From an optimization exercise on the open Yosys and OpenROAD flow, aimed at small area; shortcuts taken in it are not production practice. At most, simulation tests tie the RTL to the original design; equivalence was not proved. The series may have gaps, and a smaller design here may also do less where the tests do not look. Function not checked in runs 3 to 7: the RTL went through the layout flow alone. Power figures rest on the tool's default switching activity, not on a simulated workload.

[flow/config.mk]
export PLATFORM = sky130hd
export DESIGN_NAME = router
export DESIGN_NICKNAME = router
export VERILOG_FILES = /design/flow/design.v
export SDC_FILE = /design/flow/constraint.sdc
export NUM_CORES = 8
export LEC_CHECK = 0
export CAP_MARGIN = 20
export CORE_MARGIN = 2
export CORE_UTILIZATION = 35
export SLEW_MARGIN = 30
[flow/constraint.sdc]
create_clock -name core_clock -period 12.0 [get_ports {clock}]
set_input_delay 2.4000 -clock core_clock [delete_from_list [all_inputs] [get_ports {clock}]]
set_output_delay 2.4000 -clock core_clock [all_outputs]
set_load 0.01 [all_outputs]
[flow/design.v]
`timescale 1ns/1ps
module ingress (
    input reset_n, clock, 
    input frame_n,valid_n,di, 
    output reg [2:0] address, 
    output reg [31:0] data,
    output reg dataValid
);
    integer count; 
    always @ (posedge clock) begin
        if(!reset_n) begin 
            count = 0;
            dataValid <= 0; 
        end
        else begin
            if(!frame_n && valid_n) begin 
                if(count <= 2) begin 
                    address[count] <= di; 
                    count = count + 1; 
                end
            end
            if(!valid_n) begin 
                data[count - 3] <= di; 
                count = count + 1; 
            end
            if(count > 32 && valid_n) begin 
                dataValid <= 1'b1; 
                count = count + 1; 
            end
            if(count == 37) begin 
                dataValid <= 1'b0;
                count = 0;  
            end
        end
    end
endmodule
`timescale 1ns/1ps
module selector(
    input reset_n, clk, dataValid,
    input [2:0] address, 
    input [31:0] datain, 
    input [7:0] grant,             
    output reg [255:0] dataout,    
    output reg [7:0] push          
);
    integer i; 
    reg [2:0] addr_q;
    reg [31:0] data_q;
    reg pending;
    always@(posedge clk) begin
        if(!reset_n) begin
            pending <= 1'b0;
        end
        else if(dataValid) begin
            pending <= 1'b1;
            addr_q <= address;
            data_q <= datain;
        end
        else if(grant[addr_q]) begin
            pending <= 1'b0;
        end
    end
    always@(*) begin 
        for(i = 0; i <= 7; i = i+1) begin 
            if(pending && (addr_q == i)) begin 
                dataout[32*i +: 32] = data_q; 
                push[i] = 1'b1;
            end
            else begin 
                dataout[32*i +: 32] = 32'b0; 
                push[i] = 1'b0; 
            end
        end
    end
endmodule
`timescale 1ns/1ps
module rf32 (ra, wa, wen, din, clk, dout);
input [3:0] ra, wa;
input wen;
input [31:0] din;
input clk;
output reg [31:0] dout;
reg [31:0] r [15:0];
wire [15:0] y;
integer i;
assign y[0] = (wa == 4'b0000) && wen;
assign y[1] = (wa == 4'b0001) && wen;
assign y[2] = (wa == 4'b0010) && wen;
assign y[3] = (wa == 4'b0011) && wen;
assign y[4] = (wa == 4'b0100) && wen;
assign y[5] = (wa == 4'b0101) && wen;
assign y[6] = (wa == 4'b0110) && wen;
assign y[7] = (wa == 4'b0111) && wen;
assign y[8] = (wa == 4'b1000) && wen;
assign y[9] = (wa == 4'b1001) && wen;
assign y[10] = (wa == 4'b1010) && wen;
assign y[11] = (wa == 4'b1011) && wen;
assign y[12] = (wa == 4'b1100) && wen;
assign y[13] = (wa == 4'b1101) && wen;
assign y[14] = (wa == 4'b1110) && wen;
assign y[15] = (wa == 4'b1111) && wen;
always @(posedge clk) begin
  for (i=0; i<16; i=i+1) 
    if (y[i]) r[i]<=din;
end
always @(*)
  begin
  dout <= r[ra];
  end
endmodule
`timescale 1ns/1ps
module fifo3(clk, resetn, din, push, pop, dout, empty, full, grant);
input clk;
input resetn;
input [255:0] din;     
input [7:0] push; 
input pop;
output [31:0] dout;
output reg empty;
output full;
output reg [7:0] grant;
reg [3:0] head, tail;
wire we;
reg pushreg; 
integer i; 
reg [31:0] datareg; 
rf32 m_rf32(tail, head, we, datareg, clk, dout);
always @(*) begin
  pushreg = 1'b0;
  grant = 8'b0;
  datareg = 32'b0;
  for (i = 0; i < 8; i = i + 1) begin
    if (push[i] && !pushreg) begin
      pushreg = 1'b1;
      grant[i] = 1'b1;
      datareg = din[32*i +: 32];
    end
  end
end
always @(posedge clk) begin
  if (resetn == 0) begin
    head <= 0;
    tail <= 0;
    empty <= 1;
  end
  else begin
    if(we) begin
      head <= head + 1;
    end 
    if (!empty & pop) begin
      tail <= tail + 1;
    end
    if (we && !(!empty & pop)) empty <= 0;
    else if (!we && (!empty & pop) && (tail + 4'd1 == head)) empty <= 1;
  end
end
assign full = ((head == tail) & !empty);
assign we = (!full & pushreg);
endmodule
`timescale 1ns/1ps
module egress (
    input [31:0] datain, 
    input empty, full, clk, reset_n, push,
    output reg dataout, 
    output reg pop,
    output reg frameo_n, valido_n
);
    integer i; 
    always@(posedge clk) begin 
        if(!reset_n) begin 
            dataout <= 1'b0; 
            i = 0; 
            frameo_n <= 1'b1; 
            valido_n <= 1'b1;
            pop <= 1'b0;  
        end
        else begin
            pop <= 1'b0;
            if(!empty && !pop) begin 
                if(i < 32) begin 
                    dataout <= datain[i]; 
                    frameo_n <= 1'b0; 
                    valido_n <= 1'b0; 
                    i = i + 1;
                end
                else begin 
                    frameo_n <= 1'b1; 
                    valido_n <= 1'b1; 
                    pop <= 1'b1; 
                    i = 0;
                end
            end
            else begin 
                frameo_n <= 1'b1; 
                valido_n <= 1'b1; 
            end
        end
    end  
endmodule
`timescale 1ns/1ps
module router( 
    input clock, reset_n, 
    input [7:0] frame_n,valid_n,di, 
    output [7:0] dout,valido_n,frameo_n
);
    wire [23:0] address;           
    wire [7:0] dataValid; 
    wire [7:0] full, empty; 
    wire [255:0] ingressOut;       
    wire [255:0] datafifo;         
    wire [2047:0] dataSel;         
    wire [63:0] pushSel;           
    wire [63:0] grantSel;          
    wire [7:0] pop;
    genvar i, j;
    generate 
        for (i = 0; i < 8; i = i + 1) begin : g_in
            ingress in (.reset_n(reset_n), .clock(clock), .frame_n(frame_n[i]), .valid_n(valid_n[i]), .di(di[i]), .address(address[3*i +: 3]), .data(ingressOut[32*i +: 32]), .dataValid(dataValid[i])); 
            selector s (.reset_n(reset_n), .clk(clock), .dataValid(dataValid[i]), .address(address[3*i +: 3]), .datain(ingressOut[32*i +: 32]), .grant(grantSel[8*i +: 8]), .dataout(dataSel[256*i +: 256]), .push(pushSel[8*i +: 8])); 
        end
        for (i = 0; i < 8; i = i + 1) begin : g_out
            wire [255:0] fifoIn;       
            wire [7:0] pushfifo;
            wire [7:0] grantfifo;
            for (j = 0; j < 8; j = j + 1) begin : g_cross
                assign fifoIn[32*j +: 32] = dataSel[256*j + 32*i +: 32];
                assign pushfifo[j] = pushSel[8*j + i];
                assign grantSel[8*j + i] = grantfifo[j];
            end
            fifo3 f (.clk(clock), .resetn(reset_n), .din(fifoIn), .push(pushfifo), .pop(pop[i]), .dout(datafifo[32*i +: 32]), .empty(empty[i]), .full(full[i]), .grant(grantfifo));
            egress e (.datain(datafifo[32*i +: 32]), .empty(empty[i]), .full(full[i]), .clk(clock), .reset_n(reset_n), .push(|pushfifo), .dataout(dout[i]), .pop(pop[i]), .frameo_n(frameo_n[i]), .valido_n(valido_n[i]));
        end
    endgenerate
endmodule
[flow/run.sh]
#!/bin/bash
# synth_recipe.tcl (not shown) runs the flow's synth.tcl, then flattens the netlist and writes it again
# the make line also repeats each setting of config.mk as NAME=value (left out here)
make -C /OpenROAD-flow-scripts/flow DESIGN_CONFIG=/design/flow/config.mk WORK_HOME=/design/flow/orfs CLKGATE_MAP_FILE= SYNTH_SCRIPT=/design/flow/synth_recipe.tcl finish
Figure 1. PDN straps and rails (run 1).
The bar under the picture is 200 um long. Pins as bars on the die edge. Tap cells in gray.
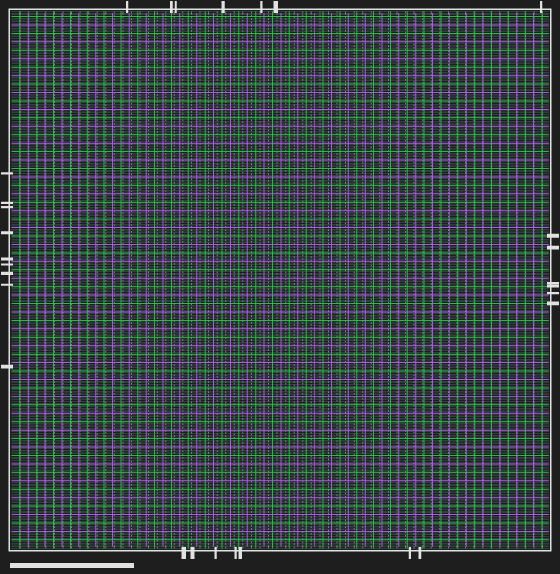
net	color
VDD	purple
VSS	green
met1 rails	319
tap cells	9920
area of the core: 0.7488 mm^2
Die X: 870.1 um
Die Height: 870.1 um
VDD IR-drop max: 0.1562 mV

Figure 2. Cells colored by class (run 1).
The bar under the picture is 200 um long. Fill, decap, tap and diode cells in gray.
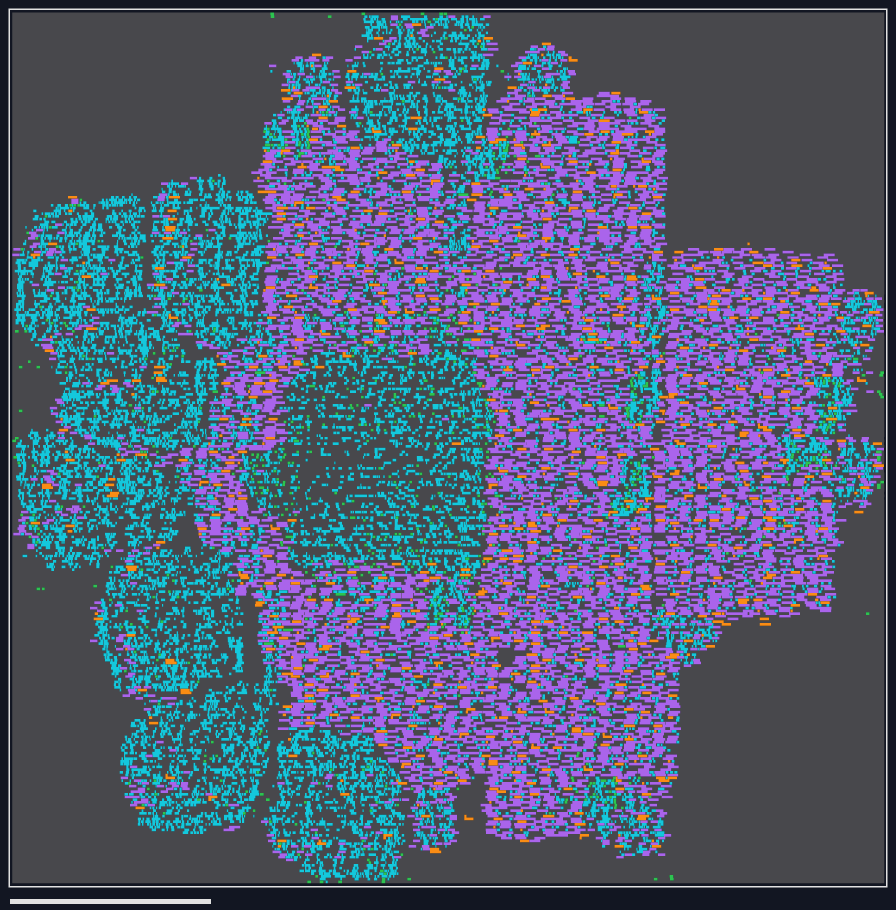
class	color	cells	share of their area
all other logic	cyan	15907	37%
clock drivers and dummy loads	orange	1024	6.6%
flip-flops	purple	5280	54%
other buffers and delay cells	green	835	2.3%
Site Rows: 318
final core occ: 39.45%
sequential portion of the cell area: 51.56%
post-route design area: 0.2954 mm^2

Figure 3. Routed clock nets over the placement (run 1).
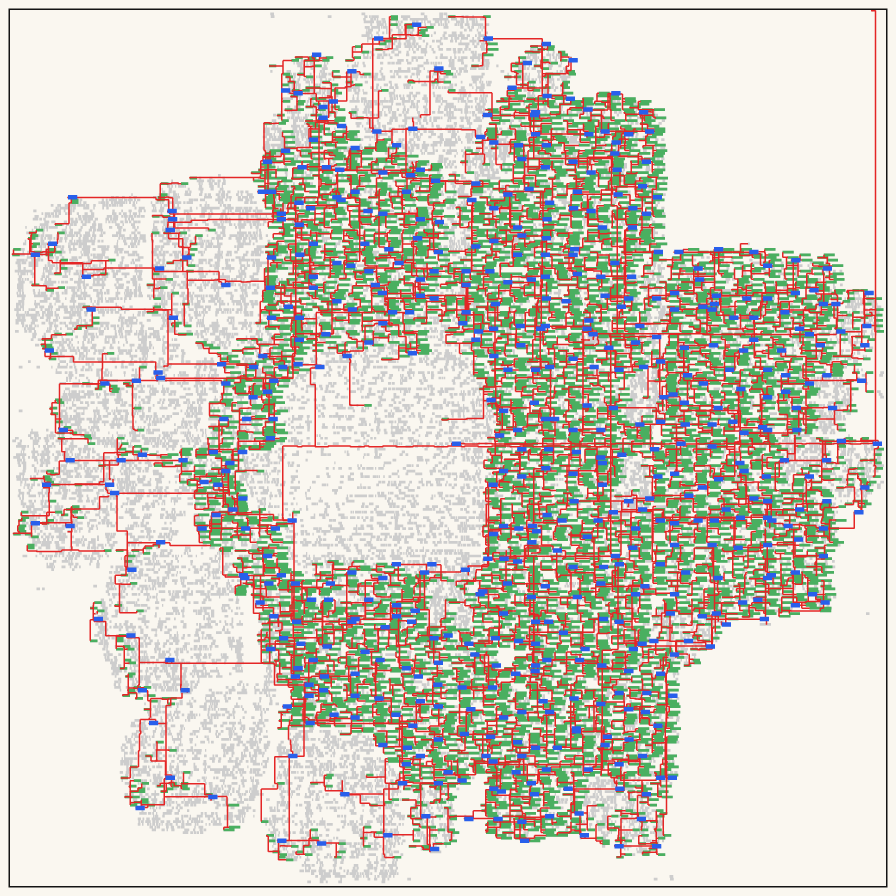
[flip-flops] green | count: 5280
[clock wires] red | length: 64.5 mm
[cells driving clock nets] blue | count: 562
routed clock nets	563
Clock Latency Late Sink: 1.12 ns
Worst Skew: 0.08495 ns
Clk network pwr share: 39.7%

==> run summary, run 1 <==
status=finished clean; Hold Vio Cnt, Final=0; Area-dominant class=registers; clock tree sinks=5280; crit path capture=g_in[5].in.count[2]$_SDFF_PP0_; Hold Path Stages=0; Max Cap Viol=0; switching portion of total power=27.65%; hold_ws=0.4215 ns; I/O pin cnt=50; worst path arrival time=between 10 and 15 ns; Clock buffer cells=689; fmax=105.7 MHz; Syn. warnings=6; post-synthesis cell type count=115; Post-Syn Instances=23047; Power Dens Cells=149.7 mW/mm^2; htree depth=6; crit end category=register; critical path class=primary input to register; Post-Syn Nets=23193; DRC=0; multi-input combinational cell area=0.1048 mm^2; most common cell after layout, fill and taps aside=edfxtp_1; RSZ-0062 raised after global routing=false; clock network area share=6.279%; Layout area overhead=12.53%; sequential share of power=around 46%; Initial DRC Count=28304; pin count of the biggest net entering global routing=95; prevailing post-synth register cell=edfxtp_1; initial antenna violation count=35; mean number of vias per cell=6.292; CTS resizes=0; largest area contributor in the netlist=edfxtp_1; first-pass GRT wire length=about 1400 mm; pin slew with the least headroom to its limit=1.179 ns; initial core utilization=35.06%; total wire length=between 900 and 1000 mm; Port Buffer Count=49; Synth top area share=between 50% and 60%; die area=0.7570 mm^2; TAP cells=approximately 9900; net switching power figure=12230 uW; commonest cells after routing, fill and taps aside=edfxtp_1 (4656), nor2_1 (1816), a22oi_1 (1351), nand2_1 (1329), nand3_1 (959); Clock Pin Slew Worst Setup and Hold Paths=~0.06 ns; multi-input combinational area share=35.48%; # fillers=70797; DP Wirelength=635.9 mm; Critical path origin=valid_n[5]; R2R cell count=26; Post-CTS Hold Buffers=0; grt ovf=0; Inserted Diodes=21; layout cell share with drive strength beyond 1=11.34%; setup_tns=0 ns; TritonRoute pass-1 iters=8; Int Power=between 30000 and 40000 uW; total power=44230 uW; hold path endpoint=g_in[3].s.addr_q[2]$_DFFE_PP_; Critical Path RT=12.93 ns; main combinational cell family by area after synthesis=compound AO/OA/AOI/OAI gates; CTS Buffer Depth=4; Critical Path Fanout Max=15; worst hold path type=register to register; Comb power frac=14.3%; flops & latches, synth=around 5300; Slew HR=21.39%; WL/cell=30.22 um; routability cong.=1.006; Final non-clock buffer share=2.202%; Setup Fix Bufs, Post-CTS=0; Non-Filler Instances=approximately 33000; Tmin final=9.460 ns; period utilisation layout=78.83%; mapped cell area=roughly 0.26 mm^2
[run 1: power by group through the flow]
stage,logic (uW),clock network (uW),registers (uW)
finish,6340,17600,20300
global route,6820,18500,20300
CTS,6160,17800,20300
detailed placement,6140,0,20700
global placement,6070,0,20700
floorplan,4370,0,20500
[run 1: sequential cells by signal, indices dropped and copies added, names as in the netlist, 24 cells and up]
register / flops
g_in.in.count: 256
g_out.e.i: 256
g_in.s.data_q: 256
g_out.f.head: 32
g_out.f.m_rf32.r: 4096
g_in.s.addr_q: 24
g_in.in.data: 256
g_in.in.address: 24
g_out.f.tail: 32
[run 1: per-stage QoR]
stage	setup WS [ns]	area [um^2]
6_report	2.540	295400
5_1_grt	1.996	295400
4_1_cts	2.822	294800
3_5_place_dp	1.719	276300
3_3_place_gp	1.454	275800
2_1_floorplan	3.297	262500
[run 1: per-layer routing]
layer	part of all wire, %	up-vias	wire length [um]	GRT usage, %
met5	0.038	-	374	0
met1	40	103485	399100	33.89
met4	4.8	14	47860	9.985
met2	44	12195	437200	38.53
met3	11	2091	112200	6.090
li1	-	89772	-	-
[run 1: worst max-delay path, stage by stage]
cell             delay (ns)
clkdlybuf4s50_1        0.80
nor4b_1                0.67
nand4_1                0.19
nor4_1                 0.28
a311oi_2               0.09
buf_4                  0.25
inv_1                  0.32
ha_1                   0.24
nor2b_1                0.37
nand2_1                0.11
a21oi_1                0.24
o21ai_0                0.28
or3_1                  0.42
a2111oi_0              0.89
o211ai_1               0.33
nor4_1                 0.37
buf_4                  0.19
nor4b_1                0.53
nand3_1                0.17
xor2_1                 0.22
nand2_1                0.10
o41ai_1                0.76
nor2_1                 0.13
[run 1: synth_stat cells, drive strengths merged (125+ instances only)]
cell type / number
a31oi: 256
o21ai: 684
a221oi: 637
nor4: 440
xor2: 526
a22o: 366
clkbuf: 1562
nand4: 826
and2: 323
nor3: 747
nand2b: 125
or3: 204
o211ai: 149
a21oi: 752
nand2: 1338
inv: 204
buf: 298
and4: 142
xnor2: 927
nand3: 963
nor2: 1948
dfxtp: 624
a221o: 182
and3: 265
o22ai: 130
a22oi: 1351
mux2: 315
edfxtp: 4656
or4: 172
Figure 4. Metal layers overlaid (run 1).
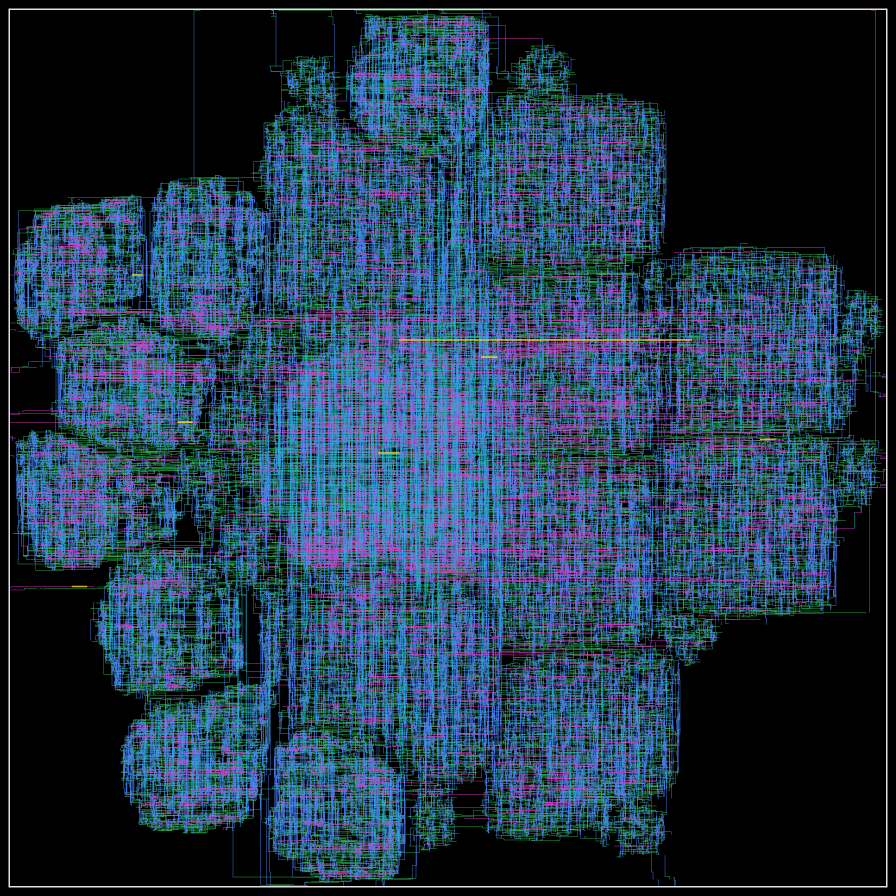

## Run 2: files that changed since run 1, shown whole
==> flow/design.v <==
`timescale 1ns/1ps
module ingress #(parameter LL = 72) (
    input clock, reset_n,
    input frame_n, valid_n, di,
    input granted,
    output reg pend,
    output reg [2:0] aq,
    output reg [2:0] w,
    output reg [LL-1:0] line,
    output b0                   
);
    reg [1:0] ca;
    reg [2:0] ain;
    reg d1, d2;
    always @(posedge clock) begin
        line <= {line[LL-2:0], di};
        if (!reset_n) begin
            ca <= 2'd0;
            d1 <= 1'b0;
            d2 <= 1'b0;
            pend <= 1'b0;
        end else begin
            if (frame_n & valid_n) ca <= 2'd0;
            else if (!frame_n & valid_n & (ca != 2'd3)) begin
                ca <= ca + 2'd1;
                ain <= {di, ain[2:1]};
            end
            d1 <= !valid_n & frame_n;
            d2 <= d1;
            if (d2) pend <= 1'b1;
            else if (granted) pend <= 1'b0;
        end
        if (d2) begin
            aq <= ain;
            w <= 3'd0;
        end else if (pend) w <= w + 3'd1;
    end
    assign b0 = line[33 + w];
endmodule
`timescale 1ns/1ps
module selector #(parameter LL = 72) (
    input clock, reset_n, start,
    input [2:0] aq,             
    input [3:0] hd,             
    input [4:0] jc1,            
    input [2:0] w,              
    input [LL-1:0] line,
    output reg act,
    output reg [2:0] tq,
    output reg [3:0] ts,
    output busy,
    output stream
);
    reg [4:0] jc, cnt;
    reg [6:0] k;
    always @(posedge clock) begin
        if (!reset_n) act <= 1'b0;
        else if (start) act <= 1'b1;
        else if (cnt == 5'd0) act <= 1'b0;
        if (start) begin
            tq <= aq;
            ts <= hd;
            jc <= jc1;
            k <= 7'd34 + w - jc1;
            cnt <= (jc1 == 5'd1) ? 5'd30 : 5'd31;
        end else begin
            jc <= jc + 5'd1;
            cnt <= cnt - 5'd1;
            if (jc == 5'd31) k <= k + 7'd32;
        end
    end
    assign busy = act & (cnt != 5'd0);
    assign stream = line[k];
endmodule
`timescale 1ns/1ps
module rf32 (
    input clock, x, clr,
    output r1
);
    reg [31:0] r;
    always @(posedge clock) r <= {r[30:2], r[1] & ~clr, r[0], r[31] | x};
    assign r1 = r[1];
endmodule
`timescale 1ns/1ps
module fifo3 (
    input clock, reset_n, init,
    input [4:0] G,
    input [7:0] req,            
    input xs,                   
    input [9:0] cq,             
    input [159:0] csd,          
    output we,
    output reg [3:0] head,
    output [4:0] jc1,
    output dout, valido_n
);
    reg [3:0] tail;
    reg emp;
    reg [4:0] L;
    wire pop, snd;
    wire full = (head == tail) & ~emp;
    assign we = (|req) & ~full;
    assign jc1 = emp ? 5'd1 : G - L;
    wire jz = (jc1 == 5'd1);
    always @(posedge clock) begin
        if (!reset_n) begin
            head <= 4'd0;
            tail <= 4'd0;
            emp <= 1'b1;
        end else begin
            if (we) head <= head + 4'd1;
            if (pop) tail <= tail + 4'd1;
            if (we && !pop) emp <= 1'b0;
            else if (!we && pop && (tail + 4'd1 == head)) emp <= 1'b1;
        end
        if (we) L <= emp ? G + 5'd1 : L + 5'd2;
    end
    egress e (.clock(clock), .reset_n(reset_n), .empty(emp), .pop(pop), .snd(snd),
        .valido_n(valido_n));
    wire [15:0] r1v;
    genvar s, c;
    generate
        for (s = 0; s < 16; s = s + 1) begin : g_s
            wire [9:0] hd;
            for (c = 0; c < 10; c = c + 1) begin : g_h
                assign hd[c] = cq[c] & csd[16*c + s];
            end
            wire x = (we & jz & (head == s) & xs) | (|hd);
            wire clr = init | (snd & (tail == s));
            rf32 r (.clock(clock), .x(x), .clr(clr), .r1(r1v[s]));
        end
    endgenerate
    assign dout = r1v[tail];
endmodule
`timescale 1ns/1ps
module egress (
    input clock, reset_n, empty,
    output pop, snd, valido_n
);
    reg [5:0] ec;
    always @(posedge clock) begin
        if (!reset_n) ec <= 6'd0;
        else if (ec == 6'd0) ec <= empty ? 6'd0 : 6'd1;
        else if (ec == 6'd33) ec <= 6'd0;
        else ec <= ec + 6'd1;
    end
    assign pop = (ec == 6'd33);
    assign snd = (ec != 6'd0) & (ec != 6'd33);
    assign valido_n = ~snd;
endmodule
`timescale 1ns/1ps
module router(
    input clock, reset_n,
    input [7:0] frame_n, valid_n, di,
    output [7:0] dout, valido_n, frameo_n
);
    reg [4:0] G;
    always @(posedge clock) if (!reset_n) G <= 5'd0; else G <= G + 5'd1;
    reg init;
    always @(posedge clock) if (!reset_n) init <= 1'b1; else if (G == 5'd31) init <= 1'b0;
    wire [7:0] pend, granted, b0;
    wire [23:0] aq, wv;
    wire [63:0] grant;            
    wire [7:0] we_all, jz_all;
    wire [31:0] head_all;
    wire [39:0] jc1_all;
    wire [9:0] cact, cbusy, cstr;
    wire [29:0] ctq;
    wire [39:0] cts;
    wire [79:0] cq;               
    wire [159:0] csd;             
    genvar i, q, s, c;
    generate
        for (c = 0; c < 10; c = c + 1) begin : g_dec
            for (q = 0; q < 8; q = q + 1) begin : g_dq
                assign cq[8*c + q] = cact[c] & (ctq[3*c +: 3] == q);
            end
            for (s = 0; s < 16; s = s + 1) begin : g_ds
                assign csd[16*c + s] = (cts[4*c +: 4] == s) & cstr[c];
            end
        end
        for (i = 0; i < 8; i = i + 1) begin : g_in
            wire [64+i:0] line;
            ingress #(.LL(65 + i)) ip (.clock(clock), .reset_n(reset_n), .frame_n(frame_n[i]),
                .valid_n(valid_n[i]), .di(di[i]), .granted(granted[i]), .pend(pend[i]),
                .aq(aq[3*i +: 3]), .w(wv[3*i +: 3]), .line(line), .b0(b0[i]));
            wire [7:0] blk;
            for (c = 0; c < 8; c = c + 1) begin : g_b
                if (c < i) assign blk[c] = pend[c] & (aq[3*c +: 3] == aq[3*i +: 3]);
                else assign blk[c] = 1'b0;
            end
            assign granted[i] = pend[i] & ~|blk;
            wire [7:0] g;
            wire [3:0] hd;
            wire [4:0] j1;
            wire st;
            for (q = 0; q < 8; q = q + 1) begin : g_g
                assign g[q] = grant[8*q + i];
            end
            assign st = |(g & we_all);
            sel8 #(.W(4)) sh (.s(g), .d(head_all), .y(hd));
            sel8 #(.W(5)) sj (.s(g), .d(jc1_all), .y(j1));
            wire prim_start = (i < 6) ? st : (st & ~cbusy[i]);
            selector #(.LL(65 + i)) ch (.clock(clock), .reset_n(reset_n), .start(prim_start),
                .aq(aq[3*i +: 3]), .hd(hd), .jc1(j1), .w(wv[3*i +: 3]),
                .line(line), .act(cact[i]), .tq(ctq[3*i +: 3]), .ts(cts[4*i +: 4]),
                .busy(cbusy[i]), .stream(cstr[i]));
            if (i >= 6) begin : g_sec
                selector #(.LL(65 + i)) ch2 (.clock(clock), .reset_n(reset_n), .start(st & cbusy[i]),
                    .aq(aq[3*i +: 3]), .hd(hd), .jc1(j1), .w(wv[3*i +: 3]),
                    .line(line), .act(cact[i+2]), .tq(ctq[3*(i+2) +: 3]), .ts(cts[4*(i+2) +: 4]),
                    .busy(cbusy[i+2]), .stream(cstr[i+2]));
            end
        end
        for (q = 0; q < 8; q = q + 1) begin : g_q
            wire [7:0] req;
            for (i = 0; i < 8; i = i + 1) begin : g_r
                assign req[i] = pend[i] & (aq[3*i +: 3] == q);
            end
            assign grant[8*q +: 8] = req & granted;
            wire [9:0] cqq;
            for (c = 0; c < 10; c = c + 1) begin : g_c
                assign cqq[c] = cq[8*c + q];
            end
            fifo3 f (.clock(clock), .reset_n(reset_n), .init(init), .G(G), .req(req),
                .xs(|(req & granted & b0)), .cq(cqq), .csd(csd), .we(we_all[q]),
                .head(head_all[4*q +: 4]), .jc1(jc1_all[5*q +: 5]),
                .dout(dout[q]), .valido_n(valido_n[q]));
            assign frameo_n[q] = valido_n[q];
        end
    endgenerate
endmodule
module sel8 #(parameter W = 4) (
    input [7:0] s,
    input [8*W-1:0] d,
    output [W-1:0] y
);
    genvar b, q;
    generate
        for (b = 0; b < W; b = b + 1) begin : g_b
            wire [7:0] t;
            for (q = 0; q < 8; q = q + 1) begin : g_q
                assign t[q] = s[q] & d[W*q + b];
            end
            assign y[b] = |t;
        end
    endgenerate
endmodule
Figure 5. Metal layers overlaid (run 2).
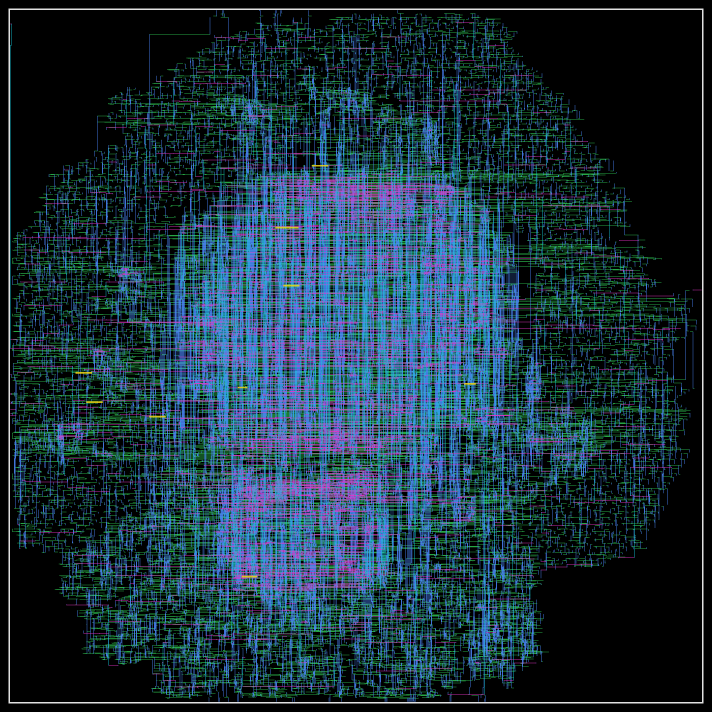
layer	color	wire length
met2	blue	199 mm
met4	cyan	30.4 mm
met3	magenta	46.2 mm
met1	green	214 mm
met5	yellow	119 um
WL/cell: 28.48 um
total wire length: 490.2 mm
via count: 87253
Total GRT Usage: 22.88%

==> run 2 against run 1 <==
- still clean on timing, DRC and antenna
- worst setup slack improved by 3.6 ns
- total power fell by 24%
- synthesized cell count fell by 53%
- critical path depth fell by 17
- routed wire length fell by 51%
- cell count fell by 48%
- clock skew rose by 0.029 ns
- critical path type is now register to output port
- critical endpoint is now valido_n[6]
==> run summary, run 2 <==
routability cong.=1.084 (+7.7%); DP Wirelength=360.0 mm (-43%); Critical Path RT=9.60 ns (-3.33 ns); Worst Skew=0.1140 ns (+0.02909 ns); Int Power=26780 uW (-16%); post-synthesis cell type count=113 (-1.7%); I/O pin cnt=50 (unchanged); Synth top area share=68.37% (+15 points); status=finished clean; die area=0.4188 mm^2 (-45%); R2R cell count=11 (-58%); htree depth=5 (-1); crit-path max cell delay=0.59 ns (-0.30 ns); worst path arrival time=3.46 ns (-6.93 ns); TritonRoute pass-1 iters=14 (+6); Largest Register=g_q.f.g_s.r.r; Syn. warnings=20 (+14); Comb power frac=2.4% (-12 points); # fillers=38077 (-46%); initial core utilization=35.09% (+0.036 points); crit-path most repeated cell=inv_1; critical path, cell by cell=inv_1, ha_1, and3_1, nor2b_1, inv_1, clkdlybuf4s50_1; Post-Syn Instances=10914 (-53%); critical path's top delay family=buffers and inverters; largest area contributor in the netlist=dfxtp_1; grt ovf=0 (unchanged); sequential share of power=52.5% (+6.6 points); VDD IR-drop max=0.1448 mV (-7.3%); Die Height=647.1 um (-26%); Max Cap Viol=0 (unchanged); mapped cell area=0.1448 mm^2 (-45%); critical path class=register to output port; Die X=647.1 um (-26%); Port Buffer Count=49 (unchanged); switching portion of total power=20.72% (-6.9 points); Hold Vio Cnt, Final=0 (unchanged); Clk network pwr share=45.1% (+5.4 points); worst hold path type=register to register; Initial DRC Count=9621 (-66%); Critical Path Fanout Max=7 (-8); max reg flops=4096 (unchanged); pin slew with the least headroom to its limit=1.197 ns (+0.01748 ns); RSZ-0062 raised after global routing=false; Post-CTS Hold Buffers=0 (unchanged); Bufs and invs on worst path=3 (-1); CTS Buffer Depth=4 (unchanged); Hold Path Stages=0 (unchanged); Non-Filler Instances=17216 (-48%); layout cell share with drive strength beyond 1=13.13% (+1.8 points); period utilisation layout=48.85% (-30 points); mean number of vias per cell=5.068 (-19%); CTS resizes=0 (unchanged); Layout area overhead=17.47%; commonest cells after routing, fill and taps aside=dfxtp_1 (4941), nand2_1 (596), nor2_1 (474), clkbuf_16 (474), buf_4 (341); biggest regs=g_q.f.g_s.r.r x4096, g_in.ip.line x548, g_in.ch.k x56; WP depth=6 (-74%)
Figure 6. Cells colored by class (run 2).
The bar under the picture is 200 um long. Fill, decap, tap and diode cells in gray.
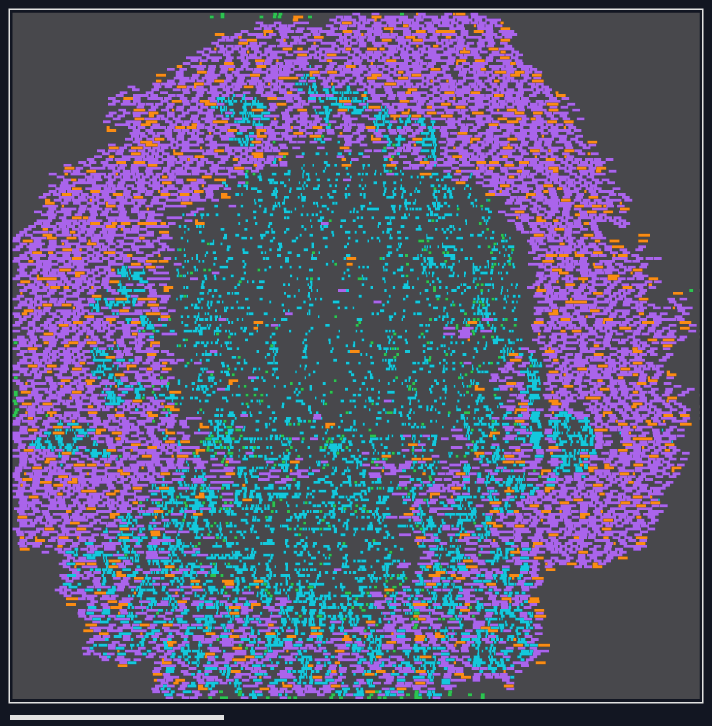
Site Rows: 236
final core occ: 41.22%
sequential portion of the cell area: 62.23%
post-route design area: 0.1701 mm^2
area of the core: 0.4125 mm^2

[run 2: final timing paths]
check	endpoint	from
hold / removal	g_in[5].ip.line[66]$_DFF_P_	g_in[5].ip.line[65]$_DFF_P_
setup / recovery	valido_n[6]	g_q[6].f.e.ec[1]$_SDFF_PP0_
hold reg to reg	g_in[5].ip.line[66]$_DFF_P_	g_in[5].ip.line[65]$_DFF_P_
setup reg to reg	g_q[5].f.g_s[6].r.r[0]$_DFF_P_	g_in[7].ch.k[1]$_DFFE_PP_
[run 2: final cells by class]
cell class | instances | area, um^2 | share of cell area (%)
Multi-Input combinational cell | 5037 | 36790 | 21.64
Inverter | 227 | 853.3 | 0.5018
Tap cell | 5474 | 6849 | 4.028
Sequential cell | 5172 | 105800 | 62.23
Antenna cell | 38 | 95.09 | 0.05592
Timing Repair Buffer | 400 | 3163 | 1.860
Clock buffer | 684 | 13910 | 8.180
Clock inverter | 184 | 2562 | 1.507
[run 2: logic make-up (layout without fill, tap and decap cells)]
logic type	Yosys count	count (layout)
buffers and inverters	705	1495
flip-flops	5172	5172
adder cells (fa/ha/maj)	240	240
AO/OA/AOI/OAI	1562	1562
AND/OR/NAND/NOR	2472	2472
XOR/XNOR	345	345
other	0	38
multiplexers	418	418
[run 2: metal layers]
metal	wire length, um	GRT usage [%]	up-vias	part of all wire [%]
met5	118	0	-	0.024
met4	30410	12.33	18	6.2
met3	46200	7.053	1150	9.4
met2	199100	32.78	3992	41
met1	214400	30.69	43072	44
li1	-	-	39021	-
[run 2: power by group through the flow]
stage	sequential, uW	combinational [uW]	clock (uW)
after floorplan	18100	602	0
after global placement	18100	783	0
after detailed placement	18100	806	0
after CTS	17700	811	15700
after global routing	17800	911	16400
final	17700	813	15200
[run 2: through the flow]
step | total power (uW) | util, % | hold WS, ns
after floorplan | 18660 | - | 0.3096
after global placement | 18910 | 37.10 | 0.3095
after detailed placement | 18930 | 37.19 | 0.3121
after CTS | 34220 | 41.18 | 0.2318
after global routing | 35050 | 41.20 | 0.2501
final | 33790 | 41.22 | 0.2423
Figure 7. Routed clock nets over the placement (run 2).
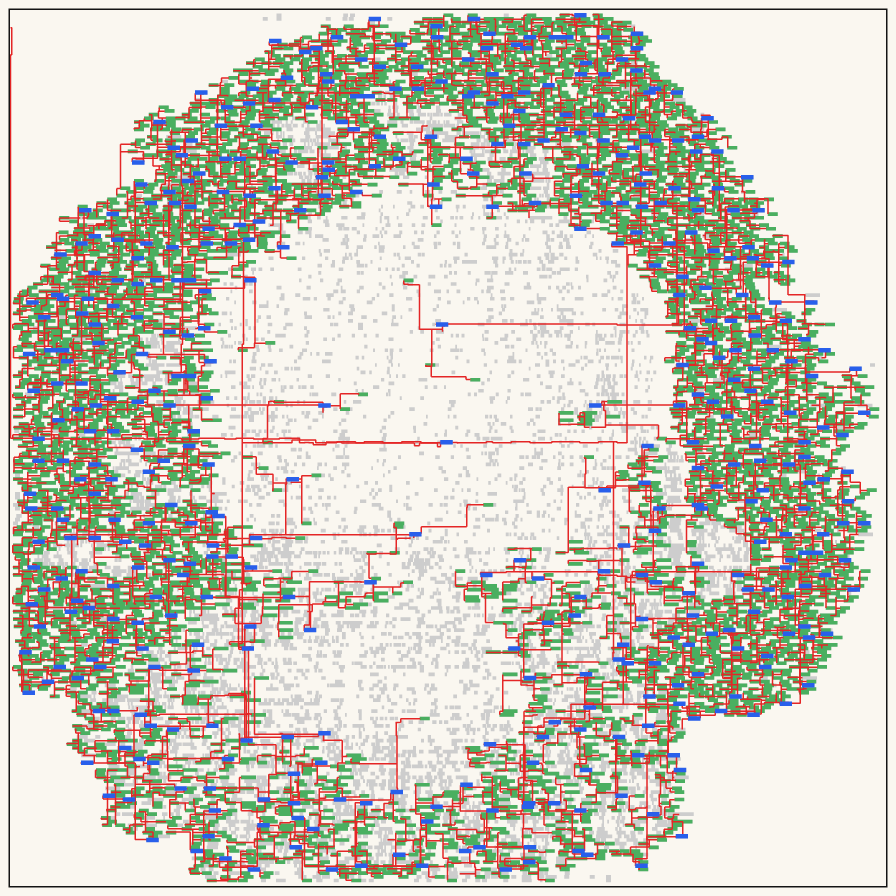

--- run 3 (changed files replaced; the others as in run 2) ---
==> flow/design.v <==
`timescale 1ns/1ps
module ingress (
    input clock, reset_n,
    input frame_n, valid_n, di,
    input granted,
    output reg pend,
    output reg [2:0] aq,
    output reg [2:0] w,
    output reg cur,
    output reg [31:0] ra, rb
);
    reg [1:0] ca;
    reg [2:0] ain;
    reg d1;
    wire last = !valid_n & frame_n;
    always @(posedge clock) begin
        ra <= {ra[30:0], (!valid_n & !cur) ? di : ra[31]};
        rb <= {rb[30:0], (!valid_n & cur) ? di : rb[31]};
        if (last) cur <= ~cur;
        if (!reset_n) begin
            ca <= 2'd0;
            d1 <= 1'b0;
            pend <= 1'b0;
        end else begin
            if (frame_n & valid_n) ca <= 2'd0;
            else if (!frame_n & valid_n & (ca != 2'd3)) begin
                ca <= ca + 2'd1;
                ain <= {di, ain[2:1]};
            end
            d1 <= last;
            if (d1) pend <= 1'b1;
            else if (granted) pend <= 1'b0;
        end
        if (d1) begin
            aq <= ain;
            w <= 3'd0;
        end else if (pend) w <= w + 3'd1;
    end
endmodule
`timescale 1ns/1ps
module selector #(parameter TWO = 1, parameter OWNQ = 1) (
    input clock, reset_n, start,
    input [2:0] aq,             
    input [3:0] hd,             
    input [4:0] m,              
    input [2:0] w,              
    input rsel,                 
    input [31:0] ra, rb,
    output reg act,
    output [2:0] tq,
    output reg [3:0] ts,
    output stream
);
    reg [4:0] kp, cnt;
    reg rs;
    reg [2:0] tqr;
    always @(posedge clock) begin
        if (!reset_n) act <= 1'b0;
        else if (start) act <= 1'b1;
        else if (cnt == 5'd0) act <= 1'b0;
        if (start) begin
            tqr <= aq;
            ts <= hd;
            rs <= rsel;
            kp <= m + w;
            cnt <= 5'd31;
        end else begin
            cnt <= cnt - 5'd1;
        end
    end
    assign tq = OWNQ ? tqr : aq;
    wire [31:0] r = (TWO && rs) ? rb : ra;
    assign stream = r[kp];
endmodule
`timescale 1ns/1ps
module rf32 (
    input clock, x, clr,
    output r1
);
    reg [31:0] r;
    always @(posedge clock) r <= {r[30:2], r[1] & ~clr, r[0], r[31] | x};
    assign r1 = r[1];
endmodule
`timescale 1ns/1ps
module fifo3 (
    input clock, reset_n, init,
    input [4:0] G,
    input [7:0] req,            
    input [9:0] cq,             
    input [159:0] csd,          
    output we,
    output reg [3:0] head,
    output [4:0] m,             
    output dout, valido_n
);
    reg [3:0] tail;
    reg emp, emp_d;
    reg [4:0] L;
    wire pop, snd;
    wire full = (head == tail) & ~emp;
    assign we = (|req) & ~full;
    assign m = emp ? 5'd1 : L + 5'd1 - G;
    always @(posedge clock) begin
        if (!reset_n) begin
            head <= 4'd0;
            tail <= 4'd0;
            emp <= 1'b1;
        end else begin
            if (we) head <= head + 4'd1;
            if (pop) tail <= tail + 4'd1;
            if (we && !pop) emp <= 1'b0;
            else if (!we && pop && (tail + 4'd1 == head)) emp <= 1'b1;
        end
        if (we) L <= emp ? G + 5'd2 : L + 5'd2;
        emp_d <= emp | ~reset_n;
    end
    egress e (.clock(clock), .reset_n(reset_n), .empty(emp_d), .pop(pop), .snd(snd),
        .valido_n(valido_n));
    wire [15:0] r1v;
    genvar s, c;
    generate
        for (s = 0; s < 16; s = s + 1) begin : g_s
            wire [9:0] hd;
            for (c = 0; c < 10; c = c + 1) begin : g_h
                assign hd[c] = cq[c] & csd[16*c + s];
            end
            wire x = |hd;
            wire clr = init | (snd & (tail == s));
            rf32 r (.clock(clock), .x(x), .clr(clr), .r1(r1v[s]));
        end
    endgenerate
    assign dout = r1v[tail];
endmodule
`timescale 1ns/1ps
module egress (
    input clock, reset_n, empty,
    output pop, snd, valido_n
);
    reg [5:0] ec;
    always @(posedge clock) begin
        if (!reset_n) ec <= 6'd0;
        else if (ec == 6'd0) ec <= empty ? 6'd0 : 6'd1;
        else if (ec == 6'd33) ec <= 6'd0;
        else ec <= ec + 6'd1;
    end
    assign pop = (ec == 6'd32);
    assign snd = (ec != 6'd0) & (ec != 6'd33);
    assign valido_n = ~snd;
endmodule
`timescale 1ns/1ps
module router(
    input clock, reset_n,
    input [7:0] frame_n, valid_n, di,
    output [7:0] dout, valido_n, frameo_n
);
    reg [4:0] G;
    always @(posedge clock) if (!reset_n) G <= 5'd0; else G <= G + 5'd1;
    reg init;
    always @(posedge clock) if (!reset_n) init <= 1'b1; else if (G == 5'd31) init <= 1'b0;
    wire [7:0] pend, granted;
    wire [23:0] aq, wv;
    wire [63:0] grant;            
    wire [7:0] we_all;
    wire [31:0] head_all;
    wire [39:0] m_all;
    wire [9:0] cact, cstr;
    wire [29:0] ctq;
    wire [39:0] cts;
    wire [79:0] cq;               
    wire [159:0] csd;             
    genvar i, q, s, c;
    generate
        for (c = 0; c < 10; c = c + 1) begin : g_dec
            for (q = 0; q < 8; q = q + 1) begin : g_dq
                assign cq[8*c + q] = cact[c] & (ctq[3*c +: 3] == q);
            end
            for (s = 0; s < 16; s = s + 1) begin : g_ds
                assign csd[16*c + s] = (cts[4*c +: 4] == s) & cstr[c];
            end
        end
        for (i = 0; i < 8; i = i + 1) begin : g_in
            wire [31:0] ra, rb;
            wire cur;
            ingress ip (.clock(clock), .reset_n(reset_n), .frame_n(frame_n[i]),
                .valid_n(valid_n[i]), .di(di[i]), .granted(granted[i]), .pend(pend[i]),
                .aq(aq[3*i +: 3]), .w(wv[3*i +: 3]), .cur(cur), .ra(ra), .rb(rb));
            wire [7:0] blk;
            for (c = 0; c < 8; c = c + 1) begin : g_b
                if (c < i) assign blk[c] = pend[c] & (aq[3*c +: 3] == aq[3*i +: 3]);
                else assign blk[c] = 1'b0;
            end
            assign granted[i] = pend[i] & ~|blk;
            wire [7:0] g;
            wire [3:0] hd;
            wire [4:0] m;
            wire st;
            for (q = 0; q < 8; q = q + 1) begin : g_g
                assign g[q] = grant[8*q + i];
            end
            assign st = |(g & we_all);
            sel8 #(.W(4)) sh (.s(g), .d(head_all), .y(hd));
            sel8 #(.W(5)) sm (.s(g), .d(m_all), .y(m));
            if (i < 6) begin : g_one
                selector #(.TWO(1), .OWNQ(i >= 5)) ch (.clock(clock), .reset_n(reset_n),
                    .start(st), .aq(aq[3*i +: 3]), .hd(hd), .m(m), .w(wv[3*i +: 3]),
                    .rsel(cur), .ra(rb), .rb(ra), .act(cact[i]), .tq(ctq[3*i +: 3]),
                    .ts(cts[4*i +: 4]), .stream(cstr[i]));
            end else begin : g_two
                selector #(.TWO(0), .OWNQ(1)) cha (.clock(clock), .reset_n(reset_n),
                    .start(st & cur), .aq(aq[3*i +: 3]), .hd(hd), .m(m), .w(wv[3*i +: 3]),
                    .rsel(1'b0), .ra(ra), .rb(ra), .act(cact[i]), .tq(ctq[3*i +: 3]),
                    .ts(cts[4*i +: 4]), .stream(cstr[i]));
                selector #(.TWO(0), .OWNQ(1)) chb (.clock(clock), .reset_n(reset_n),
                    .start(st & ~cur), .aq(aq[3*i +: 3]), .hd(hd), .m(m), .w(wv[3*i +: 3]),
                    .rsel(1'b0), .ra(rb), .rb(rb), .act(cact[i+2]), .tq(ctq[3*(i+2) +: 3]),
                    .ts(cts[4*(i+2) +: 4]), .stream(cstr[i+2]));
            end
        end
        for (q = 0; q < 8; q = q + 1) begin : g_q
            wire [7:0] req;
            for (i = 0; i < 8; i = i + 1) begin : g_r
                assign req[i] = pend[i] & (aq[3*i +: 3] == q);
            end
            assign grant[8*q +: 8] = req & granted;
            wire [9:0] cqq;
            for (c = 0; c < 10; c = c + 1) begin : g_c
                assign cqq[c] = cq[8*c + q];
            end
            fifo3 f (.clock(clock), .reset_n(reset_n), .init(init), .G(G), .req(req),
                .cq(cqq), .csd(csd), .we(we_all[q]),
                .head(head_all[4*q +: 4]), .m(m_all[5*q +: 5]),
                .dout(dout[q]), .valido_n(valido_n[q]));
            assign frameo_n[q] = valido_n[q];
        end
    endgenerate
endmodule
module sel8 #(parameter W = 4) (
    input [7:0] s,
    input [8*W-1:0] d,
    output [W-1:0] y
);
    genvar b, q;
    generate
        for (b = 0; b < W; b = b + 1) begin : g_b
            wire [7:0] t;
            for (q = 0; q < 8; q = q + 1) begin : g_q
                assign t[q] = s[q] & d[W*q + b];
            end
            assign y[b] = |t;
        end
    endgenerate
endmodule
==> flow/config.mk <==
export PLATFORM = sky130hd
export DESIGN_NAME = router
export DESIGN_NICKNAME = router
export VERILOG_FILES = /design/flow/design.v
export SDC_FILE = /design/flow/constraint.sdc
export NUM_CORES = 8
export LEC_CHECK = 0
export CAP_MARGIN = 20
export CORE_MARGIN = 2
export CORE_UTILIZATION = 35
export CTS_BUF_LIST = sky130_fd_sc_hd__clkbuf_8
export SLEW_MARGIN = 30
Figure 8. Routed clock nets over the placement (run 3).
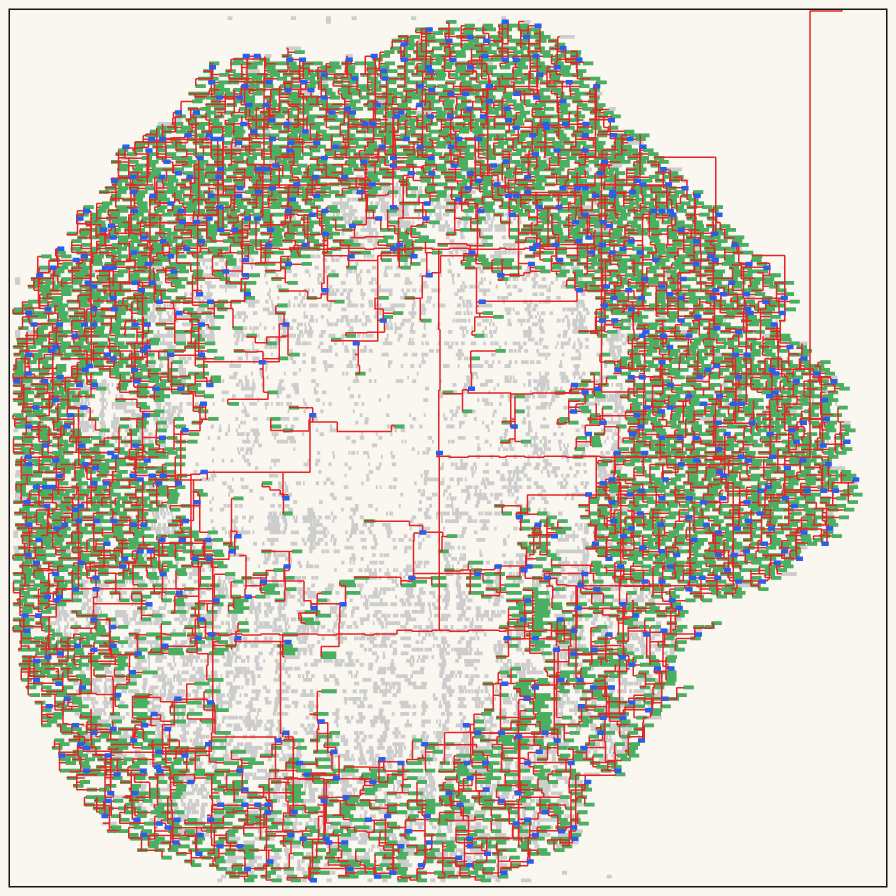
[clock wires] red | length: 53.8 mm
[cells driving clock nets] blue | count: 738
[flip-flops] green | count: 5065
routed clock nets	739
P_clk: 14100 uW
Clk network pwr share: 44.1%

==> run 3 against run 2 <==
- total power fell by 5.6%
- clock power is 7% lower
- worst setup slack got worse by 0.27 ns
- cell count down 4.1%
- count of clock-buffer cells in the layout increased by 228
- cell area decreased by 5.4%
- register-to-register slack better by 0.35 ns
- critical endpoint is now dout[0]
- largest power group unchanged
==> run summary, run 3 <==
top-count cell post-synth=dfxtp_1; Critical Path Fanout Max=10 (+3); dominant cells by area after synthesis=dfxtp_1 (71%), edfxtp_1 (4.5%), a22oi_1 (2.0%); prevailing post-synth register cell=dfxtp_1; pin count of the biggest net entering global routing=69; Slew Limit Fails=0; Synth top area share=70.90% (+2.5 points); period utilisation layout=51.09% (+2.2 points); biggest regs=g_q.f.g_s.r.r x4096, g_in.ip.ra x256, g_in.ip.rb x256; WL/cell=24.33 um (-15%); Comb power frac=1.8% (-0.6 points); synthesized area per cell=13.57 um^2; Worst Skew=0.1340 ns (+0.01996 ns); Layout Nets=10942; CTS Buffer Depth=4 (unchanged); CP startpoint kind=register; Slew HR=16.84%; Clock Pin Slew Worst Setup and Hold Paths=0.06 ns; most common cell after layout, fill and taps aside=dfxtp_1; Max Cap Viol=0 (unchanged); Hold Path Stages=0 (unchanged); # fillers=36255 (-4.8%); Worst path slowest cell=mux4_2; initial antenna violation count=48; Post-Syn Nets=10339; post-synthesis cell type count=96 (-15%); mean number of vias per cell=4.892 (-3.5%); critical path, cell by cell=mux4_2, mux4_2, clkdlybuf4s50_1; status=finished clean; I/O pin cnt=50 (unchanged); Routed Antenna Nets=0; critical path class=register to output port; via count=80797 (-7.4%); Comb group=560 uW (-31%); RSZ-0062 raised after global routing=false; Post-Syn Instances=10110 (-7.4%); pin slew with the least headroom to its limit=1.241 ns (+0.04403 ns); Total GRT Usage=19.69% (-3.2 points); root buffer cell=clkbuf_8; sequential share of power=54.2% (+1.7 points); final setup fails=0; CTS resizes=0 (unchanged); Synth top cells by count=dfxtp_1 (4858), nor2_1 (494), nand2_1 (488); largest power group=registers; number of global-route vias before repair=approximately 77000; initial core utilization=35.20% (+0.11 points); worst hold path type=register to register; grt ovf=0 (unchanged); setup_tns=0 ns; Port Buffer Count=49 (unchanged); TritonRoute pass-1 iters=10 (-4); post-route design area=0.1608 mm^2 (-5.4%); routability cong.=1.056 (-2.5%); htree depth=6 (+1); R2R cell count=8 (-3); TritonCTS clock tree=built; Hold Vio Cnt, Final=0 (unchanged); Critical Path RT=9.60 ns (about the same); Layout area overhead=17.23%; switching portion of total power=21.74% (+1.0 points); worst path arrival time=3.73 ns (+0.27 ns); first-pass GRT wire length=562.0 mm; P_leak=0.06273 uW; Site Rows=229 (-3.0%); Largest Register=g_q.f.g_s.r.r; hold_ws=0.2752 ns (+0.03294 ns); net switching power figure=6935 uW; die area=0.3970 mm^2 (-5.2%); Post-CTS Hold Buffers=0 (unchanged); clock tree sinks=just over 5000; Int Power=24960 uW (-6.8%); commonest cells after routing, fill and taps aside=dfxtp_1 (4856), clkbuf_8 (912), nand2_1 (486), nor2_1 (451), inv_1 (422); Clock Latency Late Sink=1.25 ns; total wire length=401.9 mm (-18%); DP Wirelength=277.4 mm (-23%); max reg flops=4096 (unchanged); layout cell share with drive strength beyond 1=14.52% (+1.4 points); mapped cell area=0.1372 mm^2 (-5.2%); crit-path most repeated cell=mux4_2; crit-path max cell delay=0.68 ns (+0.09 ns); Seq power=17300 uW (-2%); Syn. warnings=8 (-60%); Setup Fix Bufs, Post-CTS=0; largest area contributor in the netlist=dfxtp_1; Initial DRC Count=8964 (-6.8%); post-placement cell area=0.1447 mm^2; register area share after synthesis=75.43%
Figure 9. PDN straps and rails (run 3).
The bar under the picture is 200 um long. Pins as bars on the die edge. Tap cells in gray.
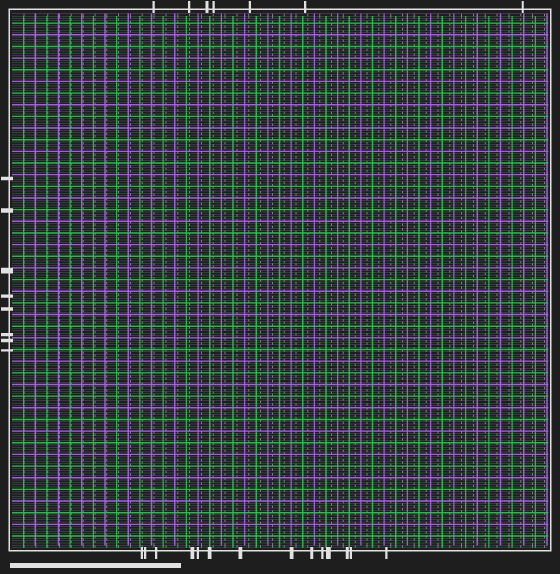
net	color
VSS	green
VDD	purple
signal pins	50
met1 rails	230
rows	229
met4 straps	46
Die X: 630.0 um
area of the core: 0.3897 mm^2
VDD IR-drop max: 0.1617 mV

[run 3: cell count changes in the layout (fill, tap and decap cells not counted), sizes merged, moves of 86 or more]
cell    before   now
o22ai      296    71
dfxtp     4944  4858
clkbuf     684   912
nand2      598   488
inv        249   456
a22oi      249   366
[run 3: worst max-delay path: cells and delay by family (launching register included)]
kind	cells	cell delay (ns)
buffers and inverters	1	0.57
DFF	1	0.63
muxes	2	1.26
[run 3: cell families after synthesis]
| kind of cell | synth area share [%] |
|---|---|
| buffers and inverters | 1.961 |
| adder cells (fa/ha/maj) | 1.939 |
| AO/OA/AOI/OAI | 6.829 |
| XOR/XNOR | 2.133 |
| multiplexers | 3.424 |
| AND/OR/NAND/NOR | 8.287 |
| flip-flops | 75.43 |
[run 3: path summary, 6_finish.rpt]
| kind | startpoint | to | slack [ns] |
|---|---|---|---|
| setup / recovery | g_q[0].f.tail[0]$_SDFFE_PN0P_ | dout[0] | 5.87 |
| hold / removal | g_q[4].f.g_s[13].r.r[10]$_DFF_P_ | g_q[4].f.g_s[13].r.r[11]$_DFF_P_ | 0.28 |
| setup reg to reg | g_in[6].ip.aq[1]$_DFFE_PP_ | g_in[5].g_one.ch.kp[4]$_DFFE_PP_ | 7.14 |
| hold reg to reg | g_q[4].f.g_s[13].r.r[10]$_DFF_P_ | g_q[4].f.g_s[13].r.r[11]$_DFF_P_ | 0.28 |
[run 3: cell type report]
cell class | instances | area, um^2 | area share [%]
diodes | 26 | 65.06 | 0.04046
clock inverters | 408 | 3416 | 2.124
multi-input cells | 4402 | 31580 | 19.64
flip-flops and latches | 5065 | 103500 | 64.35
clock buffers | 912 | 12550 | 7.806
repair buffers | 317 | 2511 | 1.562
well taps | 5197 | 6502 | 4.044
inverters | 189 | 710.7 | 0.4419
[run 3: per-layer routing]
metal / vias to the layer above / wire length (um) / track usage [%]
li1: 36420 / - / -
met1: 38967 / 172700 / 25.80
met2: 4203 / 165000 / 28.31
met3: 1181 / 41590 / 7.191
met4: 26 / 22390 / 10.15
met5: - / 243 / 0.1449
[run 3: stage by stage]
step,instances,utilization [%],power (uW),setup slack [ns]
final,16516,41.27,31900,5.869
after global routing,16494,41.25,33200,5.664
after global placement,15168,37.09,18180,7.118
after floorplan,10110,-,17960,7.776
after detailed placement,15168,37.14,18190,7.072
after CTS,16488,41.23,32380,5.670
Figure 10. Metal layers overlaid (run 3).
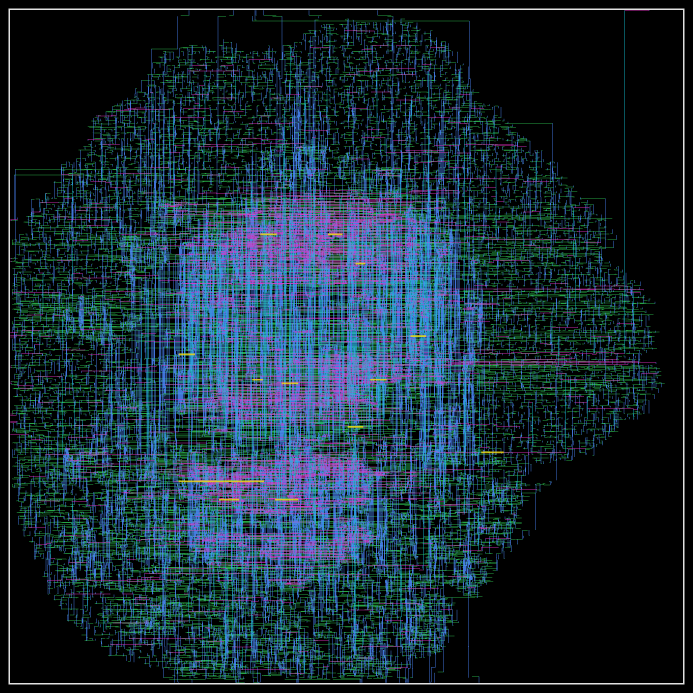

==> inputs of run 4 (changes only) <==
--- a/flow/config.mk
+++ b/flow/config.mk
@@ -10,3 +10,3 @@
 export CORE_UTILIZATION = 35
-export CTS_BUF_LIST = sky130_fd_sc_hd__clkbuf_8
+export CTS_BUF_LIST = sky130_fd_sc_hd__clkbuf_4
 export SLEW_MARGIN = 30
Figure 11. Metal layers overlaid (run 4).
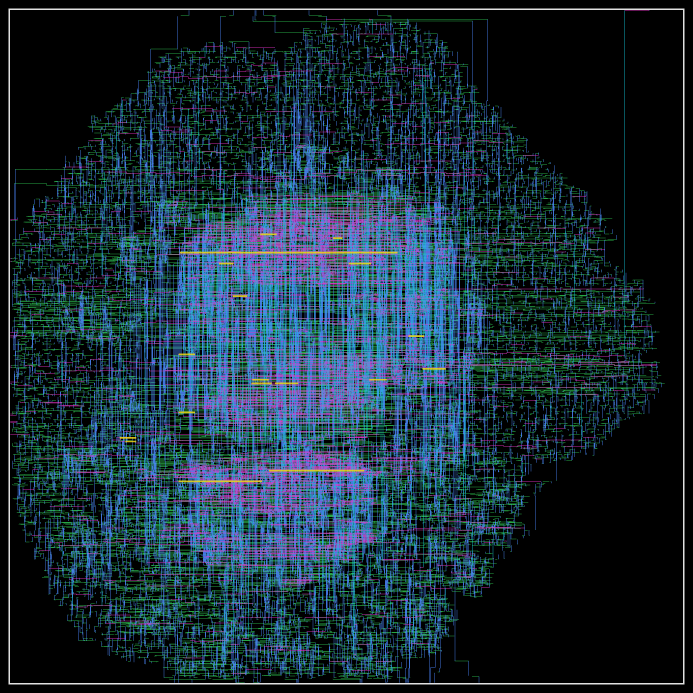
total wire length: 404.1 mm
Total GRT Usage: 20.16%
WL/cell: 23.40 um
via count: 83644

==> run 4 against run 3 <==
- cell area fell by 0.42%
- count of clock-buffer cells in the layout is 912 higher
- worst setup slack worse by 0.45 ns
- non-clock buffer count unchanged
- critical endpoint unchanged
==> run summary, run 4 <==
status=finished clean; biggest regs=g_q.f.g_s.r.r x4096, g_in.ip.ra x256, g_in.ip.rb x256; VDD IR-drop max=0.1453 mV (-10%); DP Wirelength=277.4 mm (unchanged); initial core utilization=35.20% (unchanged); Max Cap Viol=0 (unchanged); fmax=152.0 MHz; Power Dens Cells=195.6 mW/mm^2; CTS Buffer Depth=5 (+1); Setup Fix Bufs, Post-CTS=0 (unchanged); Placed Instances=15168 (unchanged); Post-Syn Nets=10339 (unchanged); layout cell share with drive strength beyond 1=20.47% (+6.0 points); Critical Path Fanout Max=10 (unchanged); # fillers=36752 (+1.4%); most common cell after layout, fill and taps aside=dfxtp_1; I/O pin cnt=50 (unchanged); commonest cells after routing, fill and taps aside=dfxtp_1 (4856), clkbuf_4 (1824), nand2_1 (486), nor2_1 (451), a22oi_1 (366); Worst Skew=0.2164 ns (+0.08243 ns); htree depth=7 (+1); setup_tns=0 ns (unchanged); Critical Path RT=9.60 ns (about the same); final setup fails=0 (unchanged); critical path class=register to output port; TritonRoute pass-1 iters=9 (-1); clock tree sinks=5065 (unchanged); area of the core=0.3897 mm^2 (unchanged); Die X=630.0 um (unchanged); Largest Register=g_q.f.g_s.r.r; routability cong.=1.056 (unchanged); CP startpoint kind=register; prevailing post-synth register cell=dfxtp_1; Port Buffer Count=49 (unchanged); mean number of vias per cell=4.842 (-1.0%); Clock Latency Late Sink=1.71 ns (+0.46 ns); critical path's top delay family=multiplexers; Worst path slowest cell=mux4_2; largest area contributor in the netlist=dfxtp_1; crit end category=output port; Non-Filler Instances=17273 (+4.6%); pin count of the biggest net entering global routing=69 (unchanged); worst path arrival time=4.18 ns (+0.45 ns); crit-path max cell delay=0.68 ns (about the same); mapped cell area=0.1372 mm^2 (unchanged); pin slew with the least headroom to its limit=1.210 ns (-0.03035 ns); Post-Syn Instances=10110 (unchanged); CTS resizes=0 (unchanged); P_leak=0.06288 uW (+0.24%); first-pass GRT wire length=568.8 mm (+1.2%); top-count cell post-synth=dfxtp_1; Die Height=about 630 um; Routed Antenna Nets=0 (unchanged); RSZ-0062 raised after global routing=false; die area=0.3970 mm^2 (unchanged); dominant cells by area after synthesis=dfxtp_1 (71%), edfxtp_1 (4.5%), a22oi_1 (2.0%); Synth top cells by count=dfxtp_1 (4858), nor2_1 (494), nand2_1 (488); Site Rows=229 (unchanged); Bufs and invs on worst path=1 (unchanged); Post-synth ARST share=0%; root buffer cell=clkbuf_4; grt ovf=0 (unchanged); Hold Vio Cnt, Final=0 (unchanged); register area share after synthesis=75.43% (unchanged); max reg flops=4096 (unchanged); Layout area overhead=16.74%; post-route design area=0.1601 mm^2 (-0.42%); TritonCTS clock tree=built; Hold Path Stages=0 (unchanged); Syn. warnings=8 (unchanged); R2R cell count=8 (unchanged); Layout Nets=11471 (+4.8%); critical path, cell by cell=mux4_2, mux4_2, clkdlybuf4s50_1; post-placement cell area=0.1447 mm^2 (unchanged); post-synthesis cell type count=96 (unchanged); Clock Pin Slew Worst Setup and Hold Paths=0.07 ns (about the same); crit-path most repeated cell=mux4_2; Post-CTS Hold Buffers=0 (unchanged); worst hold path type=register to register; Slew HR=18.87% (+2.0 points); number of global-route vias before repair=81906 (+6.2%); initial antenna violation count=48 (unchanged); Slew Limit Fails=0 (unchanged); Synth top area share=70.90% (unchanged); synthesized area per cell=13.57 um^2 (unchanged); DRC=0; WP depth=3 (unchanged); period utilisation layout=54.82% (+3.7 points); Initial DRC Count=8921 (-0.48%); EDFF count, synth=207
Figure 12. Track usage over the die (run 4).
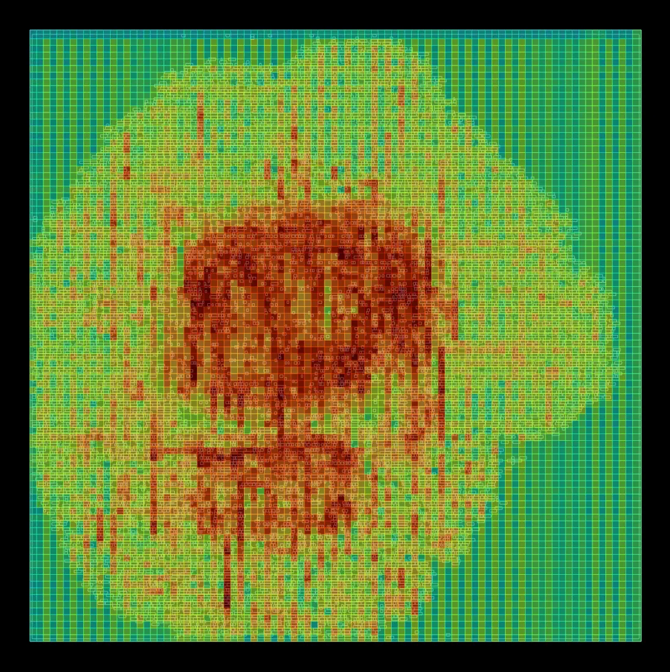
M2 GR Usage: 28.30%
busiest grt layer: met2
final core occ: 41.10%
met3 Usage GRT: 8.796%

## run 4: power by group
group	switching [uW]	internal [uW]
combinational	328	231
sequential	143	17100
clock	6100	7390
## run 4: path summary, 6_finish.rpt
check | slack [ns] | start | to
min reg2reg | 0.19 | g_q[7].f.g_s[0].r.r[10]$_DFF_P_ | g_q[7].f.g_s[0].r.r[11]$_DFF_P_
max | 5.42 | g_q[0].f.tail[0]$_SDFFE_PN0P_ | dout[0]
max reg2reg | 7.06 | g_in[6].ip.aq[1]$_DFFE_PP_ | g_in[5].g_one.ch.tqr[2]$_DFFE_PP_
min | 0.19 | g_q[7].f.g_s[0].r.r[10]$_DFF_P_ | g_q[7].f.g_s[0].r.r[11]$_DFF_P_
## run 4: cell families after synthesis
family	count (synthesis)	synth area share [%]
buffers and inverters	643	1.961
AOI/OAI and AO/OA	1281	6.829
muxes	326	3.424
and+or+nand+nor	2258	8.287
adders and majority gates	203	1.939
xor gates and xnor gates	334	2.133
DFF	5065	75.43
## run 4: metal layers
layer	part of all wire, %	GRT usage, %
met4	6.0	12.18
met1	42	25.41
met5	0.14	0.1449
met3	11	8.796
met2	41	28.30
## run 4: worst register-to-register path, stage by stage, from the launching register on
cell and delay (ns):
edfxtp_1 0.85, and4bb_2 0.44, or4_1 0.56, nor3_2 0.79, nor2_2 0.33, buf_4 0.28, a222oi_1 0.23, a21boi_1 0.62
inv_1 0.54
## run 4: through the flow
step | utilization [%] | setup WS (ns) | power (uW) | hold slack (ns)
after detailed placement | 37.14 | 7.072 | 18190 | 0.3121
after global routing | 41.08 | 5.113 | 32910 | 0.2037
after floorplan | - | 7.776 | 17960 | 0.3096
after global placement | 37.09 | 7.118 | 18180 | 0.3095
after CTS | 41.05 | 5.140 | 31900 | 0.1848
final | 41.10 | 5.422 | 31320 | 0.1916
## run 4: area by class of cell
cell class	count	area (um^2)	area share, %
flip-flops and latches	5065	103500	64.61
multi-input cells	4402	31580	19.72
clock buffers	1824	13690	8.551
well taps	5197	6502	4.061
repair buffers	317	2511	1.568
clock inverters	243	1574	0.9829
inverters	189	710.7	0.4438
diodes	36	90.09	0.05626
Figure 13. Cells colored by class (run 4).
The bar under the picture is 200 um long. Fill, decap, tap and diode cells in gray.
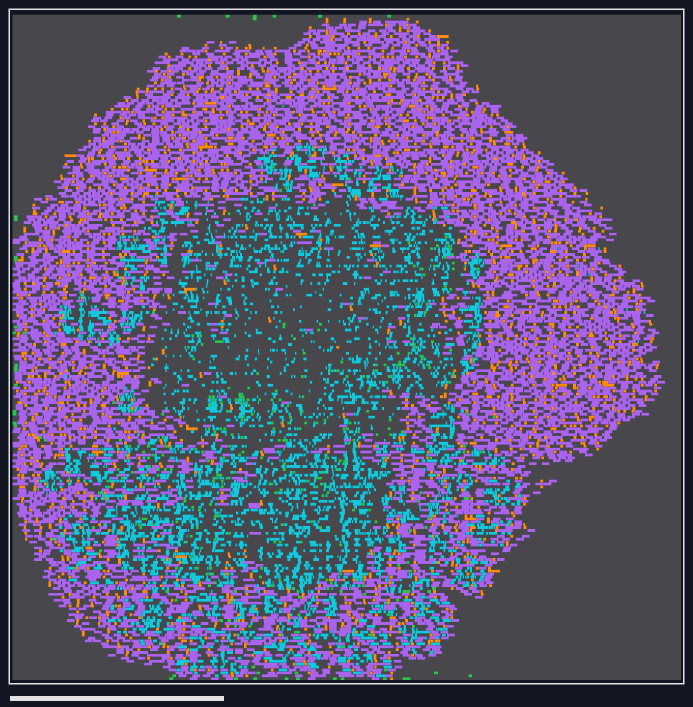

==> inputs of run 5 (changes only) <==
--- a/flow/config.mk
+++ b/flow/config.mk
@@ -10,3 +10,5 @@
 export CORE_UTILIZATION = 35
-export CTS_BUF_LIST = sky130_fd_sc_hd__clkbuf_4
+export CTS_BUF_LIST = sky130_fd_sc_hd__clkbuf_16
+export CTS_CLUSTER_DIAMETER = 60
+export CTS_CLUSTER_SIZE = 30
 export SLEW_MARGIN = 30
Figure 14. Cells colored by class (run 5).
The bar under the picture is 200 um long. Fill, decap, tap and diode cells in gray.
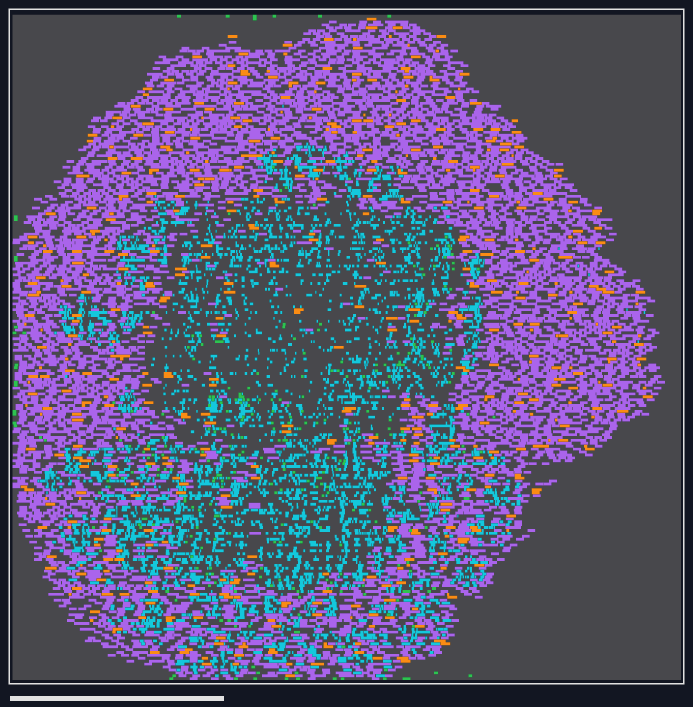
post-route design area: 0.1561 mm^2
Site Rows: 229

Figure 15. Track usage over the die (run 5).
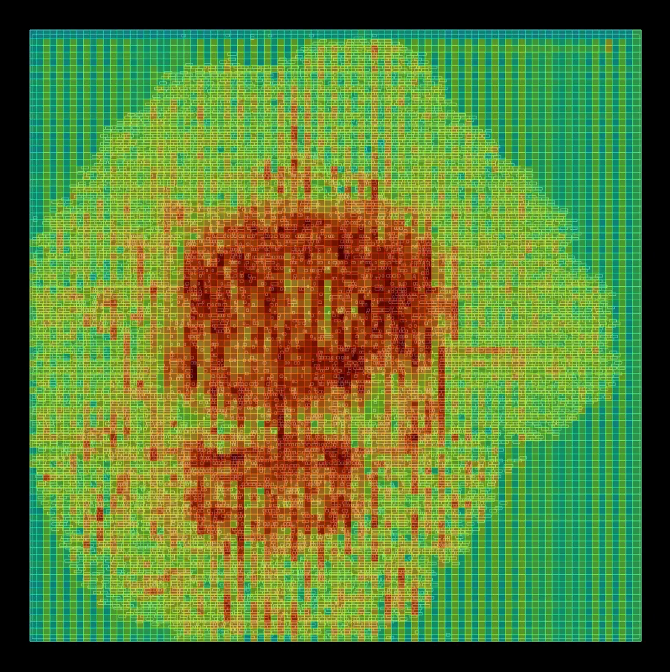
M2 GR Usage: 27.50%
Total GRT Usage: 19.28%
met3 Usage GRT: 6.477%

==> run 5 against run 4 <==
- synthesized cell count stayed put
- global-route usage is 0.89 points lower
- routed wire length is 2.3% lower
- critical path depth stayed put
- highest routed layer unchanged
- combinational power hardly changed
- count of clock-buffer cells in the layout is 1515 lower
- die area stayed put
==> run summary, run 5 <==
first-pass GRT wire length=548.1 mm (-3.7%); post-synthesis cell type count=96 (unchanged); total wire length=394.9 mm (-2.3%); mean number of vias per cell=4.941 (+2.0%); Compound-Gate Fraction of Synth Area=6.829% (unchanged); prevailing post-synth register cell=dfxtp_1; EDFF count, synth=207 (unchanged); P_leak=0.05913 uW (-6.0%); Syn. warnings=8 (unchanged); Die Height=630.0 um (unchanged); number of global-route vias before repair=72646 (-11%); Worst path slowest cell=mux4_2; final core occ=40.05% (-1.0 points); Initial DRC Count=9440 (+5.8%); Slew Limit Fails=0 (unchanged); DRC=0 (unchanged); main combinational cell family by area after synthesis=simple AND/OR/NAND/NOR gates; Layout Nets=10508 (-8.4%); mapped cell area=0.1372 mm^2 (unchanged); CTS Buffer Depth=4 (-1); status=finished clean; initial core utilization=35.20% (unchanged); Simple-Gate Fraction of Synth Area=8.287% (unchanged); xor and xnor area share after synthesis=2.133% (unchanged); register area share after synthesis=75.43% (unchanged); Die X=630.0 um (unchanged); sequential share of power=58.3% (+3.2 points); critical path, cell by cell=mux4_2, mux4_2, clkdlybuf4s50_1; Synth top area share=70.90% (unchanged); max reg flops=4096 (unchanged); htree depth=5 (-2); Clock Latency Late Sink=0.98 ns (-0.73 ns); via count=77827 (-7.0%); crit-path max cell delay=0.68 ns (about the same); Synth top cells by count=dfxtp_1 (4858), nor2_1 (494), nand2_1 (488); period utilisation layout=49.05% (-5.8 points); Worst Skew=0.1197 ns (-0.09676 ns); Routed Antenna Nets=0 (unchanged); root buffer cell=clkbuf_16; worst path arrival time=3.49 ns (-0.69 ns); VDD IR-drop max=0.1516 mV (+4.4%); worst hold path type=register to register; Critical Path Fanout Max=10 (unchanged); TritonCTS clock tree=built; Clk network pwr share=39.8% (-3.3 points); Setup Fix Bufs, Post-CTS=0 (unchanged); Max Cap Viol=0 (unchanged); most common cell after layout, fill and taps aside=dfxtp_1; pin count of the biggest net entering global routing=69 (unchanged); Clock Pin Slew Worst Setup and Hold Paths=0.10 ns (+0.03 ns); Post-Syn Instances=10110 (unchanged); Int Power=22840 uW (-7.7%); Post-synth ARST share=0% (unchanged); RSZ-0062 raised after global routing=false; top-count cell post-synth=dfxtp_1; # fillers=36474 (-0.76%)
-- run 5: cells by family after synthesis --
family | after synthesis
adders and majority gates | 203
and+or+nand+nor | 2258
xor gates and xnor gates | 334
buffers and inverters | 643
muxes | 326
DFF | 5065
AOI/OAI and AO/OA | 1281
-- run 5: power groups by stage --
stage                     sequential (uW)  combinational [uW]  clock, uW
after floorplan                     17600                 371          0
after detailed placement            17600                 547          0
after CTS                           17200                 552      12100
after global placement              17600                 540          0
after global routing                17300                 611      12800
final                               17200                 559      11800
-- run 5: final cells by class --
| class | count | area (um^2) | share of cell area, % |
|---|---|---|---|
| Clock buffer | 309 | 7732 | 4.954 |
| Sequential cell | 5065 | 103500 | 66.30 |
| Tap cell | 5197 | 6502 | 4.166 |
| Multi-Input combinational cell | 4402 | 31580 | 20.24 |
| Inverter | 189 | 710.7 | 0.4554 |
| Timing Repair Buffer | 316 | 2500 | 1.602 |
| Clock inverter | 246 | 3502 | 2.244 |
| Antenna cell | 27 | 67.56 | 0.04329 |
-- run 5: metrics by stage --
stage	total power (uW)	instances	setup slack [ns]	hold WS (ns)	instance area, um^2
2_1_floorplan	17960	10110	7.776	0.3096	137200
3_3_place_gp	18180	15168	7.118	0.3095	144500
3_5_place_dp	18190	15168	7.072	0.3121	144700
4_1_cts	29940	15723	5.992	0.2873	155900
5_1_grt	30640	15725	5.974	0.2766	156000
6_report	29570	15751	6.115	0.3008	156100
-- run 5: metal layers --
metal | track usage (%) | part of all wire [%]
met1 | 25.95 | 44
met2 | 27.50 | 40
met3 | 6.477 | 10
met4 | 9.553 | 5.9
met5 | 0.1449 | 0.032
-- run 5: worst max-delay path: cells and delay by family (launching register included) --
family / cells / cell delay [ns]
buf+inv: 1 / 0.57
flops: 1 / 0.64
mux: 2 / 1.26
-- run 5: worst paths after layout --
path / start / end / slack (ns) / cells after the start
worst min-delay path: g_q[5].f.g_s[9].r.r[21]$_DFF_P_ / g_q[5].f.g_s[9].r.r[22]$_DFF_P_ / 0.30 / 0
worst max register to register: g_in[6].ip.aq[1]$_DFFE_PP_ / g_in[5].g_one.ch.tqr[1]$_DFFE_PP_ / 7.14 / 8
worst max-delay path: g_q[0].f.tail[0]$_SDFFE_PN0P_ / dout[0] / 6.11 / 3
worst min register to register: g_q[5].f.g_s[9].r.r[21]$_DFF_P_ / g_q[5].f.g_s[9].r.r[22]$_DFF_P_ / 0.30 / 0
Figure 16. Metal layers overlaid (run 5).
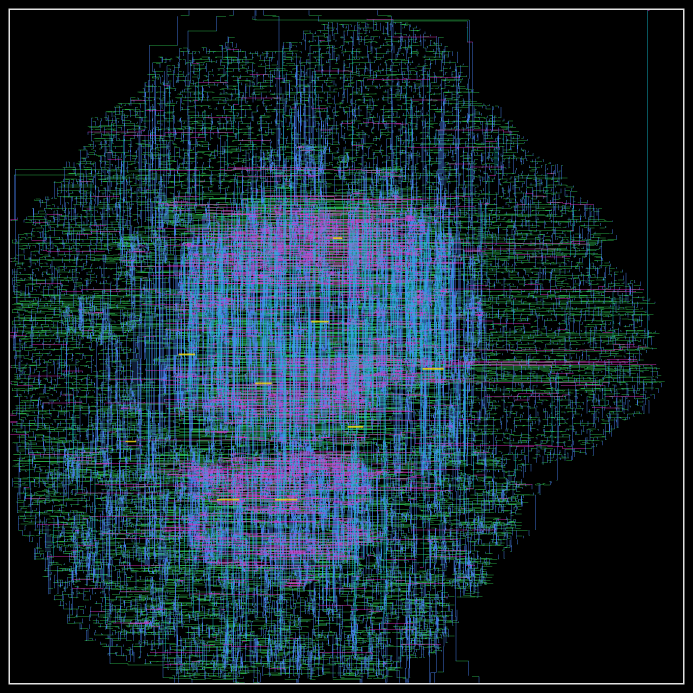

==> inputs of run 6 (changes only) <==
--- a/flow/config.mk
+++ b/flow/config.mk
@@ -11,4 +11,4 @@
 export CTS_BUF_LIST = sky130_fd_sc_hd__clkbuf_16
-export CTS_CLUSTER_DIAMETER = 60
-export CTS_CLUSTER_SIZE = 30
+export CTS_CLUSTER_DIAMETER = 50
+export CTS_CLUSTER_SIZE = 24
 export SLEW_MARGIN = 30
Figure 17. Metal layers overlaid (run 6).
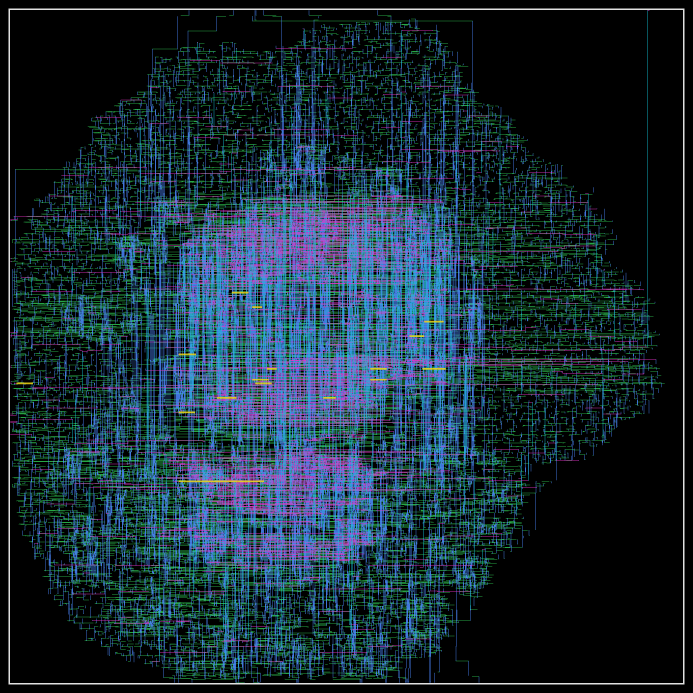
layer	color	wire length
met4	cyan	22.8 mm
met2	blue	160 mm
met5	yellow	280 um
met1	green	171 mm
met3	magenta	41.9 mm
total wire length: 395.9 mm
Total GRT Usage: 19.34%

Figure 18. Routed clock nets over the placement (run 6).
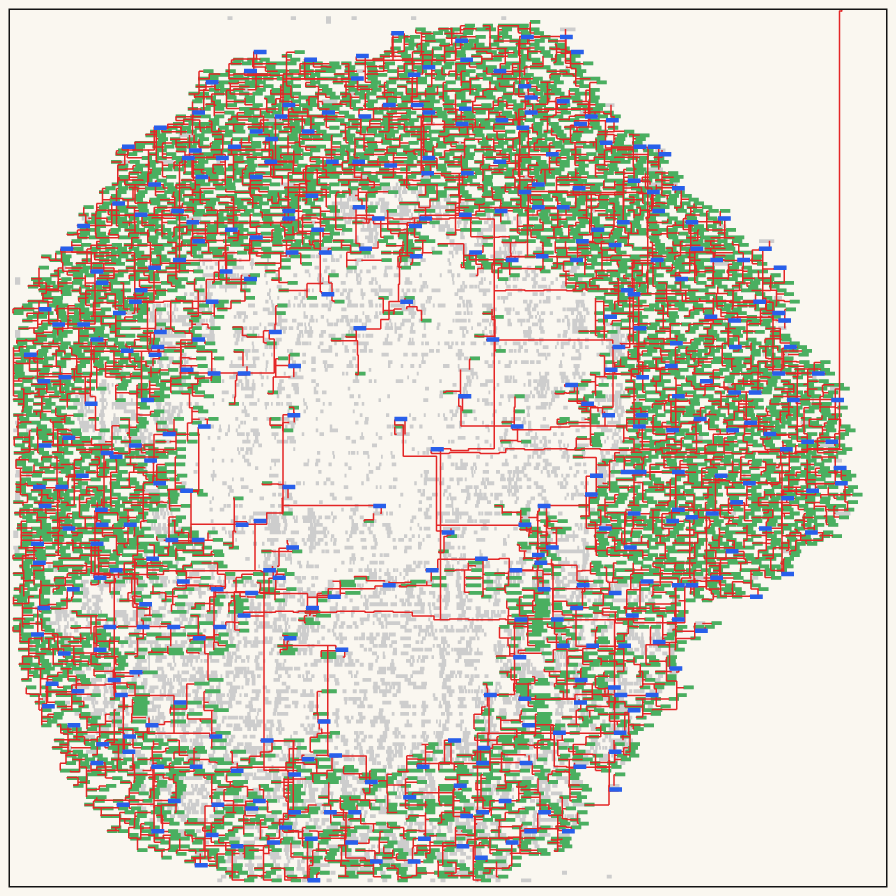
Worst Skew: 0.09056 ns
P_clk: 12800 uW
Clock Latency Late Sink: 0.98 ns

==> run 6 against run 5 <==
- still clean
- hold slack worse by 0.039 ns
- critical path depth stayed put
- synthesized cell count stayed put
- die area stayed put
- clock power is 8% higher
- cell area is 1.1% higher
- via count is 0.19% higher
- largest power group unchanged
- highest routed layer unchanged
==> run summary, run 6 <==
number of global-route vias before repair=73200 (+0.76%); I/O pin cnt=50; setup_tns=0 ns; net switching power figure=6957 uW; dominant cells by area after synthesis=dfxtp_1 (71%), edfxtp_1 (4.5%), a22oi_1 (2.0%); initial core utilization=35.20% (unchanged); FF-to-FF setup slack=7.15 ns (about the same); Compound-Gate Fraction of Synth Area=6.829% (unchanged); crit end category=output port; Syn. warnings=8 (unchanged); Post-synth ARST share=0% (unchanged); Clock Pin Slew Worst Setup and Hold Paths=0.08 ns (-0.02 ns); mean number of vias per cell=4.925 (-0.33%); Die X=630.0 um (unchanged); Slew HR=20.29%; RSZ-0062 raised after global routing=false; worst path arrival time=3.49 ns (about the same); WL/cell=25.00 um; register area=0.1035 mm^2 (unchanged); Post-Syn Nets=10339; VDD IR-drop max=0.1452 mV (-4.2%); Hold Vio Cnt, Final=0; Int Power=23630 uW (+3.4%); Layout area overhead=15.01%; # fillers=36354 (-0.33%); synthesized area per cell=13.57 um^2; Power Dens Cells=just under 200 mW/mm^2; Comb power frac=1.8%; commonest cells after routing, fill and taps aside=dfxtp_1 (4856), nand2_1 (486), nor2_1 (450), a22oi_1 (366), clkbuf_16 (365); Slew Limit Fails=0 (unchanged); Synth top area share=70.90% (unchanged); post-synthesis cell type count=96 (unchanged); Site Rows=229 (unchanged); root buffer cell=clkbuf_16; Clk network pwr share=41.8% (+2.0 points); multi-input combinational cell area=0.03159 mm^2 (about the same); Post-Syn Instances=10110 (unchanged); htree depth=5 (unchanged); Placed Instances=15168 (unchanged); layout cell share with drive strength beyond 1=11.01%; prevailing post-synth register cell=dfxtp_1; Die Height=630.0 um (unchanged); Synth top cells by count=dfxtp_1 (4858), nor2_1 (494), nand2_1 (488); initial antenna violation count=38; EDFF count, synth=207 (unchanged); register area share after synthesis=75.43% (unchanged); proportion of synthesized area in mux cells=3.424%; crit-path most repeated cell=mux4_2; area of the core=0.3897 mm^2; fmax=169.7 MHz; max reg flops=4096 (unchanged); Layout Nets=10564 (+0.53%); TritonRoute pass-1 iters=9; crit-path max cell delay=0.68 ns (about the same); biggest regs=g_q.f.g_s.r.r x4096, g_in.ip.ra x256, g_in.ip.rb x256; Port Buffer Count=49; TritonCTS clock tree=built; R2R cell count=8 (unchanged); Post-CTS Hold Buffers=0; Non-Filler Instances=15834 (+0.53%); Worst path slowest cell=mux4_2; die area=slightly below 0.4 mm^2; P_leak=0.05995 uW (+1.4%); CTS resizes=0; period utilisation layout=49.11% (+0.062 points); xor and xnor area share after synthesis=2.133% (unchanged); via count=77977 (+0.19%); CP startpoint kind=register; flops & latches, synth=slightly above 5000; number of buffers created by CTS=361; main combinational cell family by area after synthesis=simple AND/OR/NAND/NOR gates; WP depth=3 (unchanged); Max Cap Viol=0 (unchanged); most common cell after layout, fill and taps aside=dfxtp_1; Simple-Gate Fraction of Synth Area=8.287% (unchanged); Tmin final=roughly 5.9 ns; Critical Path Fanout Max=10 (unchanged); switching portion of total power=22.74%; top-count cell post-synth=dfxtp_1; critical path's top delay family=multiplexers; clock tree sinks=5065; Setup Fix Bufs, Post-CTS=0 (unchanged); first-pass GRT wire length=550.0 mm (+0.36%); Initial DRC Count=8733 (-7.5%); largest area contributor in the netlist=dfxtp_1; sequential share of power=56.4% (-1.9 points); status=finished clean; post-synthesis adder-cell area fraction=a little under 2%; worst hold path type=register to register; Bufs and invs on worst path=1 (unchanged); DP Wirelength=277.4 mm; grt ovf=0; critical path class=register to output port; Hold Path Stages=0 (unchanged); critical path, cell by cell=mux4_2, mux4_2, clkdlybuf4s50_1; pin count of the biggest net entering global routing=69 (unchanged); final setup fails=0; Routed Antenna Nets=0 (unchanged); Largest Register=g_q.f.g_s.r.r; Critical Path RT=9.60 ns; mapped cell area=0.1372 mm^2 (unchanged); pin slew with the least headroom to its limit=1.189 ns; CTS Buffer Depth=4 (unchanged); DRC=0 (unchanged); routability cong.=between 1 and 1.5
-- run 6: changes by cell type in the layout (fill, tap and decap cells not counted), moves of 5 or more --
cell and change:
clkbuf_16 +56, clkinv_8 +21, clkinv_2 +14, inv_6 -9, inv_12 -8, clkinv_16 +7, inv_16 -7, clkinv_4 -5
inv_1 +5
-- run 6: power groups by stage --
stage | Combinational [uW] | Sequential, uW | Clock (uW)
after floorplan | 371 | 17600 | 0
after global placement | 540 | 17600 | 0
after detailed placement | 547 | 17600 | 0
after CTS | 552 | 17200 | 13200
after global routing | 612 | 17300 | 13800
final | 560 | 17200 | 12800
-- run 6: area by class of cell --
| cell class | count | share of cell area, % |
|---|---|---|
| multi-input combinational | 4402 | 20.02 |
| clock buffer | 365 | 5.790 |
| clock inverter | 273 | 2.405 |
| timing repair buffer | 316 | 1.582 |
| inverter | 189 | 0.4505 |
| antenna | 27 | 0.04283 |
| tap | 5197 | 4.122 |
| sequential | 5065 | 65.59 |
-- run 6: path summary, 6_finish.rpt --
| path | start | endpoint |
|---|---|---|
| worst max-delay path | g_q[0].f.tail[0]$_SDFFE_PN0P_ | dout[0] |
| worst min-delay path | g_q[0].f.g_s[14].r.r[20]$_DFF_P_ | g_q[0].f.g_s[14].r.r[21]$_DFF_P_ |
| worst max register to register | g_in[6].ip.aq[1]$_DFFE_PP_ | g_in[5].g_one.ch.tqr[2]$_DFFE_PP_ |
| worst min register to register | g_q[0].f.g_s[14].r.r[20]$_DFF_P_ | g_q[0].f.g_s[14].r.r[21]$_DFF_P_ |
-- run 6: stage by stage --
step | setup WS (ns) | util [%] | hold WS, ns | power [uW] | instance area, um^2
final | 6.107 | 40.49 | 0.2614 | 30590 | 157800
after global routing | 5.968 | 40.47 | 0.2712 | 31690 | 157700
after CTS | 5.989 | 40.45 | 0.2558 | 30960 | 157600
after detailed placement | 7.072 | 37.14 | 0.3121 | 18190 | 144700
after global placement | 7.118 | 37.09 | 0.3095 | 18180 | 144500
after floorplan | 7.776 | - | 0.3096 | 17960 | 137200
-- run 6: metal layers --
| metal | track usage, % | up-vias | wire length (um) |
|---|---|---|---|
| met4 | 9.567 | 32 | 22810 |
| met2 | 27.68 | 3769 | 160100 |
| met1 | 25.67 | 37585 | 170800 |
| met5 | 0.1449 | - | 279 |
| met3 | 6.951 | 1095 | 41860 |
| li1 | - | 35496 | - |
Figure 19. Track usage over the die (run 6).
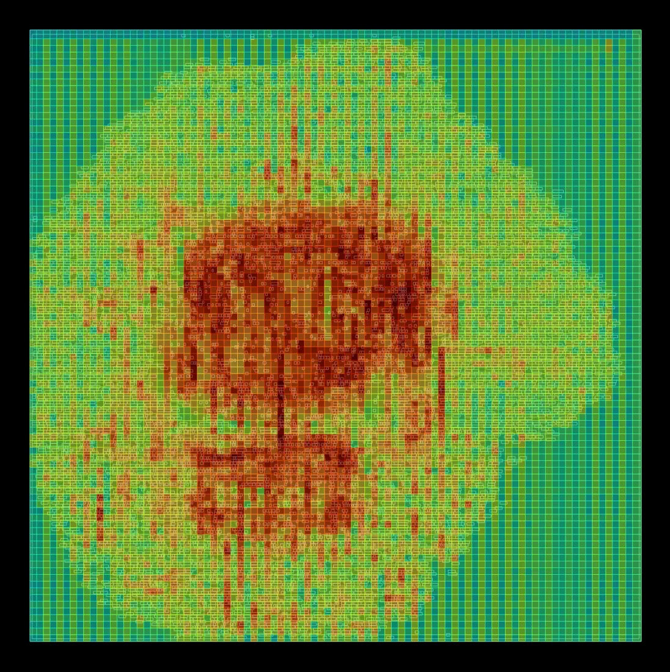

==> inputs of run 7 (changes only) <==
--- a/flow/config.mk
+++ b/flow/config.mk
@@ -11,4 +11,4 @@
 export CTS_BUF_LIST = sky130_fd_sc_hd__clkbuf_16
-export CTS_CLUSTER_DIAMETER = 50
-export CTS_CLUSTER_SIZE = 24
+export CTS_CLUSTER_DIAMETER = 80
+export CTS_CLUSTER_SIZE = 32
 export SLEW_MARGIN = 30
Figure 20. Track usage over the die (run 7).
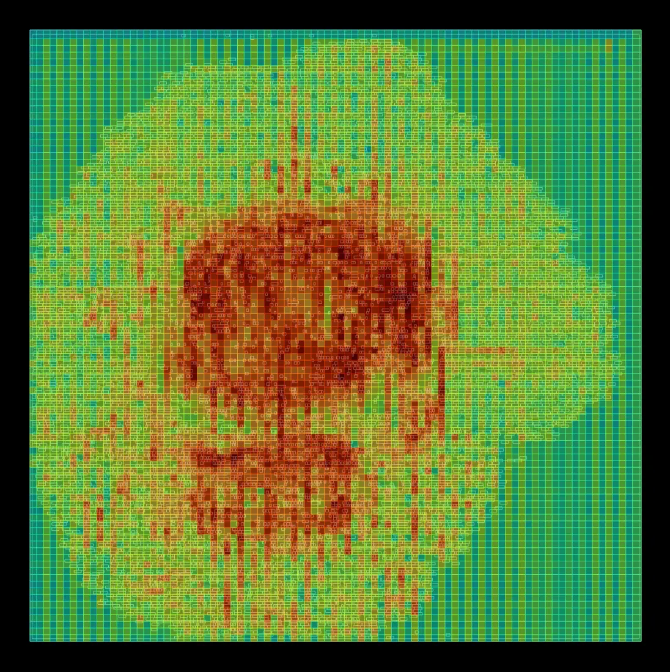
Total GRT Usage: 19.15%
grt met1 use: 25.89%
final core occ: 38.85%
M2 GR Usage: 27.47%

==> run 7 against run 6 <==
- die area unchanged
- register-to-register slack got worse by 0.16 ns
- core utilization decreased by 1.6 points
- global-route usage down 0.18 points
- clock power down 33%
- critical endpoint unchanged
- largest cell class unchanged
- largest power group unchanged
==> run summary, run 7 <==
Post-Syn Instances=10110 (unchanged); DRC=0 (unchanged); fmax=169.6 MHz (about the same); post-synthesis cell type count=96 (unchanged); root buffer cell=clkbuf_16; status=finished clean; Syn. warnings=8 (unchanged); Slew HR=20.23% (-0.063 points); largest area contributor in the netlist=dfxtp_1; worst hold path type=register to register; dpl ws=7.072 ns (unchanged); Hold Vio Cnt, Final=0 (unchanged); RSZ-0062 raised after global routing=false; Critical Path Fanout Max=10 (unchanged); WL/cell=25.38 um (+1.5%); Synth top area share=70.90% (unchanged); mapped cell area=0.1372 mm^2 (unchanged); crit end category=output port; net switching power figure=5656 uW (-19%); Post-Syn Nets=10339 (unchanged); grt ovf=0 (unchanged); mean number of vias per cell=4.953 (+0.58%); via count=76657 (-1.7%); Slew Limit Fails=0 (unchanged); Int Power=20750 uW (-12%); Die Height=630.0 um (unchanged); Routed Antenna Nets=0 (unchanged); initial core utilization=35.20% (unchanged); flops & latches, synth=5065 (unchanged); Tmin final=5.896 ns (+0.003340 ns); VDD IR-drop max=0.1513 mV (+4.2%); Post-CTS Hold Buffers=0 (unchanged); die area=0.3970 mm^2 (unchanged); Critical Path RT=9.60 ns (about the same); I/O pin cnt=50 (unchanged); EDFF count, synth=207 (unchanged); DP Wirelength=277.4 mm (unchanged); Clock Pin Slew Worst Setup and Hold Paths=0.12 ns (+0.04 ns); total wire length=392.8 mm (-0.78%); synthesized area per cell=13.57 um^2 (unchanged); most common cell after layout, fill and taps aside=dfxtp_1; Comb power frac=2.1% (+0.3 points); final setup fails=0 (unchanged); number of global-route vias before repair=71324 (-2.6%); register area share after synthesis=75.43% (unchanged); Layout Nets=10409 (-1.5%); layout cell share with drive strength beyond 1=8.119% (-2.9 points); htree depth=4 (-1); top-count cell post-synth=dfxtp_1; CTS Buffer Depth=4 (unchanged); TritonCTS clock tree=built; Site Rows=229 (unchanged)
Figure 21. Cells colored by class (run 7).
The bar under the picture is 200 um long. Fill, decap, tap and diode cells in gray.
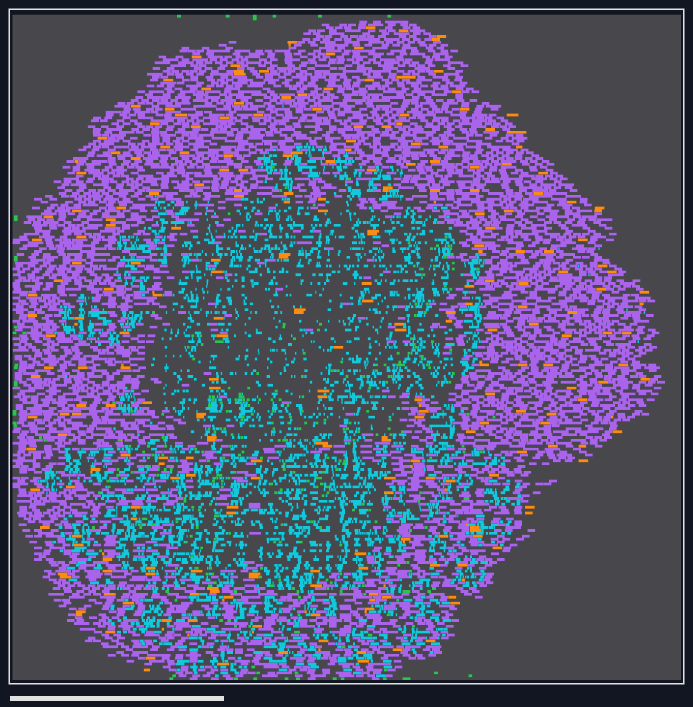
class	color	cells	share of their area
other buffers and delay cells	green	317	1.7%
clock drivers and dummy loads	orange	287	4.5%
flip-flops	purple	5065	71%
all other logic	cyan	4591	22%
sequential portion of the cell area: 68.34%
post-route design area: 0.1514 mm^2

## run 7: changes by cell type in the layout (fill, tap and decap cells not counted), sizes merged
cell and delta:
buf +1, bufinv -10, clkbuf -157, clkinv -88, clkinvlp -15, diode -8
inv -81
## run 7: final timing paths
check | slack, ns | end | depth (start not counted) | from
max | 6.10 | dout[0] | 3 | g_q[0].f.tail[0]$_SDFFE_PN0P_
min | 0.27 | g_q[4].f.g_s[13].r.r[14]$_DFF_P_ | 0 | g_q[4].f.g_s[13].r.r[13]$_DFF_P_
max reg2reg | 6.99 | g_in[5].g_one.ch.tqr[1]$_DFFE_PP_ | 8 | g_in[6].ip.aq[1]$_DFFE_PP_
min reg2reg | 0.27 | g_q[4].f.g_s[13].r.r[14]$_DFF_P_ | 0 | g_q[4].f.g_s[13].r.r[13]$_DFF_P_
## run 7: final cells by class
cell class              instances  area [um^2]
fillers                     36934       238300
clock inverters                79         1368
diodes                         19        47.55
flip-flops and latches       5065       103500
clock buffers                 208         5205
inverters                     189        710.7
multi-input cells            4402        31580
repair buffers                317         2511
well taps                    5197         6502
## run 7: power by group through the flow
stage | combinational, uW | sequential, uW | clock (uW)
CTS | 553 | 17300 | 8920
detailed placement | 547 | 17600 | 0
floorplan | 371 | 17600 | 0
finish | 561 | 17300 | 8590
global route | 612 | 17300 | 9490
global placement | 540 | 17600 | 0
## run 7: cell families after synthesis
family	synth area share [%]
XOR/XNOR	2.133
AO/OA/AOI/OAI	6.829
AND/OR/NAND/NOR	8.287
flip-flops	75.43
buffers and inverters	1.961
adder cells (fa/ha/maj)	1.939
multiplexers	3.424
## run 7: routing by layer
layer | GRT usage, % | wire length, um | vias to the layer above
li1 | - | - | 34879
met3 | 6.249 | 39130 | 1071
met1 | 25.89 | 172200 | 37084
met2 | 27.47 | 158100 | 3587
met4 | 9.241 | 23100 | 36
met5 | 0.1449 | 321 | -
## run 7: through the flow
step	utilization [%]	hold slack (ns)	area, um^2	std cells
after global routing	38.84	0.2737	151400	15458
after detailed placement	37.14	0.3121	144700	15168
after global placement	37.09	0.3095	144500	15168
after CTS	38.82	0.2604	151300	15455
after floorplan	-	0.3096	137200	10110
final	38.85	0.2731	151400	15476
## run 7: worst max-delay path, stage by stage, from the launching register on
cell	delay, ns
dfxtp_1	0.67
mux4_2	0.59
mux4_2	0.67
clkdlybuf4s50_1	0.57
Figure 22. Routed clock nets over the placement (run 7).
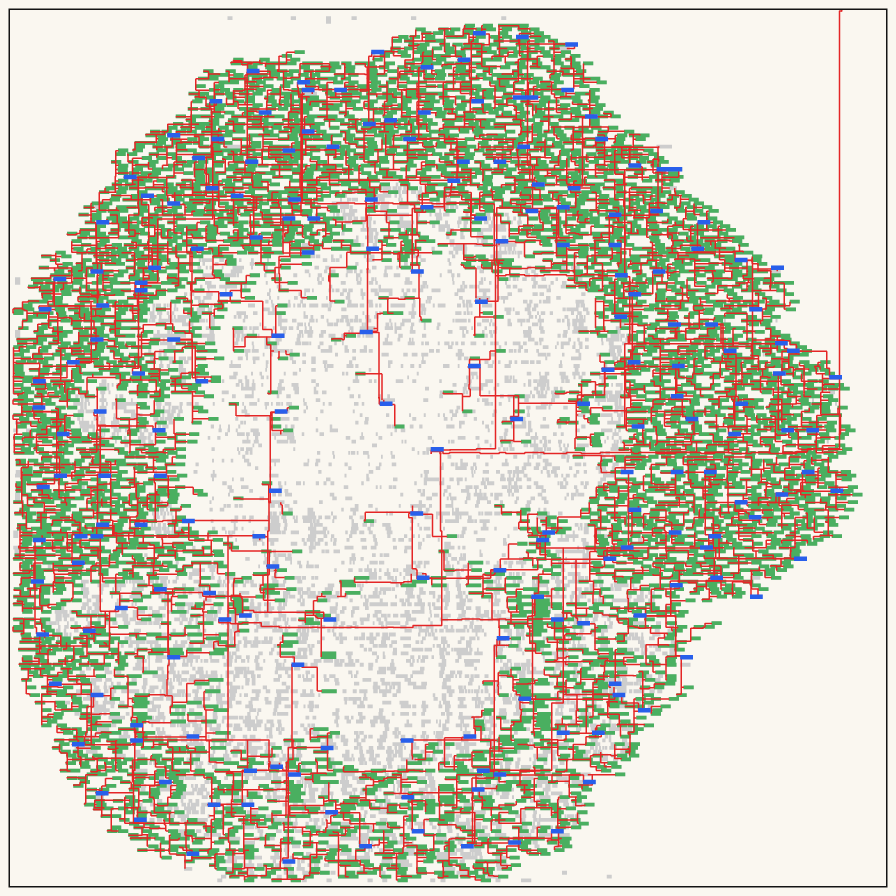

## Run 8: files that changed since run 7, shown whole
removed: flow/run.sh
==> flow/design.v <==
`timescale 1ns/1ps
module ingress #(parameter SHARED = 0) (
    input clock, reset_n,
    input frame_n, valid_n, di,
    input granted,
    input start,                
    output reg pend,
    output reg [2:0] aq,
    output reg [4:0] w,
    output reg cur,
    output reg [31:0] ra, rb
);
    reg [1:0] ca;
    reg [2:0] ain;
    reg d1;
    wire last = !valid_n & frame_n;
    always @(posedge clock) begin
        ra <= {ra[30:0], (!valid_n & !cur) ? di : ra[31]};
        rb <= {rb[30:0], (!valid_n & cur) ? di : rb[31]};
        if (last) cur <= ~cur;
        if (!reset_n) begin
            ca <= 2'd0;
            d1 <= 1'b0;
            pend <= 1'b0;
        end else begin
            if (frame_n & valid_n) ca <= 2'd0;
            else if (!frame_n & valid_n & (ca != 2'd3)) begin
                ca <= ca + 2'd1;
                ain <= {di, ain[2:1]};
            end
            d1 <= last;
            if (d1) pend <= 1'b1;
            else if (granted) pend <= 1'b0;
        end
        if (d1) aq <= ain;
        if (SHARED) begin
            if (d1 | start) w <= 5'd0;
            else w <= w + 5'd1;
        end else begin
            if (d1) w <= 5'd0;
            else if (pend) w <= {2'b00, w[2:0] + 3'd1};
        end
    end
endmodule
`timescale 1ns/1ps
module selector #(parameter TWO = 1, parameter OWNQ = 1, parameter EXTCNT = 0) (
    input clock, reset_n, start,
    input [2:0] aq,             
    input [3:0] hd,             
    input [4:0] m,              
    input [4:0] w,              
    input rsel,                 
    input [31:0] ra, rb,
    output reg act,
    output [2:0] tq,
    output reg [3:0] ts,
    output stream
);
    reg [4:0] kp, cnt;
    reg rs;
    reg [2:0] tqr;
    always @(posedge clock) begin
        if (!reset_n) act <= 1'b0;
        else if (start) act <= 1'b1;
        else if (EXTCNT ? (w == 5'd31) : (cnt == 5'd0)) act <= 1'b0;
        if (start) begin
            tqr <= aq;
            ts <= hd;
            rs <= rsel;
            kp <= m + w[2:0];
            cnt <= 5'd31;
        end else begin
            cnt <= cnt - 5'd1;
        end
    end
    assign tq = OWNQ ? tqr : aq;
    wire [31:0] r = (TWO && rs) ? rb : ra;
    assign stream = r[kp];
endmodule
`timescale 1ns/1ps
module rf32 (
    input clock, x, clr,
    output r1
);
    reg [31:0] r;
    always @(posedge clock) r <= {r[30:2], r[1] & ~clr, r[0], r[31] | x};
    assign r1 = r[1];
endmodule
`timescale 1ns/1ps
module fifo3 (
    input clock, reset_n, init,
    input [7:0] req,            
    input [9:0] cq,             
    input [159:0] csd,          
    output we,
    output reg [3:0] head,
    output [4:0] m,             
    output dout, valido_n
);
    reg [3:0] tail;
    reg emp, emp_d;
    reg [4:0] M;
    wire pop, snd;
    wire full = (head == tail) & ~emp;
    assign we = (|req) & ~full;
    assign m = emp ? 5'd1 : M;
    always @(posedge clock) begin
        if (!reset_n) begin
            head <= 4'd0;
            tail <= 4'd0;
            emp <= 1'b1;
        end else begin
            if (we) head <= head + 4'd1;
            if (pop) tail <= tail + 4'd1;
            if (we && !pop) emp <= 1'b0;
            else if (!we && pop && (tail + 4'd1 == head)) emp <= 1'b1;
        end
        if (we) M <= emp ? 5'd2 : M + 5'd1;
        else M <= M - 5'd1;
        emp_d <= emp | ~reset_n;
    end
    egress e (.clock(clock), .reset_n(reset_n), .empty(emp_d), .pop(pop), .snd(snd),
        .valido_n(valido_n));
    wire [15:0] r1v;
    genvar s, c;
    generate
        for (s = 0; s < 16; s = s + 1) begin : g_s
            wire [9:0] hd;
            for (c = 0; c < 10; c = c + 1) begin : g_h
                assign hd[c] = cq[c] & csd[16*c + s];
            end
            wire x = |hd;
            wire clr = init | (snd & (tail == s));
            rf32 r (.clock(clock), .x(x), .clr(clr), .r1(r1v[s]));
        end
    endgenerate
    assign dout = r1v[tail];
endmodule
`timescale 1ns/1ps
module egress (
    input clock, reset_n, empty,
    output pop, snd, valido_n
);
    reg [5:0] ec;
    always @(posedge clock) begin
        if (!reset_n) ec <= 6'd0;
        else if (ec == 6'd0) ec <= empty ? 6'd0 : 6'd1;
        else if (ec == 6'd33) ec <= 6'd0;
        else ec <= ec + 6'd1;
    end
    assign pop = (ec == 6'd32);
    assign snd = (ec != 6'd0) & (ec != 6'd33);
    assign valido_n = ~snd;
endmodule
`timescale 1ns/1ps
module router(
    input clock, reset_n,
    input [7:0] frame_n, valid_n, di,
    output [7:0] dout, valido_n, frameo_n
);
    reg [4:0] G;
    always @(posedge clock) if (!reset_n) G <= 5'd0; else G <= G + 5'd1;
    reg init;
    always @(posedge clock) if (!reset_n) init <= 1'b1; else if (G == 5'd31) init <= 1'b0;
    wire [7:0] pend, granted;
    wire [23:0] aq;
    wire [39:0] wv;
    wire [63:0] grant;            
    wire [7:0] we_all;
    wire [31:0] head_all;
    wire [39:0] m_all;
    wire [9:0] cact, cstr;
    wire [29:0] ctq;
    wire [39:0] cts;
    wire [79:0] cq;               
    wire [159:0] csd;             
    genvar i, q, s, c;
    generate
        for (c = 0; c < 10; c = c + 1) begin : g_dec
            for (q = 0; q < 8; q = q + 1) begin : g_dq
                assign cq[8*c + q] = cact[c] & (ctq[3*c +: 3] == q);
            end
            for (s = 0; s < 16; s = s + 1) begin : g_ds
                assign csd[16*c + s] = (cts[4*c +: 4] == s) & cstr[c];
            end
        end
        for (i = 0; i < 8; i = i + 1) begin : g_in
            wire [31:0] ra, rb;
            wire cur;
            wire st;
            ingress #(.SHARED(i < 5)) ip (.clock(clock), .reset_n(reset_n), .frame_n(frame_n[i]),
                .valid_n(valid_n[i]), .di(di[i]), .granted(granted[i]), .start(st),
                .pend(pend[i]), .aq(aq[3*i +: 3]), .w(wv[5*i +: 5]), .cur(cur), .ra(ra), .rb(rb));
            wire [7:0] g;
            assign granted[i] = |g;
            wire [3:0] hd;
            wire [4:0] m;
            for (q = 0; q < 8; q = q + 1) begin : g_g
                assign g[q] = grant[8*q + i];
            end
            assign st = |(g & we_all);
            sel8 #(.W(4)) sh (.s(g), .d(head_all), .y(hd));
            sel8 #(.W(5)) sm (.s(g), .d(m_all), .y(m));
            if (i < 6) begin : g_one
                selector #(.TWO(1), .OWNQ(i >= 5), .EXTCNT(i < 5)) ch (.clock(clock), .reset_n(reset_n),
                    .start(st), .aq(aq[3*i +: 3]), .hd(hd), .m(m), .w(wv[5*i +: 5]),
                    .rsel(cur), .ra(rb), .rb(ra), .act(cact[i]), .tq(ctq[3*i +: 3]),
                    .ts(cts[4*i +: 4]), .stream(cstr[i]));
            end else begin : g_two
                selector #(.TWO(0), .OWNQ(1)) cha (.clock(clock), .reset_n(reset_n),
                    .start(st & cur), .aq(aq[3*i +: 3]), .hd(hd), .m(m), .w(wv[5*i +: 5]),
                    .rsel(1'b0), .ra(ra), .rb(ra), .act(cact[i]), .tq(ctq[3*i +: 3]),
                    .ts(cts[4*i +: 4]), .stream(cstr[i]));
                selector #(.TWO(0), .OWNQ(1)) chb (.clock(clock), .reset_n(reset_n),
                    .start(st & ~cur), .aq(aq[3*i +: 3]), .hd(hd), .m(m), .w(wv[5*i +: 5]),
                    .rsel(1'b0), .ra(rb), .rb(rb), .act(cact[i+2]), .tq(ctq[3*(i+2) +: 3]),
                    .ts(cts[4*(i+2) +: 4]), .stream(cstr[i+2]));
            end
        end
        for (q = 0; q < 8; q = q + 1) begin : g_q
            wire [7:0] req;
            for (i = 0; i < 8; i = i + 1) begin : g_r
                assign req[i] = pend[i] & (aq[3*i +: 3] == q);
            end
            for (i = 0; i < 8; i = i + 1) begin : g_w
                if (i == 0) assign grant[8*q] = req[0];
                else assign grant[8*q + i] = req[i] & ~|req[i-1:0];
            end
            wire [9:0] cqq;
            for (c = 0; c < 10; c = c + 1) begin : g_c
                assign cqq[c] = cq[8*c + q];
            end
            fifo3 f (.clock(clock), .reset_n(reset_n), .init(init), .req(req),
                .cq(cqq), .csd(csd), .we(we_all[q]),
                .head(head_all[4*q +: 4]), .m(m_all[5*q +: 5]),
                .dout(dout[q]), .valido_n(valido_n[q]));
            assign frameo_n[q] = valido_n[q];
        end
    endgenerate
endmodule
module sel8 #(parameter W = 4) (
    input [7:0] s,
    input [8*W-1:0] d,
    output [W-1:0] y
);
    genvar b, q;
    generate
        for (b = 0; b < W; b = b + 1) begin : g_b
            wire [7:0] t;
            for (q = 0; q < 8; q = q + 1) begin : g_q
                assign t[q] = s[q] & d[W*q + b];
            end
            assign y[b] = |t;
        end
    endgenerate
endmodule
==> flow/flow/run.sh <==
#!/bin/bash
# The standard layout (standard.sh), with two changes:
#  - synthesis maps the logic with an area-oriented ABC script
#    (strash; dch -f; amap -m) instead of ORFS's delay-oriented one; every step
#    before it, flip-flop mapping included, is unchanged, so the registers are
#    the standard synthesis's;
#  - the clock tree is built from sink clusters of up to 32 flip-flops within
#    80 um, driven by clkbuf_16, without dummy loads.
set -eo pipefail
rm -rf scripts_abc
cp -r "$FLOW_HOME/scripts" scripts_abc
printf 'strash\ndch -f\namap -m\n' > scripts_abc/abc_speed.script
export SCRIPTS_DIR="$PWD/scripts_abc"
export CTS_ARGS="-sink_clustering_enable -repair_clock_nets -sink_clustering_size 32 -sink_clustering_max_diameter 80 -buf_list sky130_fd_sc_hd__clkbuf_16 -dont_use_dummy_load"
bash standard.sh > standard.log 2>&1
==> flow/standard.sh <==
#!/bin/bash
# synth_recipe.tcl (not shown) runs the flow's synth.tcl, then flattens the netlist and writes it again
# the make line also repeats each setting of config.mk as NAME=value (left out here)
make -C /OpenROAD-flow-scripts/flow DESIGN_CONFIG=/design/flow/config.mk WORK_HOME=/design/flow/orfs CLKGATE_MAP_FILE= SYNTH_SCRIPT=/design/flow/synth_recipe.tcl "${@:-finish}"
==> flow/config.mk <==
export PLATFORM = sky130hd
export DESIGN_NAME = router
export DESIGN_NICKNAME = router
export VERILOG_FILES = /design/flow/design.v
export SDC_FILE = /design/flow/constraint.sdc
export NUM_CORES = 8
export LEC_CHECK = 0
export CAP_MARGIN = 20
export CORE_MARGIN = 2
export CORE_UTILIZATION = 35
export SLEW_MARGIN = 30
Figure 23. Routed clock nets over the placement (run 8).
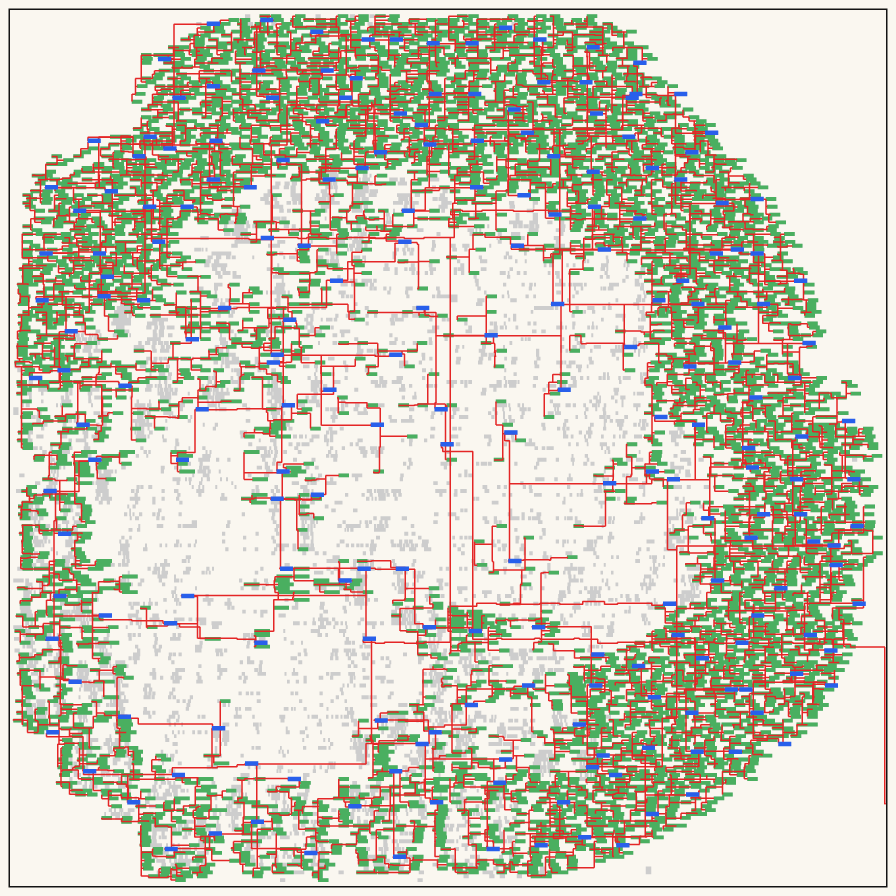
Clk network pwr share: 30.3%
P_clk: 7930 uW
Worst Skew: 0.1691 ns

==> run 8 against run 7 <==
- hold slack got worse by 0.054 ns
- via count is 3.0% lower
- synthesized area fell by 5.6%
- combinational power rose by 49%
- largest cell class unchanged
- synthesized cell count is 7.3% lower
- count of clock-buffer cells in the layout rose by 7
- sequential power is essentially flat
- global-route usage rose by 1.1 points
- routed wire length is 0.50% lower
- clock power down 7.7%
- critical endpoint is now g_in[7].g_two.cha.cnt[4]$_SDFF_PP1_
- non-clock buffer count fell by 134
==> run summary, run 8 <==
setup_tns=0 ns; WP depth=15 (+12); mapped cell area=0.1295 mm^2 (-5.6%); FF-to-FF setup slack=5.03 ns (-1.96 ns); Slew HR=22.69% (+2.5 points); crit-path max cell delay=0.88 ns (+0.21 ns); via count=74384 (-3.0%); Site Rows=223 (-2.6%); Comb power frac=3.2% (+1.1 points); R2R cell count=15 (+7); Slew Limit Fails=0 (unchanged); Critical Path Fanout Max=19 (+9); post-synthesis cell type count=50 (-48%); initial core utilization=35.12% (-0.081 points); post-placement cell area=0.1371 mm^2 (-5.2%); total wire length=390.9 mm (-0.50%); largest area contributor in the netlist=dfxtp_1; die area=0.3748 mm^2 (-5.6%); Hold Path Stages=0 (unchanged); I/O pin cnt=50 (unchanged); Post-Syn Nets=9540 (-7.7%); DRC=0 (unchanged); EDFF count, synth=167 (-19%); register area share after synthesis=79.39% (+4.0 points); busiest grt layer=met2; Hold Vio Cnt, Final=0 (unchanged); Synth top area share=75.51% (+4.6 points); post-route design area=0.1426 mm^2 (-5.8%); VDD IR-drop max=0.1256 mV (-17%); DP Wirelength=281.6 mm (+1.5%); crit end category=register; Port Buffer Count=49; P_leak=0.05168 uW; final setup fails=0 (unchanged); Layout Nets=9916 (-4.7%); Clock Pin Slew Worst Setup and Hold Paths=0.10 ns (-0.02 ns); critical path's top delay family=simple AND/OR/NAND/NOR gates; grt ovf=0 (unchanged); Post-CTS Hold Buffers=0 (unchanged); met3 Usage GRT=4.166% (-2.1 points); Non-Filler Instances=14710 (-4.9%); Critical Path RT=12.77 ns (+3.17 ns); Syn. warnings=9 (+1); number of global-route vias before repair=71076 (-0.35%); critical path, cell by cell=clkinv_1, nor4_1, clkinv_1, nand4_1, o21bai_1, nor2_1, o21ai_0, nor2_1, a21oi_1, clkinv_1, o22ai_1, nor4_1, nor2_1, clkinv_1, o311ai_0; CTS Buffer Depth=4 (unchanged); RSZ-0062 raised after global routing=false; Bufs and invs on worst path=4 (+3); htree depth=4 (unchanged); Placed Instances=14477 (-4.6%); TritonCTS clock tree=built; Worst path slowest cell=clkinv_1; flops & latches, synth=5050 (-0.30%); Die Height=612.2 um (-2.8%); net switching power figure=5523 uW (-2.4%); Int Power=20640 uW (-0.53%); mean number of vias per cell=5.057 (+2.1%); status=finished clean; dpl ws=5.270 ns (-1.803 ns); Routed Antenna Nets=0 (unchanged); most common cell after layout, fill and taps aside=dfxtp_1; synthesized area per cell=13.82 um^2 (+1.8%); Post-Syn Instances=9370 (-7.3%); worst hold path type=register to register
Figure 24. Track usage over the die (run 8).
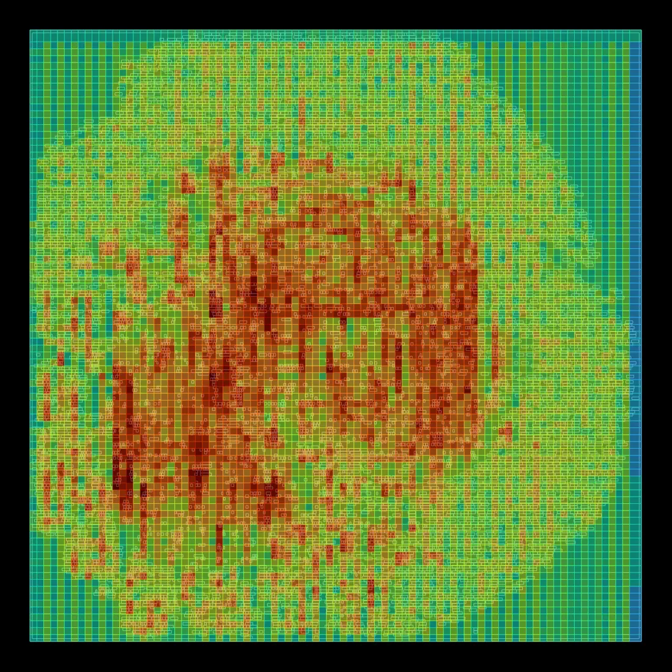
Total GRT Usage: 20.26%
grt met1 use: 26.95%
WL/cell: 26.57 um
final core occ: 38.68%
M2 GR Usage: 31.61%

-- run 8: cell families after synthesis --
family          after synthesis  share of synthesized area [%]
xor+xnor                     13                        0.08795
compound gates             1990                          10.91
simple gates               1625                          6.506
flops                      5050                          79.39
mux                           3                        0.02609
fa+ha+maj                   144                          1.438
buf+inv                     545                          1.650
-- run 8: through the flow --
step / utilization [%] / hold WS (ns)
2_1_floorplan: - / 0.3096
3_3_place_gp: 37.19 / 0.3095
3_5_place_dp: 37.20 / 0.3121
4_1_cts: 38.66 / 0.2118
5_1_grt: 38.67 / 0.2115
6_report: 38.68 / 0.2192
-- run 8: metal layers --
| metal | part of all wire (%) | wire, um | vias up |
|---|---|---|---|
| li1 | - | - | 34426 |
| met1 | 44 | 172100 | 36594 |
| met2 | 44 | 171500 | 2626 |
| met3 | 6.7 | 26380 | 732 |
| met4 | 5.3 | 20810 | 6 |
| met5 | 0.0095 | 37 | - |
-- run 8: final timing paths --
path                                                  startpoint                             endpoint
worst min register to register  g_q[1].f.g_s[12].r.r[26]$_DFF_P_     g_q[1].f.g_s[12].r.r[27]$_DFF_P_
worst min-delay path            g_q[1].f.g_s[12].r.r[26]$_DFF_P_     g_q[1].f.g_s[12].r.r[27]$_DFF_P_
worst max register to register        g_in[0].ip.aq[0]$_DFFE_PP_  g_in[7].g_two.cha.cnt[4]$_SDFF_PP1_
worst max-delay path                  g_in[0].ip.aq[0]$_DFFE_PP_  g_in[7].g_two.cha.cnt[4]$_SDFF_PP1_
-- run 8: cell type report --
type | count | area, um^2
antenna | 16 | 40.04
clock buffer | 215 | 5380
timing repair buffer | 183 | 1508
inverter | 521 | 1963
multi-input combinational | 3775 | 24720
tap | 4950 | 6193
fill | 34335 | 226000
sequential | 5050 | 102800
-- run 8: power by group through the flow --
stage	logic [uW]	clock network [uW]	registers, uW
after floorplan	532	0	17700
final	835	7930	17400
after detailed placement	821	0	17800
after global placement	770	0	17800
after CTS	825	8230	17400
after global routing	920	8800	17400
Figure 25. Cells colored by class (run 8).
The bar under the picture is 200 um long. Fill, decap, tap and diode cells in gray.
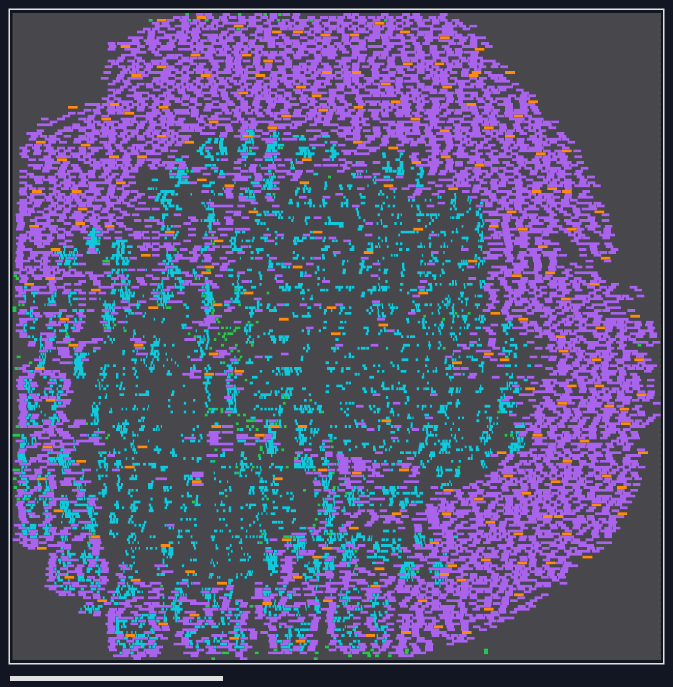

==> inputs of run 9 (changes only) <==
--- a/flow/design.v
+++ b/flow/design.v
@@ -1,3 +1,3 @@
 `timescale 1ns/1ps
-module ingress #(parameter SHARED = 0) (
+module ingress #(parameter SHARED = 0, parameter WRST = 0) (
     input clock, reset_n,
@@ -36,3 +36,3 @@
         if (SHARED) begin
-            if (d1 | start) w <= 5'd0;
+            if (d1 | start | (WRST && !reset_n)) w <= 5'd0;
             else w <= w + 5'd1;
@@ -45,3 +45,4 @@
 `timescale 1ns/1ps
-module selector #(parameter TWO = 1, parameter OWNQ = 1, parameter EXTCNT = 0) (
+module selector #(parameter TWO = 1, parameter OWNQ = 1, parameter EXTCNT = 0,
+                  parameter LIVE = 0) (
     input clock, reset_n, start,
@@ -76,3 +77,3 @@
     assign tq = OWNQ ? tqr : aq;
-    wire [31:0] r = (TWO && rs) ? rb : ra;
+    wire [31:0] r = (TWO && (LIVE ? rsel : rs)) ? rb : ra;
     assign stream = r[kp];
@@ -160,9 +161,7 @@
 );
-    reg [4:0] G;
-    always @(posedge clock) if (!reset_n) G <= 5'd0; else G <= G + 5'd1;
     reg init;
-    always @(posedge clock) if (!reset_n) init <= 1'b1; else if (G == 5'd31) init <= 1'b0;
+    wire [39:0] wv;
+    always @(posedge clock) if (!reset_n) init <= 1'b1; else if (wv[4:0] == 5'd31) init <= 1'b0;
     wire [7:0] pend, granted;
     wire [23:0] aq;
-    wire [39:0] wv;
     wire [63:0] grant;            
@@ -190,3 +189,3 @@
             wire st;
-            ingress #(.SHARED(i < 5)) ip (.clock(clock), .reset_n(reset_n), .frame_n(frame_n[i]),
+            ingress #(.SHARED(i < 5), .WRST(i == 0)) ip (.clock(clock), .reset_n(reset_n), .frame_n(frame_n[i]),
                 .valid_n(valid_n[i]), .di(di[i]), .granted(granted[i]), .start(st),
@@ -204,3 +203,3 @@
             if (i < 6) begin : g_one
-                selector #(.TWO(1), .OWNQ(i >= 5), .EXTCNT(i < 5)) ch (.clock(clock), .reset_n(reset_n),
+                selector #(.TWO(1), .OWNQ(i >= 5), .EXTCNT(i < 5), .LIVE(i < 3)) ch (.clock(clock), .reset_n(reset_n),
                     .start(st), .aq(aq[3*i +: 3]), .hd(hd), .m(m), .w(wv[5*i +: 5]),
Figure 26. Cells colored by class (run 9).
The bar under the picture is 200 um long. Fill, decap, tap and diode cells in gray.
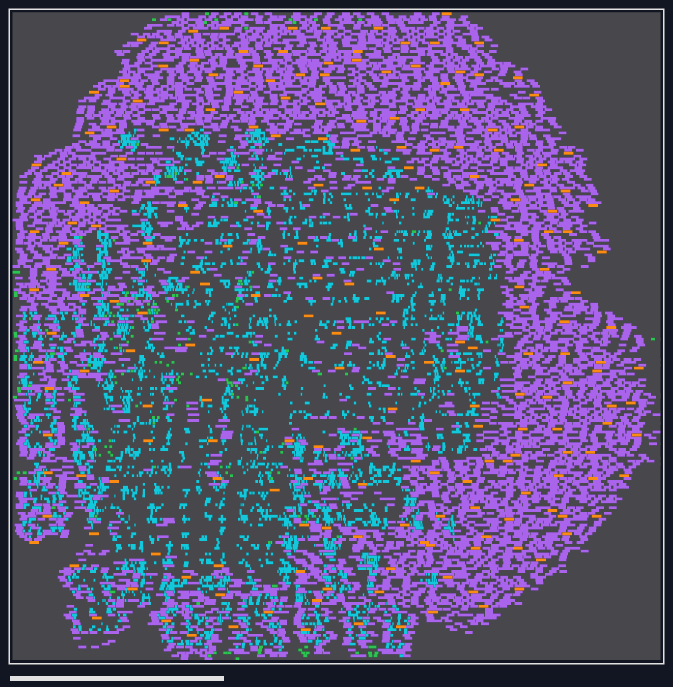
Site Rows: 223
post-route design area: 0.1422 mm^2
sequential portion of the cell area: 72.15%
area of the core: 0.3680 mm^2

Figure 27. Track usage over the die (run 9).
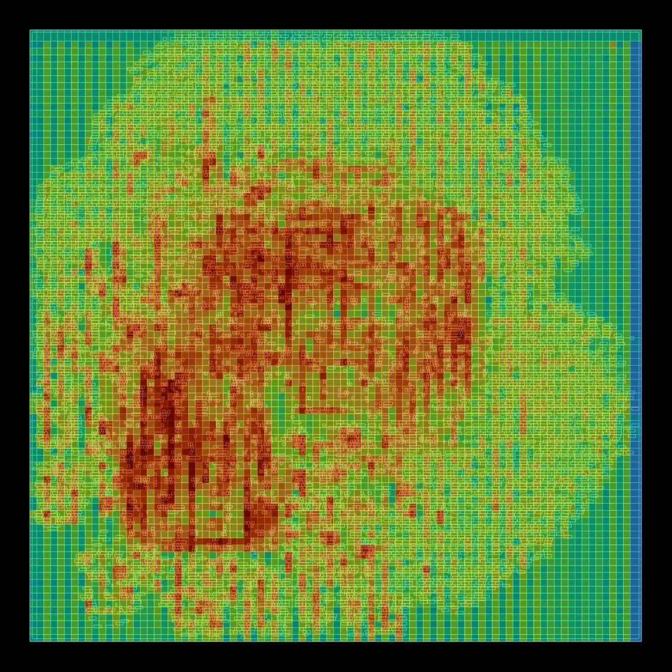
grt met1 use: 27.09%
final core occ: 38.63%

==> run 9 against run 8 <==
- clock power barely moved
- hold slack improved by 0.029 ns
- sequential cell count fell by 8
- via count barely moved
- highest routed layer unchanged
- combinational power barely moved
- still clean on timing, DRC and antenna
- sequential power barely moved
- die area fell by 0.23%
- register-to-register slack improved by 0.96 ns
- critical path depth fell by 9
- largest power group unchanged
- synthesized cell count fell by 0.59%
- clock skew fell by 0.039 ns
- first-iteration DRC count rose by 12%
==> run summary, run 9 <==
Routed Antenna Nets=0 (unchanged); Layout Nets=9859 (-0.57%); Int Power=20610 uW (-0.17%); Critical Path Fanout Max=13 (-6); Clock Pin Slew Worst Setup and Hold Paths=0.10 ns (about the same); main combinational cell family by area after synthesis=compound AO/OA/AOI/OAI gates; DRC=0 (unchanged); htree depth=4 (unchanged); dpl ws=5.914 ns (+0.6438 ns); net switching power figure=5537 uW (+0.26%); M2 GR Usage=30.90% (-0.71 points); worst hold path type=register to register; Port Buffer Count=49 (unchanged); register area share after synthesis=79.42% (about the same); DP Wirelength=276.1 mm (-1.9%); Total GRT Usage=20.12% (-0.13 points); post-synthesis adder-cell area fraction=1.403% (-0.035 points); Comb power frac=3.2% (about the same); mapped cell area=0.1292 mm^2 (-0.23%); Hold Path Stages=0 (unchanged); synthesized area per cell=13.87 um^2 (+0.36%); Post-Syn Nets=9481 (-0.62%); TritonCTS clock tree=built; pin count of the biggest net entering global routing=97; mean number of vias per cell=5.117 (+1.2%); EDFF count, synth=164 (-1.8%); xor and xnor area share after synthesis=0.06103% (-0.027 points); number of global-route vias before repair=71262 (+0.26%); final setup fails=0 (unchanged); Critical Path RT=9.60 ns (-3.17 ns); I/O pin cnt=50 (unchanged); Worst Skew=0.1301 ns (-0.03897 ns); critical path, cell by cell=clkinv_1, a22oi_1, o22a_1, o22a_1, o221ai_1, clkdlybuf4s50_1; via count=74398 (+0.019%); grt ovf=0 (unchanged); busiest grt layer=met2; register area=0.1026 mm^2 (-0.18%); Compound-Gate Fraction of Synth Area=11.09% (+0.18 points); Worst path slowest cell=dfxtp_1; met3 Usage GRT=4.643% (+0.48 points); post-synthesis cell type count=46 (-8.0%); largest area contributor in the netlist=dfxtp_1; Post-Syn Instances=9315 (-0.59%); VDD IR-drop max=0.1214 mV (-3.3%); R2R cell count=11 (-4); Slew HR=25.53% (+2.8 points); status=finished clean; Clk network pwr share=30.4% (about the same); multi-input combinational cell area=0.02465 mm^2 (-0.24%); die area=0.3739 mm^2 (-0.23%); Simple-Gate Fraction of Synth Area=6.357% (-0.15 points); most common cell after layout, fill and taps aside=dfxtp_1; CTS Buffer Depth=4 (unchanged); crit end category=output port; Slew Limit Fails=0 (unchanged); proportion of synthesized area in mux cells=0.03488% (+0.0088 points); flops & latches, synth=5042 (-0.16%); post-placement cell area=0.1366 mm^2 (-0.38%); Synth top area share=75.61% (+0.097 points); initial core utilization=35.09% (about the same); Post-CTS Hold Buffers=0 (unchanged); setup_tns=0 ns (unchanged)
run 9: cell types whose count changed after synthesis, moves of 21 or more:
cell and change:
nor4_1 -26, nor3_1 +39, o22ai_1 -47, o21ai_0 -44, or4_1 -30, o22a_1 +21
o221ai_1 +73
run 9: power groups by stage:
stage / combinational (uW) / clock (uW) / sequential [uW]
floorplan: 527 / 0 / 17700
global placement: 757 / 0 / 17700
detailed placement: 818 / 0 / 17700
CTS: 822 / 8250 / 17400
global route: 915 / 8830 / 17400
finish: 835 / 7940 / 17400
run 9: final timing paths:
path                                   startpoint                         endpoint  slack (ns)
setup / recovery    g_q[2].f.tail[0]$_SDFFE_PN0P_                          dout[2]        5.67
hold / removal    g_q[2].f.g_s[7].r.r[25]$_DFF_P_  g_q[2].f.g_s[7].r.r[26]$_DFF_P_        0.25
hold reg to reg   g_q[2].f.g_s[7].r.r[25]$_DFF_P_  g_q[2].f.g_s[7].r.r[26]$_DFF_P_        0.25
setup reg to reg    g_in[4].g_one.ch.rs$_DFFE_PP_   g_q[7].f.g_s[3].r.r[0]$_DFF_P_        5.99
run 9: layout make-up:
class,instances,share of cell area (%)
Sequential cell,5042,72.15
Multi-Input combinational cell,3734,17.34
Tap cell,4837,4.256
Clock buffer,215,3.784
Inverter,515,1.362
Timing Repair Buffer,185,1.091
Antenna cell,12,0.02112
run 9: cell families (layout without fill, tap and decap cells):
family          count (synthesis)  in the layout
compound gates               1988           1988
xor+xnor                        9              9
fa+ha+maj                     140            140
buf+inv                       539            915
flops                        5042           5042
mux                             4              4
other cells                     0             12
simple gates                 1593           1593
run 9: metal layers:
| layer | up-vias | part of all wire [%] |
|---|---|---|
| met5 | - | 0.023 |
| met3 | 742 | 7.4 |
| met1 | 36540 | 44 |
| met2 | 2797 | 43 |
| li1 | 34307 | - |
| met4 | 12 | 5.0 |
run 9: metrics by stage:
step | power, uW | util, % | cells
4_1_cts | 26430 | 38.58 | 14519
3_3_place_gp | 18470 | 37.09 | 14300
6_report | 26140 | 38.63 | 14540
2_1_floorplan | 18180 | - | 9315
3_5_place_dp | 18560 | 37.11 | 14304
5_1_grt | 27150 | 38.63 | 14529
run 9: critical path, delay by kind of cell (launching register included):
family                 cells  cell delay [ns]
DFF                        1             0.79
AOI/OAI and AO/OA          4             0.90
buffers and inverters      2             1.26

## separate check: timing with driven ports
How much do the figures lean on ideal ports? The routed layouts below were timed once more, with nothing changed but the port constraints. Step 1 (the two cells are an assumption about what drives the block):
set clk [get_ports {clock}]
set_driving_cell -lib_cell sky130_fd_sc_hd__clkbuf_16 $clk
set_driving_cell -lib_cell sky130_fd_sc_hd__buf_2 [delete_from_list [all_inputs] $clk]
Step 2 also shifts input and output timing later by t, the mid clock arrival at the registers, as if the neighbouring blocks saw the same clock. Three values: ideal ports, drivers, drivers and shift; two values: the first two.
run | t, ns | setup slack, ns | hold WS [ns] | worst register clock-pin slew, ns | cell pins on the clock port's net
run 1 | 1.234 | 2.540 / 2.666 / 1.433 | 0.422 / 0.422 / 0.422 | 0.07 / 0.07 | 1
run 2 | 1.099 | 6.139 / 6.030 / 6.786 | 0.242 / 0.242 / 0.242 | 0.08 / 0.08 | 1
run 3 | 1.299 | 5.869 / 5.757 / 7.056 | 0.275 / 0.275 / 0.275 | 0.09 / 0.09 | 1
run 4 | 1.703 | 5.422 / 5.310 / 7.013 | 0.192 / 0.192 / 0.192 | 0.09 / 0.09 | 1
run 5 | 1.038 | 6.114 / 5.999 / 7.037 | 0.301 / 0.301 / 0.301 | 0.11 / 0.11 | 1
run 6 | 1.056 | 6.107 / 5.992 / 7.048 | 0.261 / 0.261 / 0.261 | 0.09 / 0.09 | 1
run 7 | 1.062 | 6.104 / 5.991 / 6.994 | 0.273 / 0.273 / 0.273 | 0.12 / 0.12 | 1
run 8 | 1.006 | 5.031 / 5.031 / 5.031 | 0.219 / 0.219 / 0.219 | 0.12 / 0.12 | 1
run 9 | 1.023 | 5.671 / 5.563 / 5.989 | 0.248 / 0.248 / 0.248 | 0.12 / 0.12 | 1
After both steps setup and hold are still met in every run listed. For run 1, which loses most, drivers alone change the setup slack by +0.126 ns; drivers and shift together by -1.107 ns.
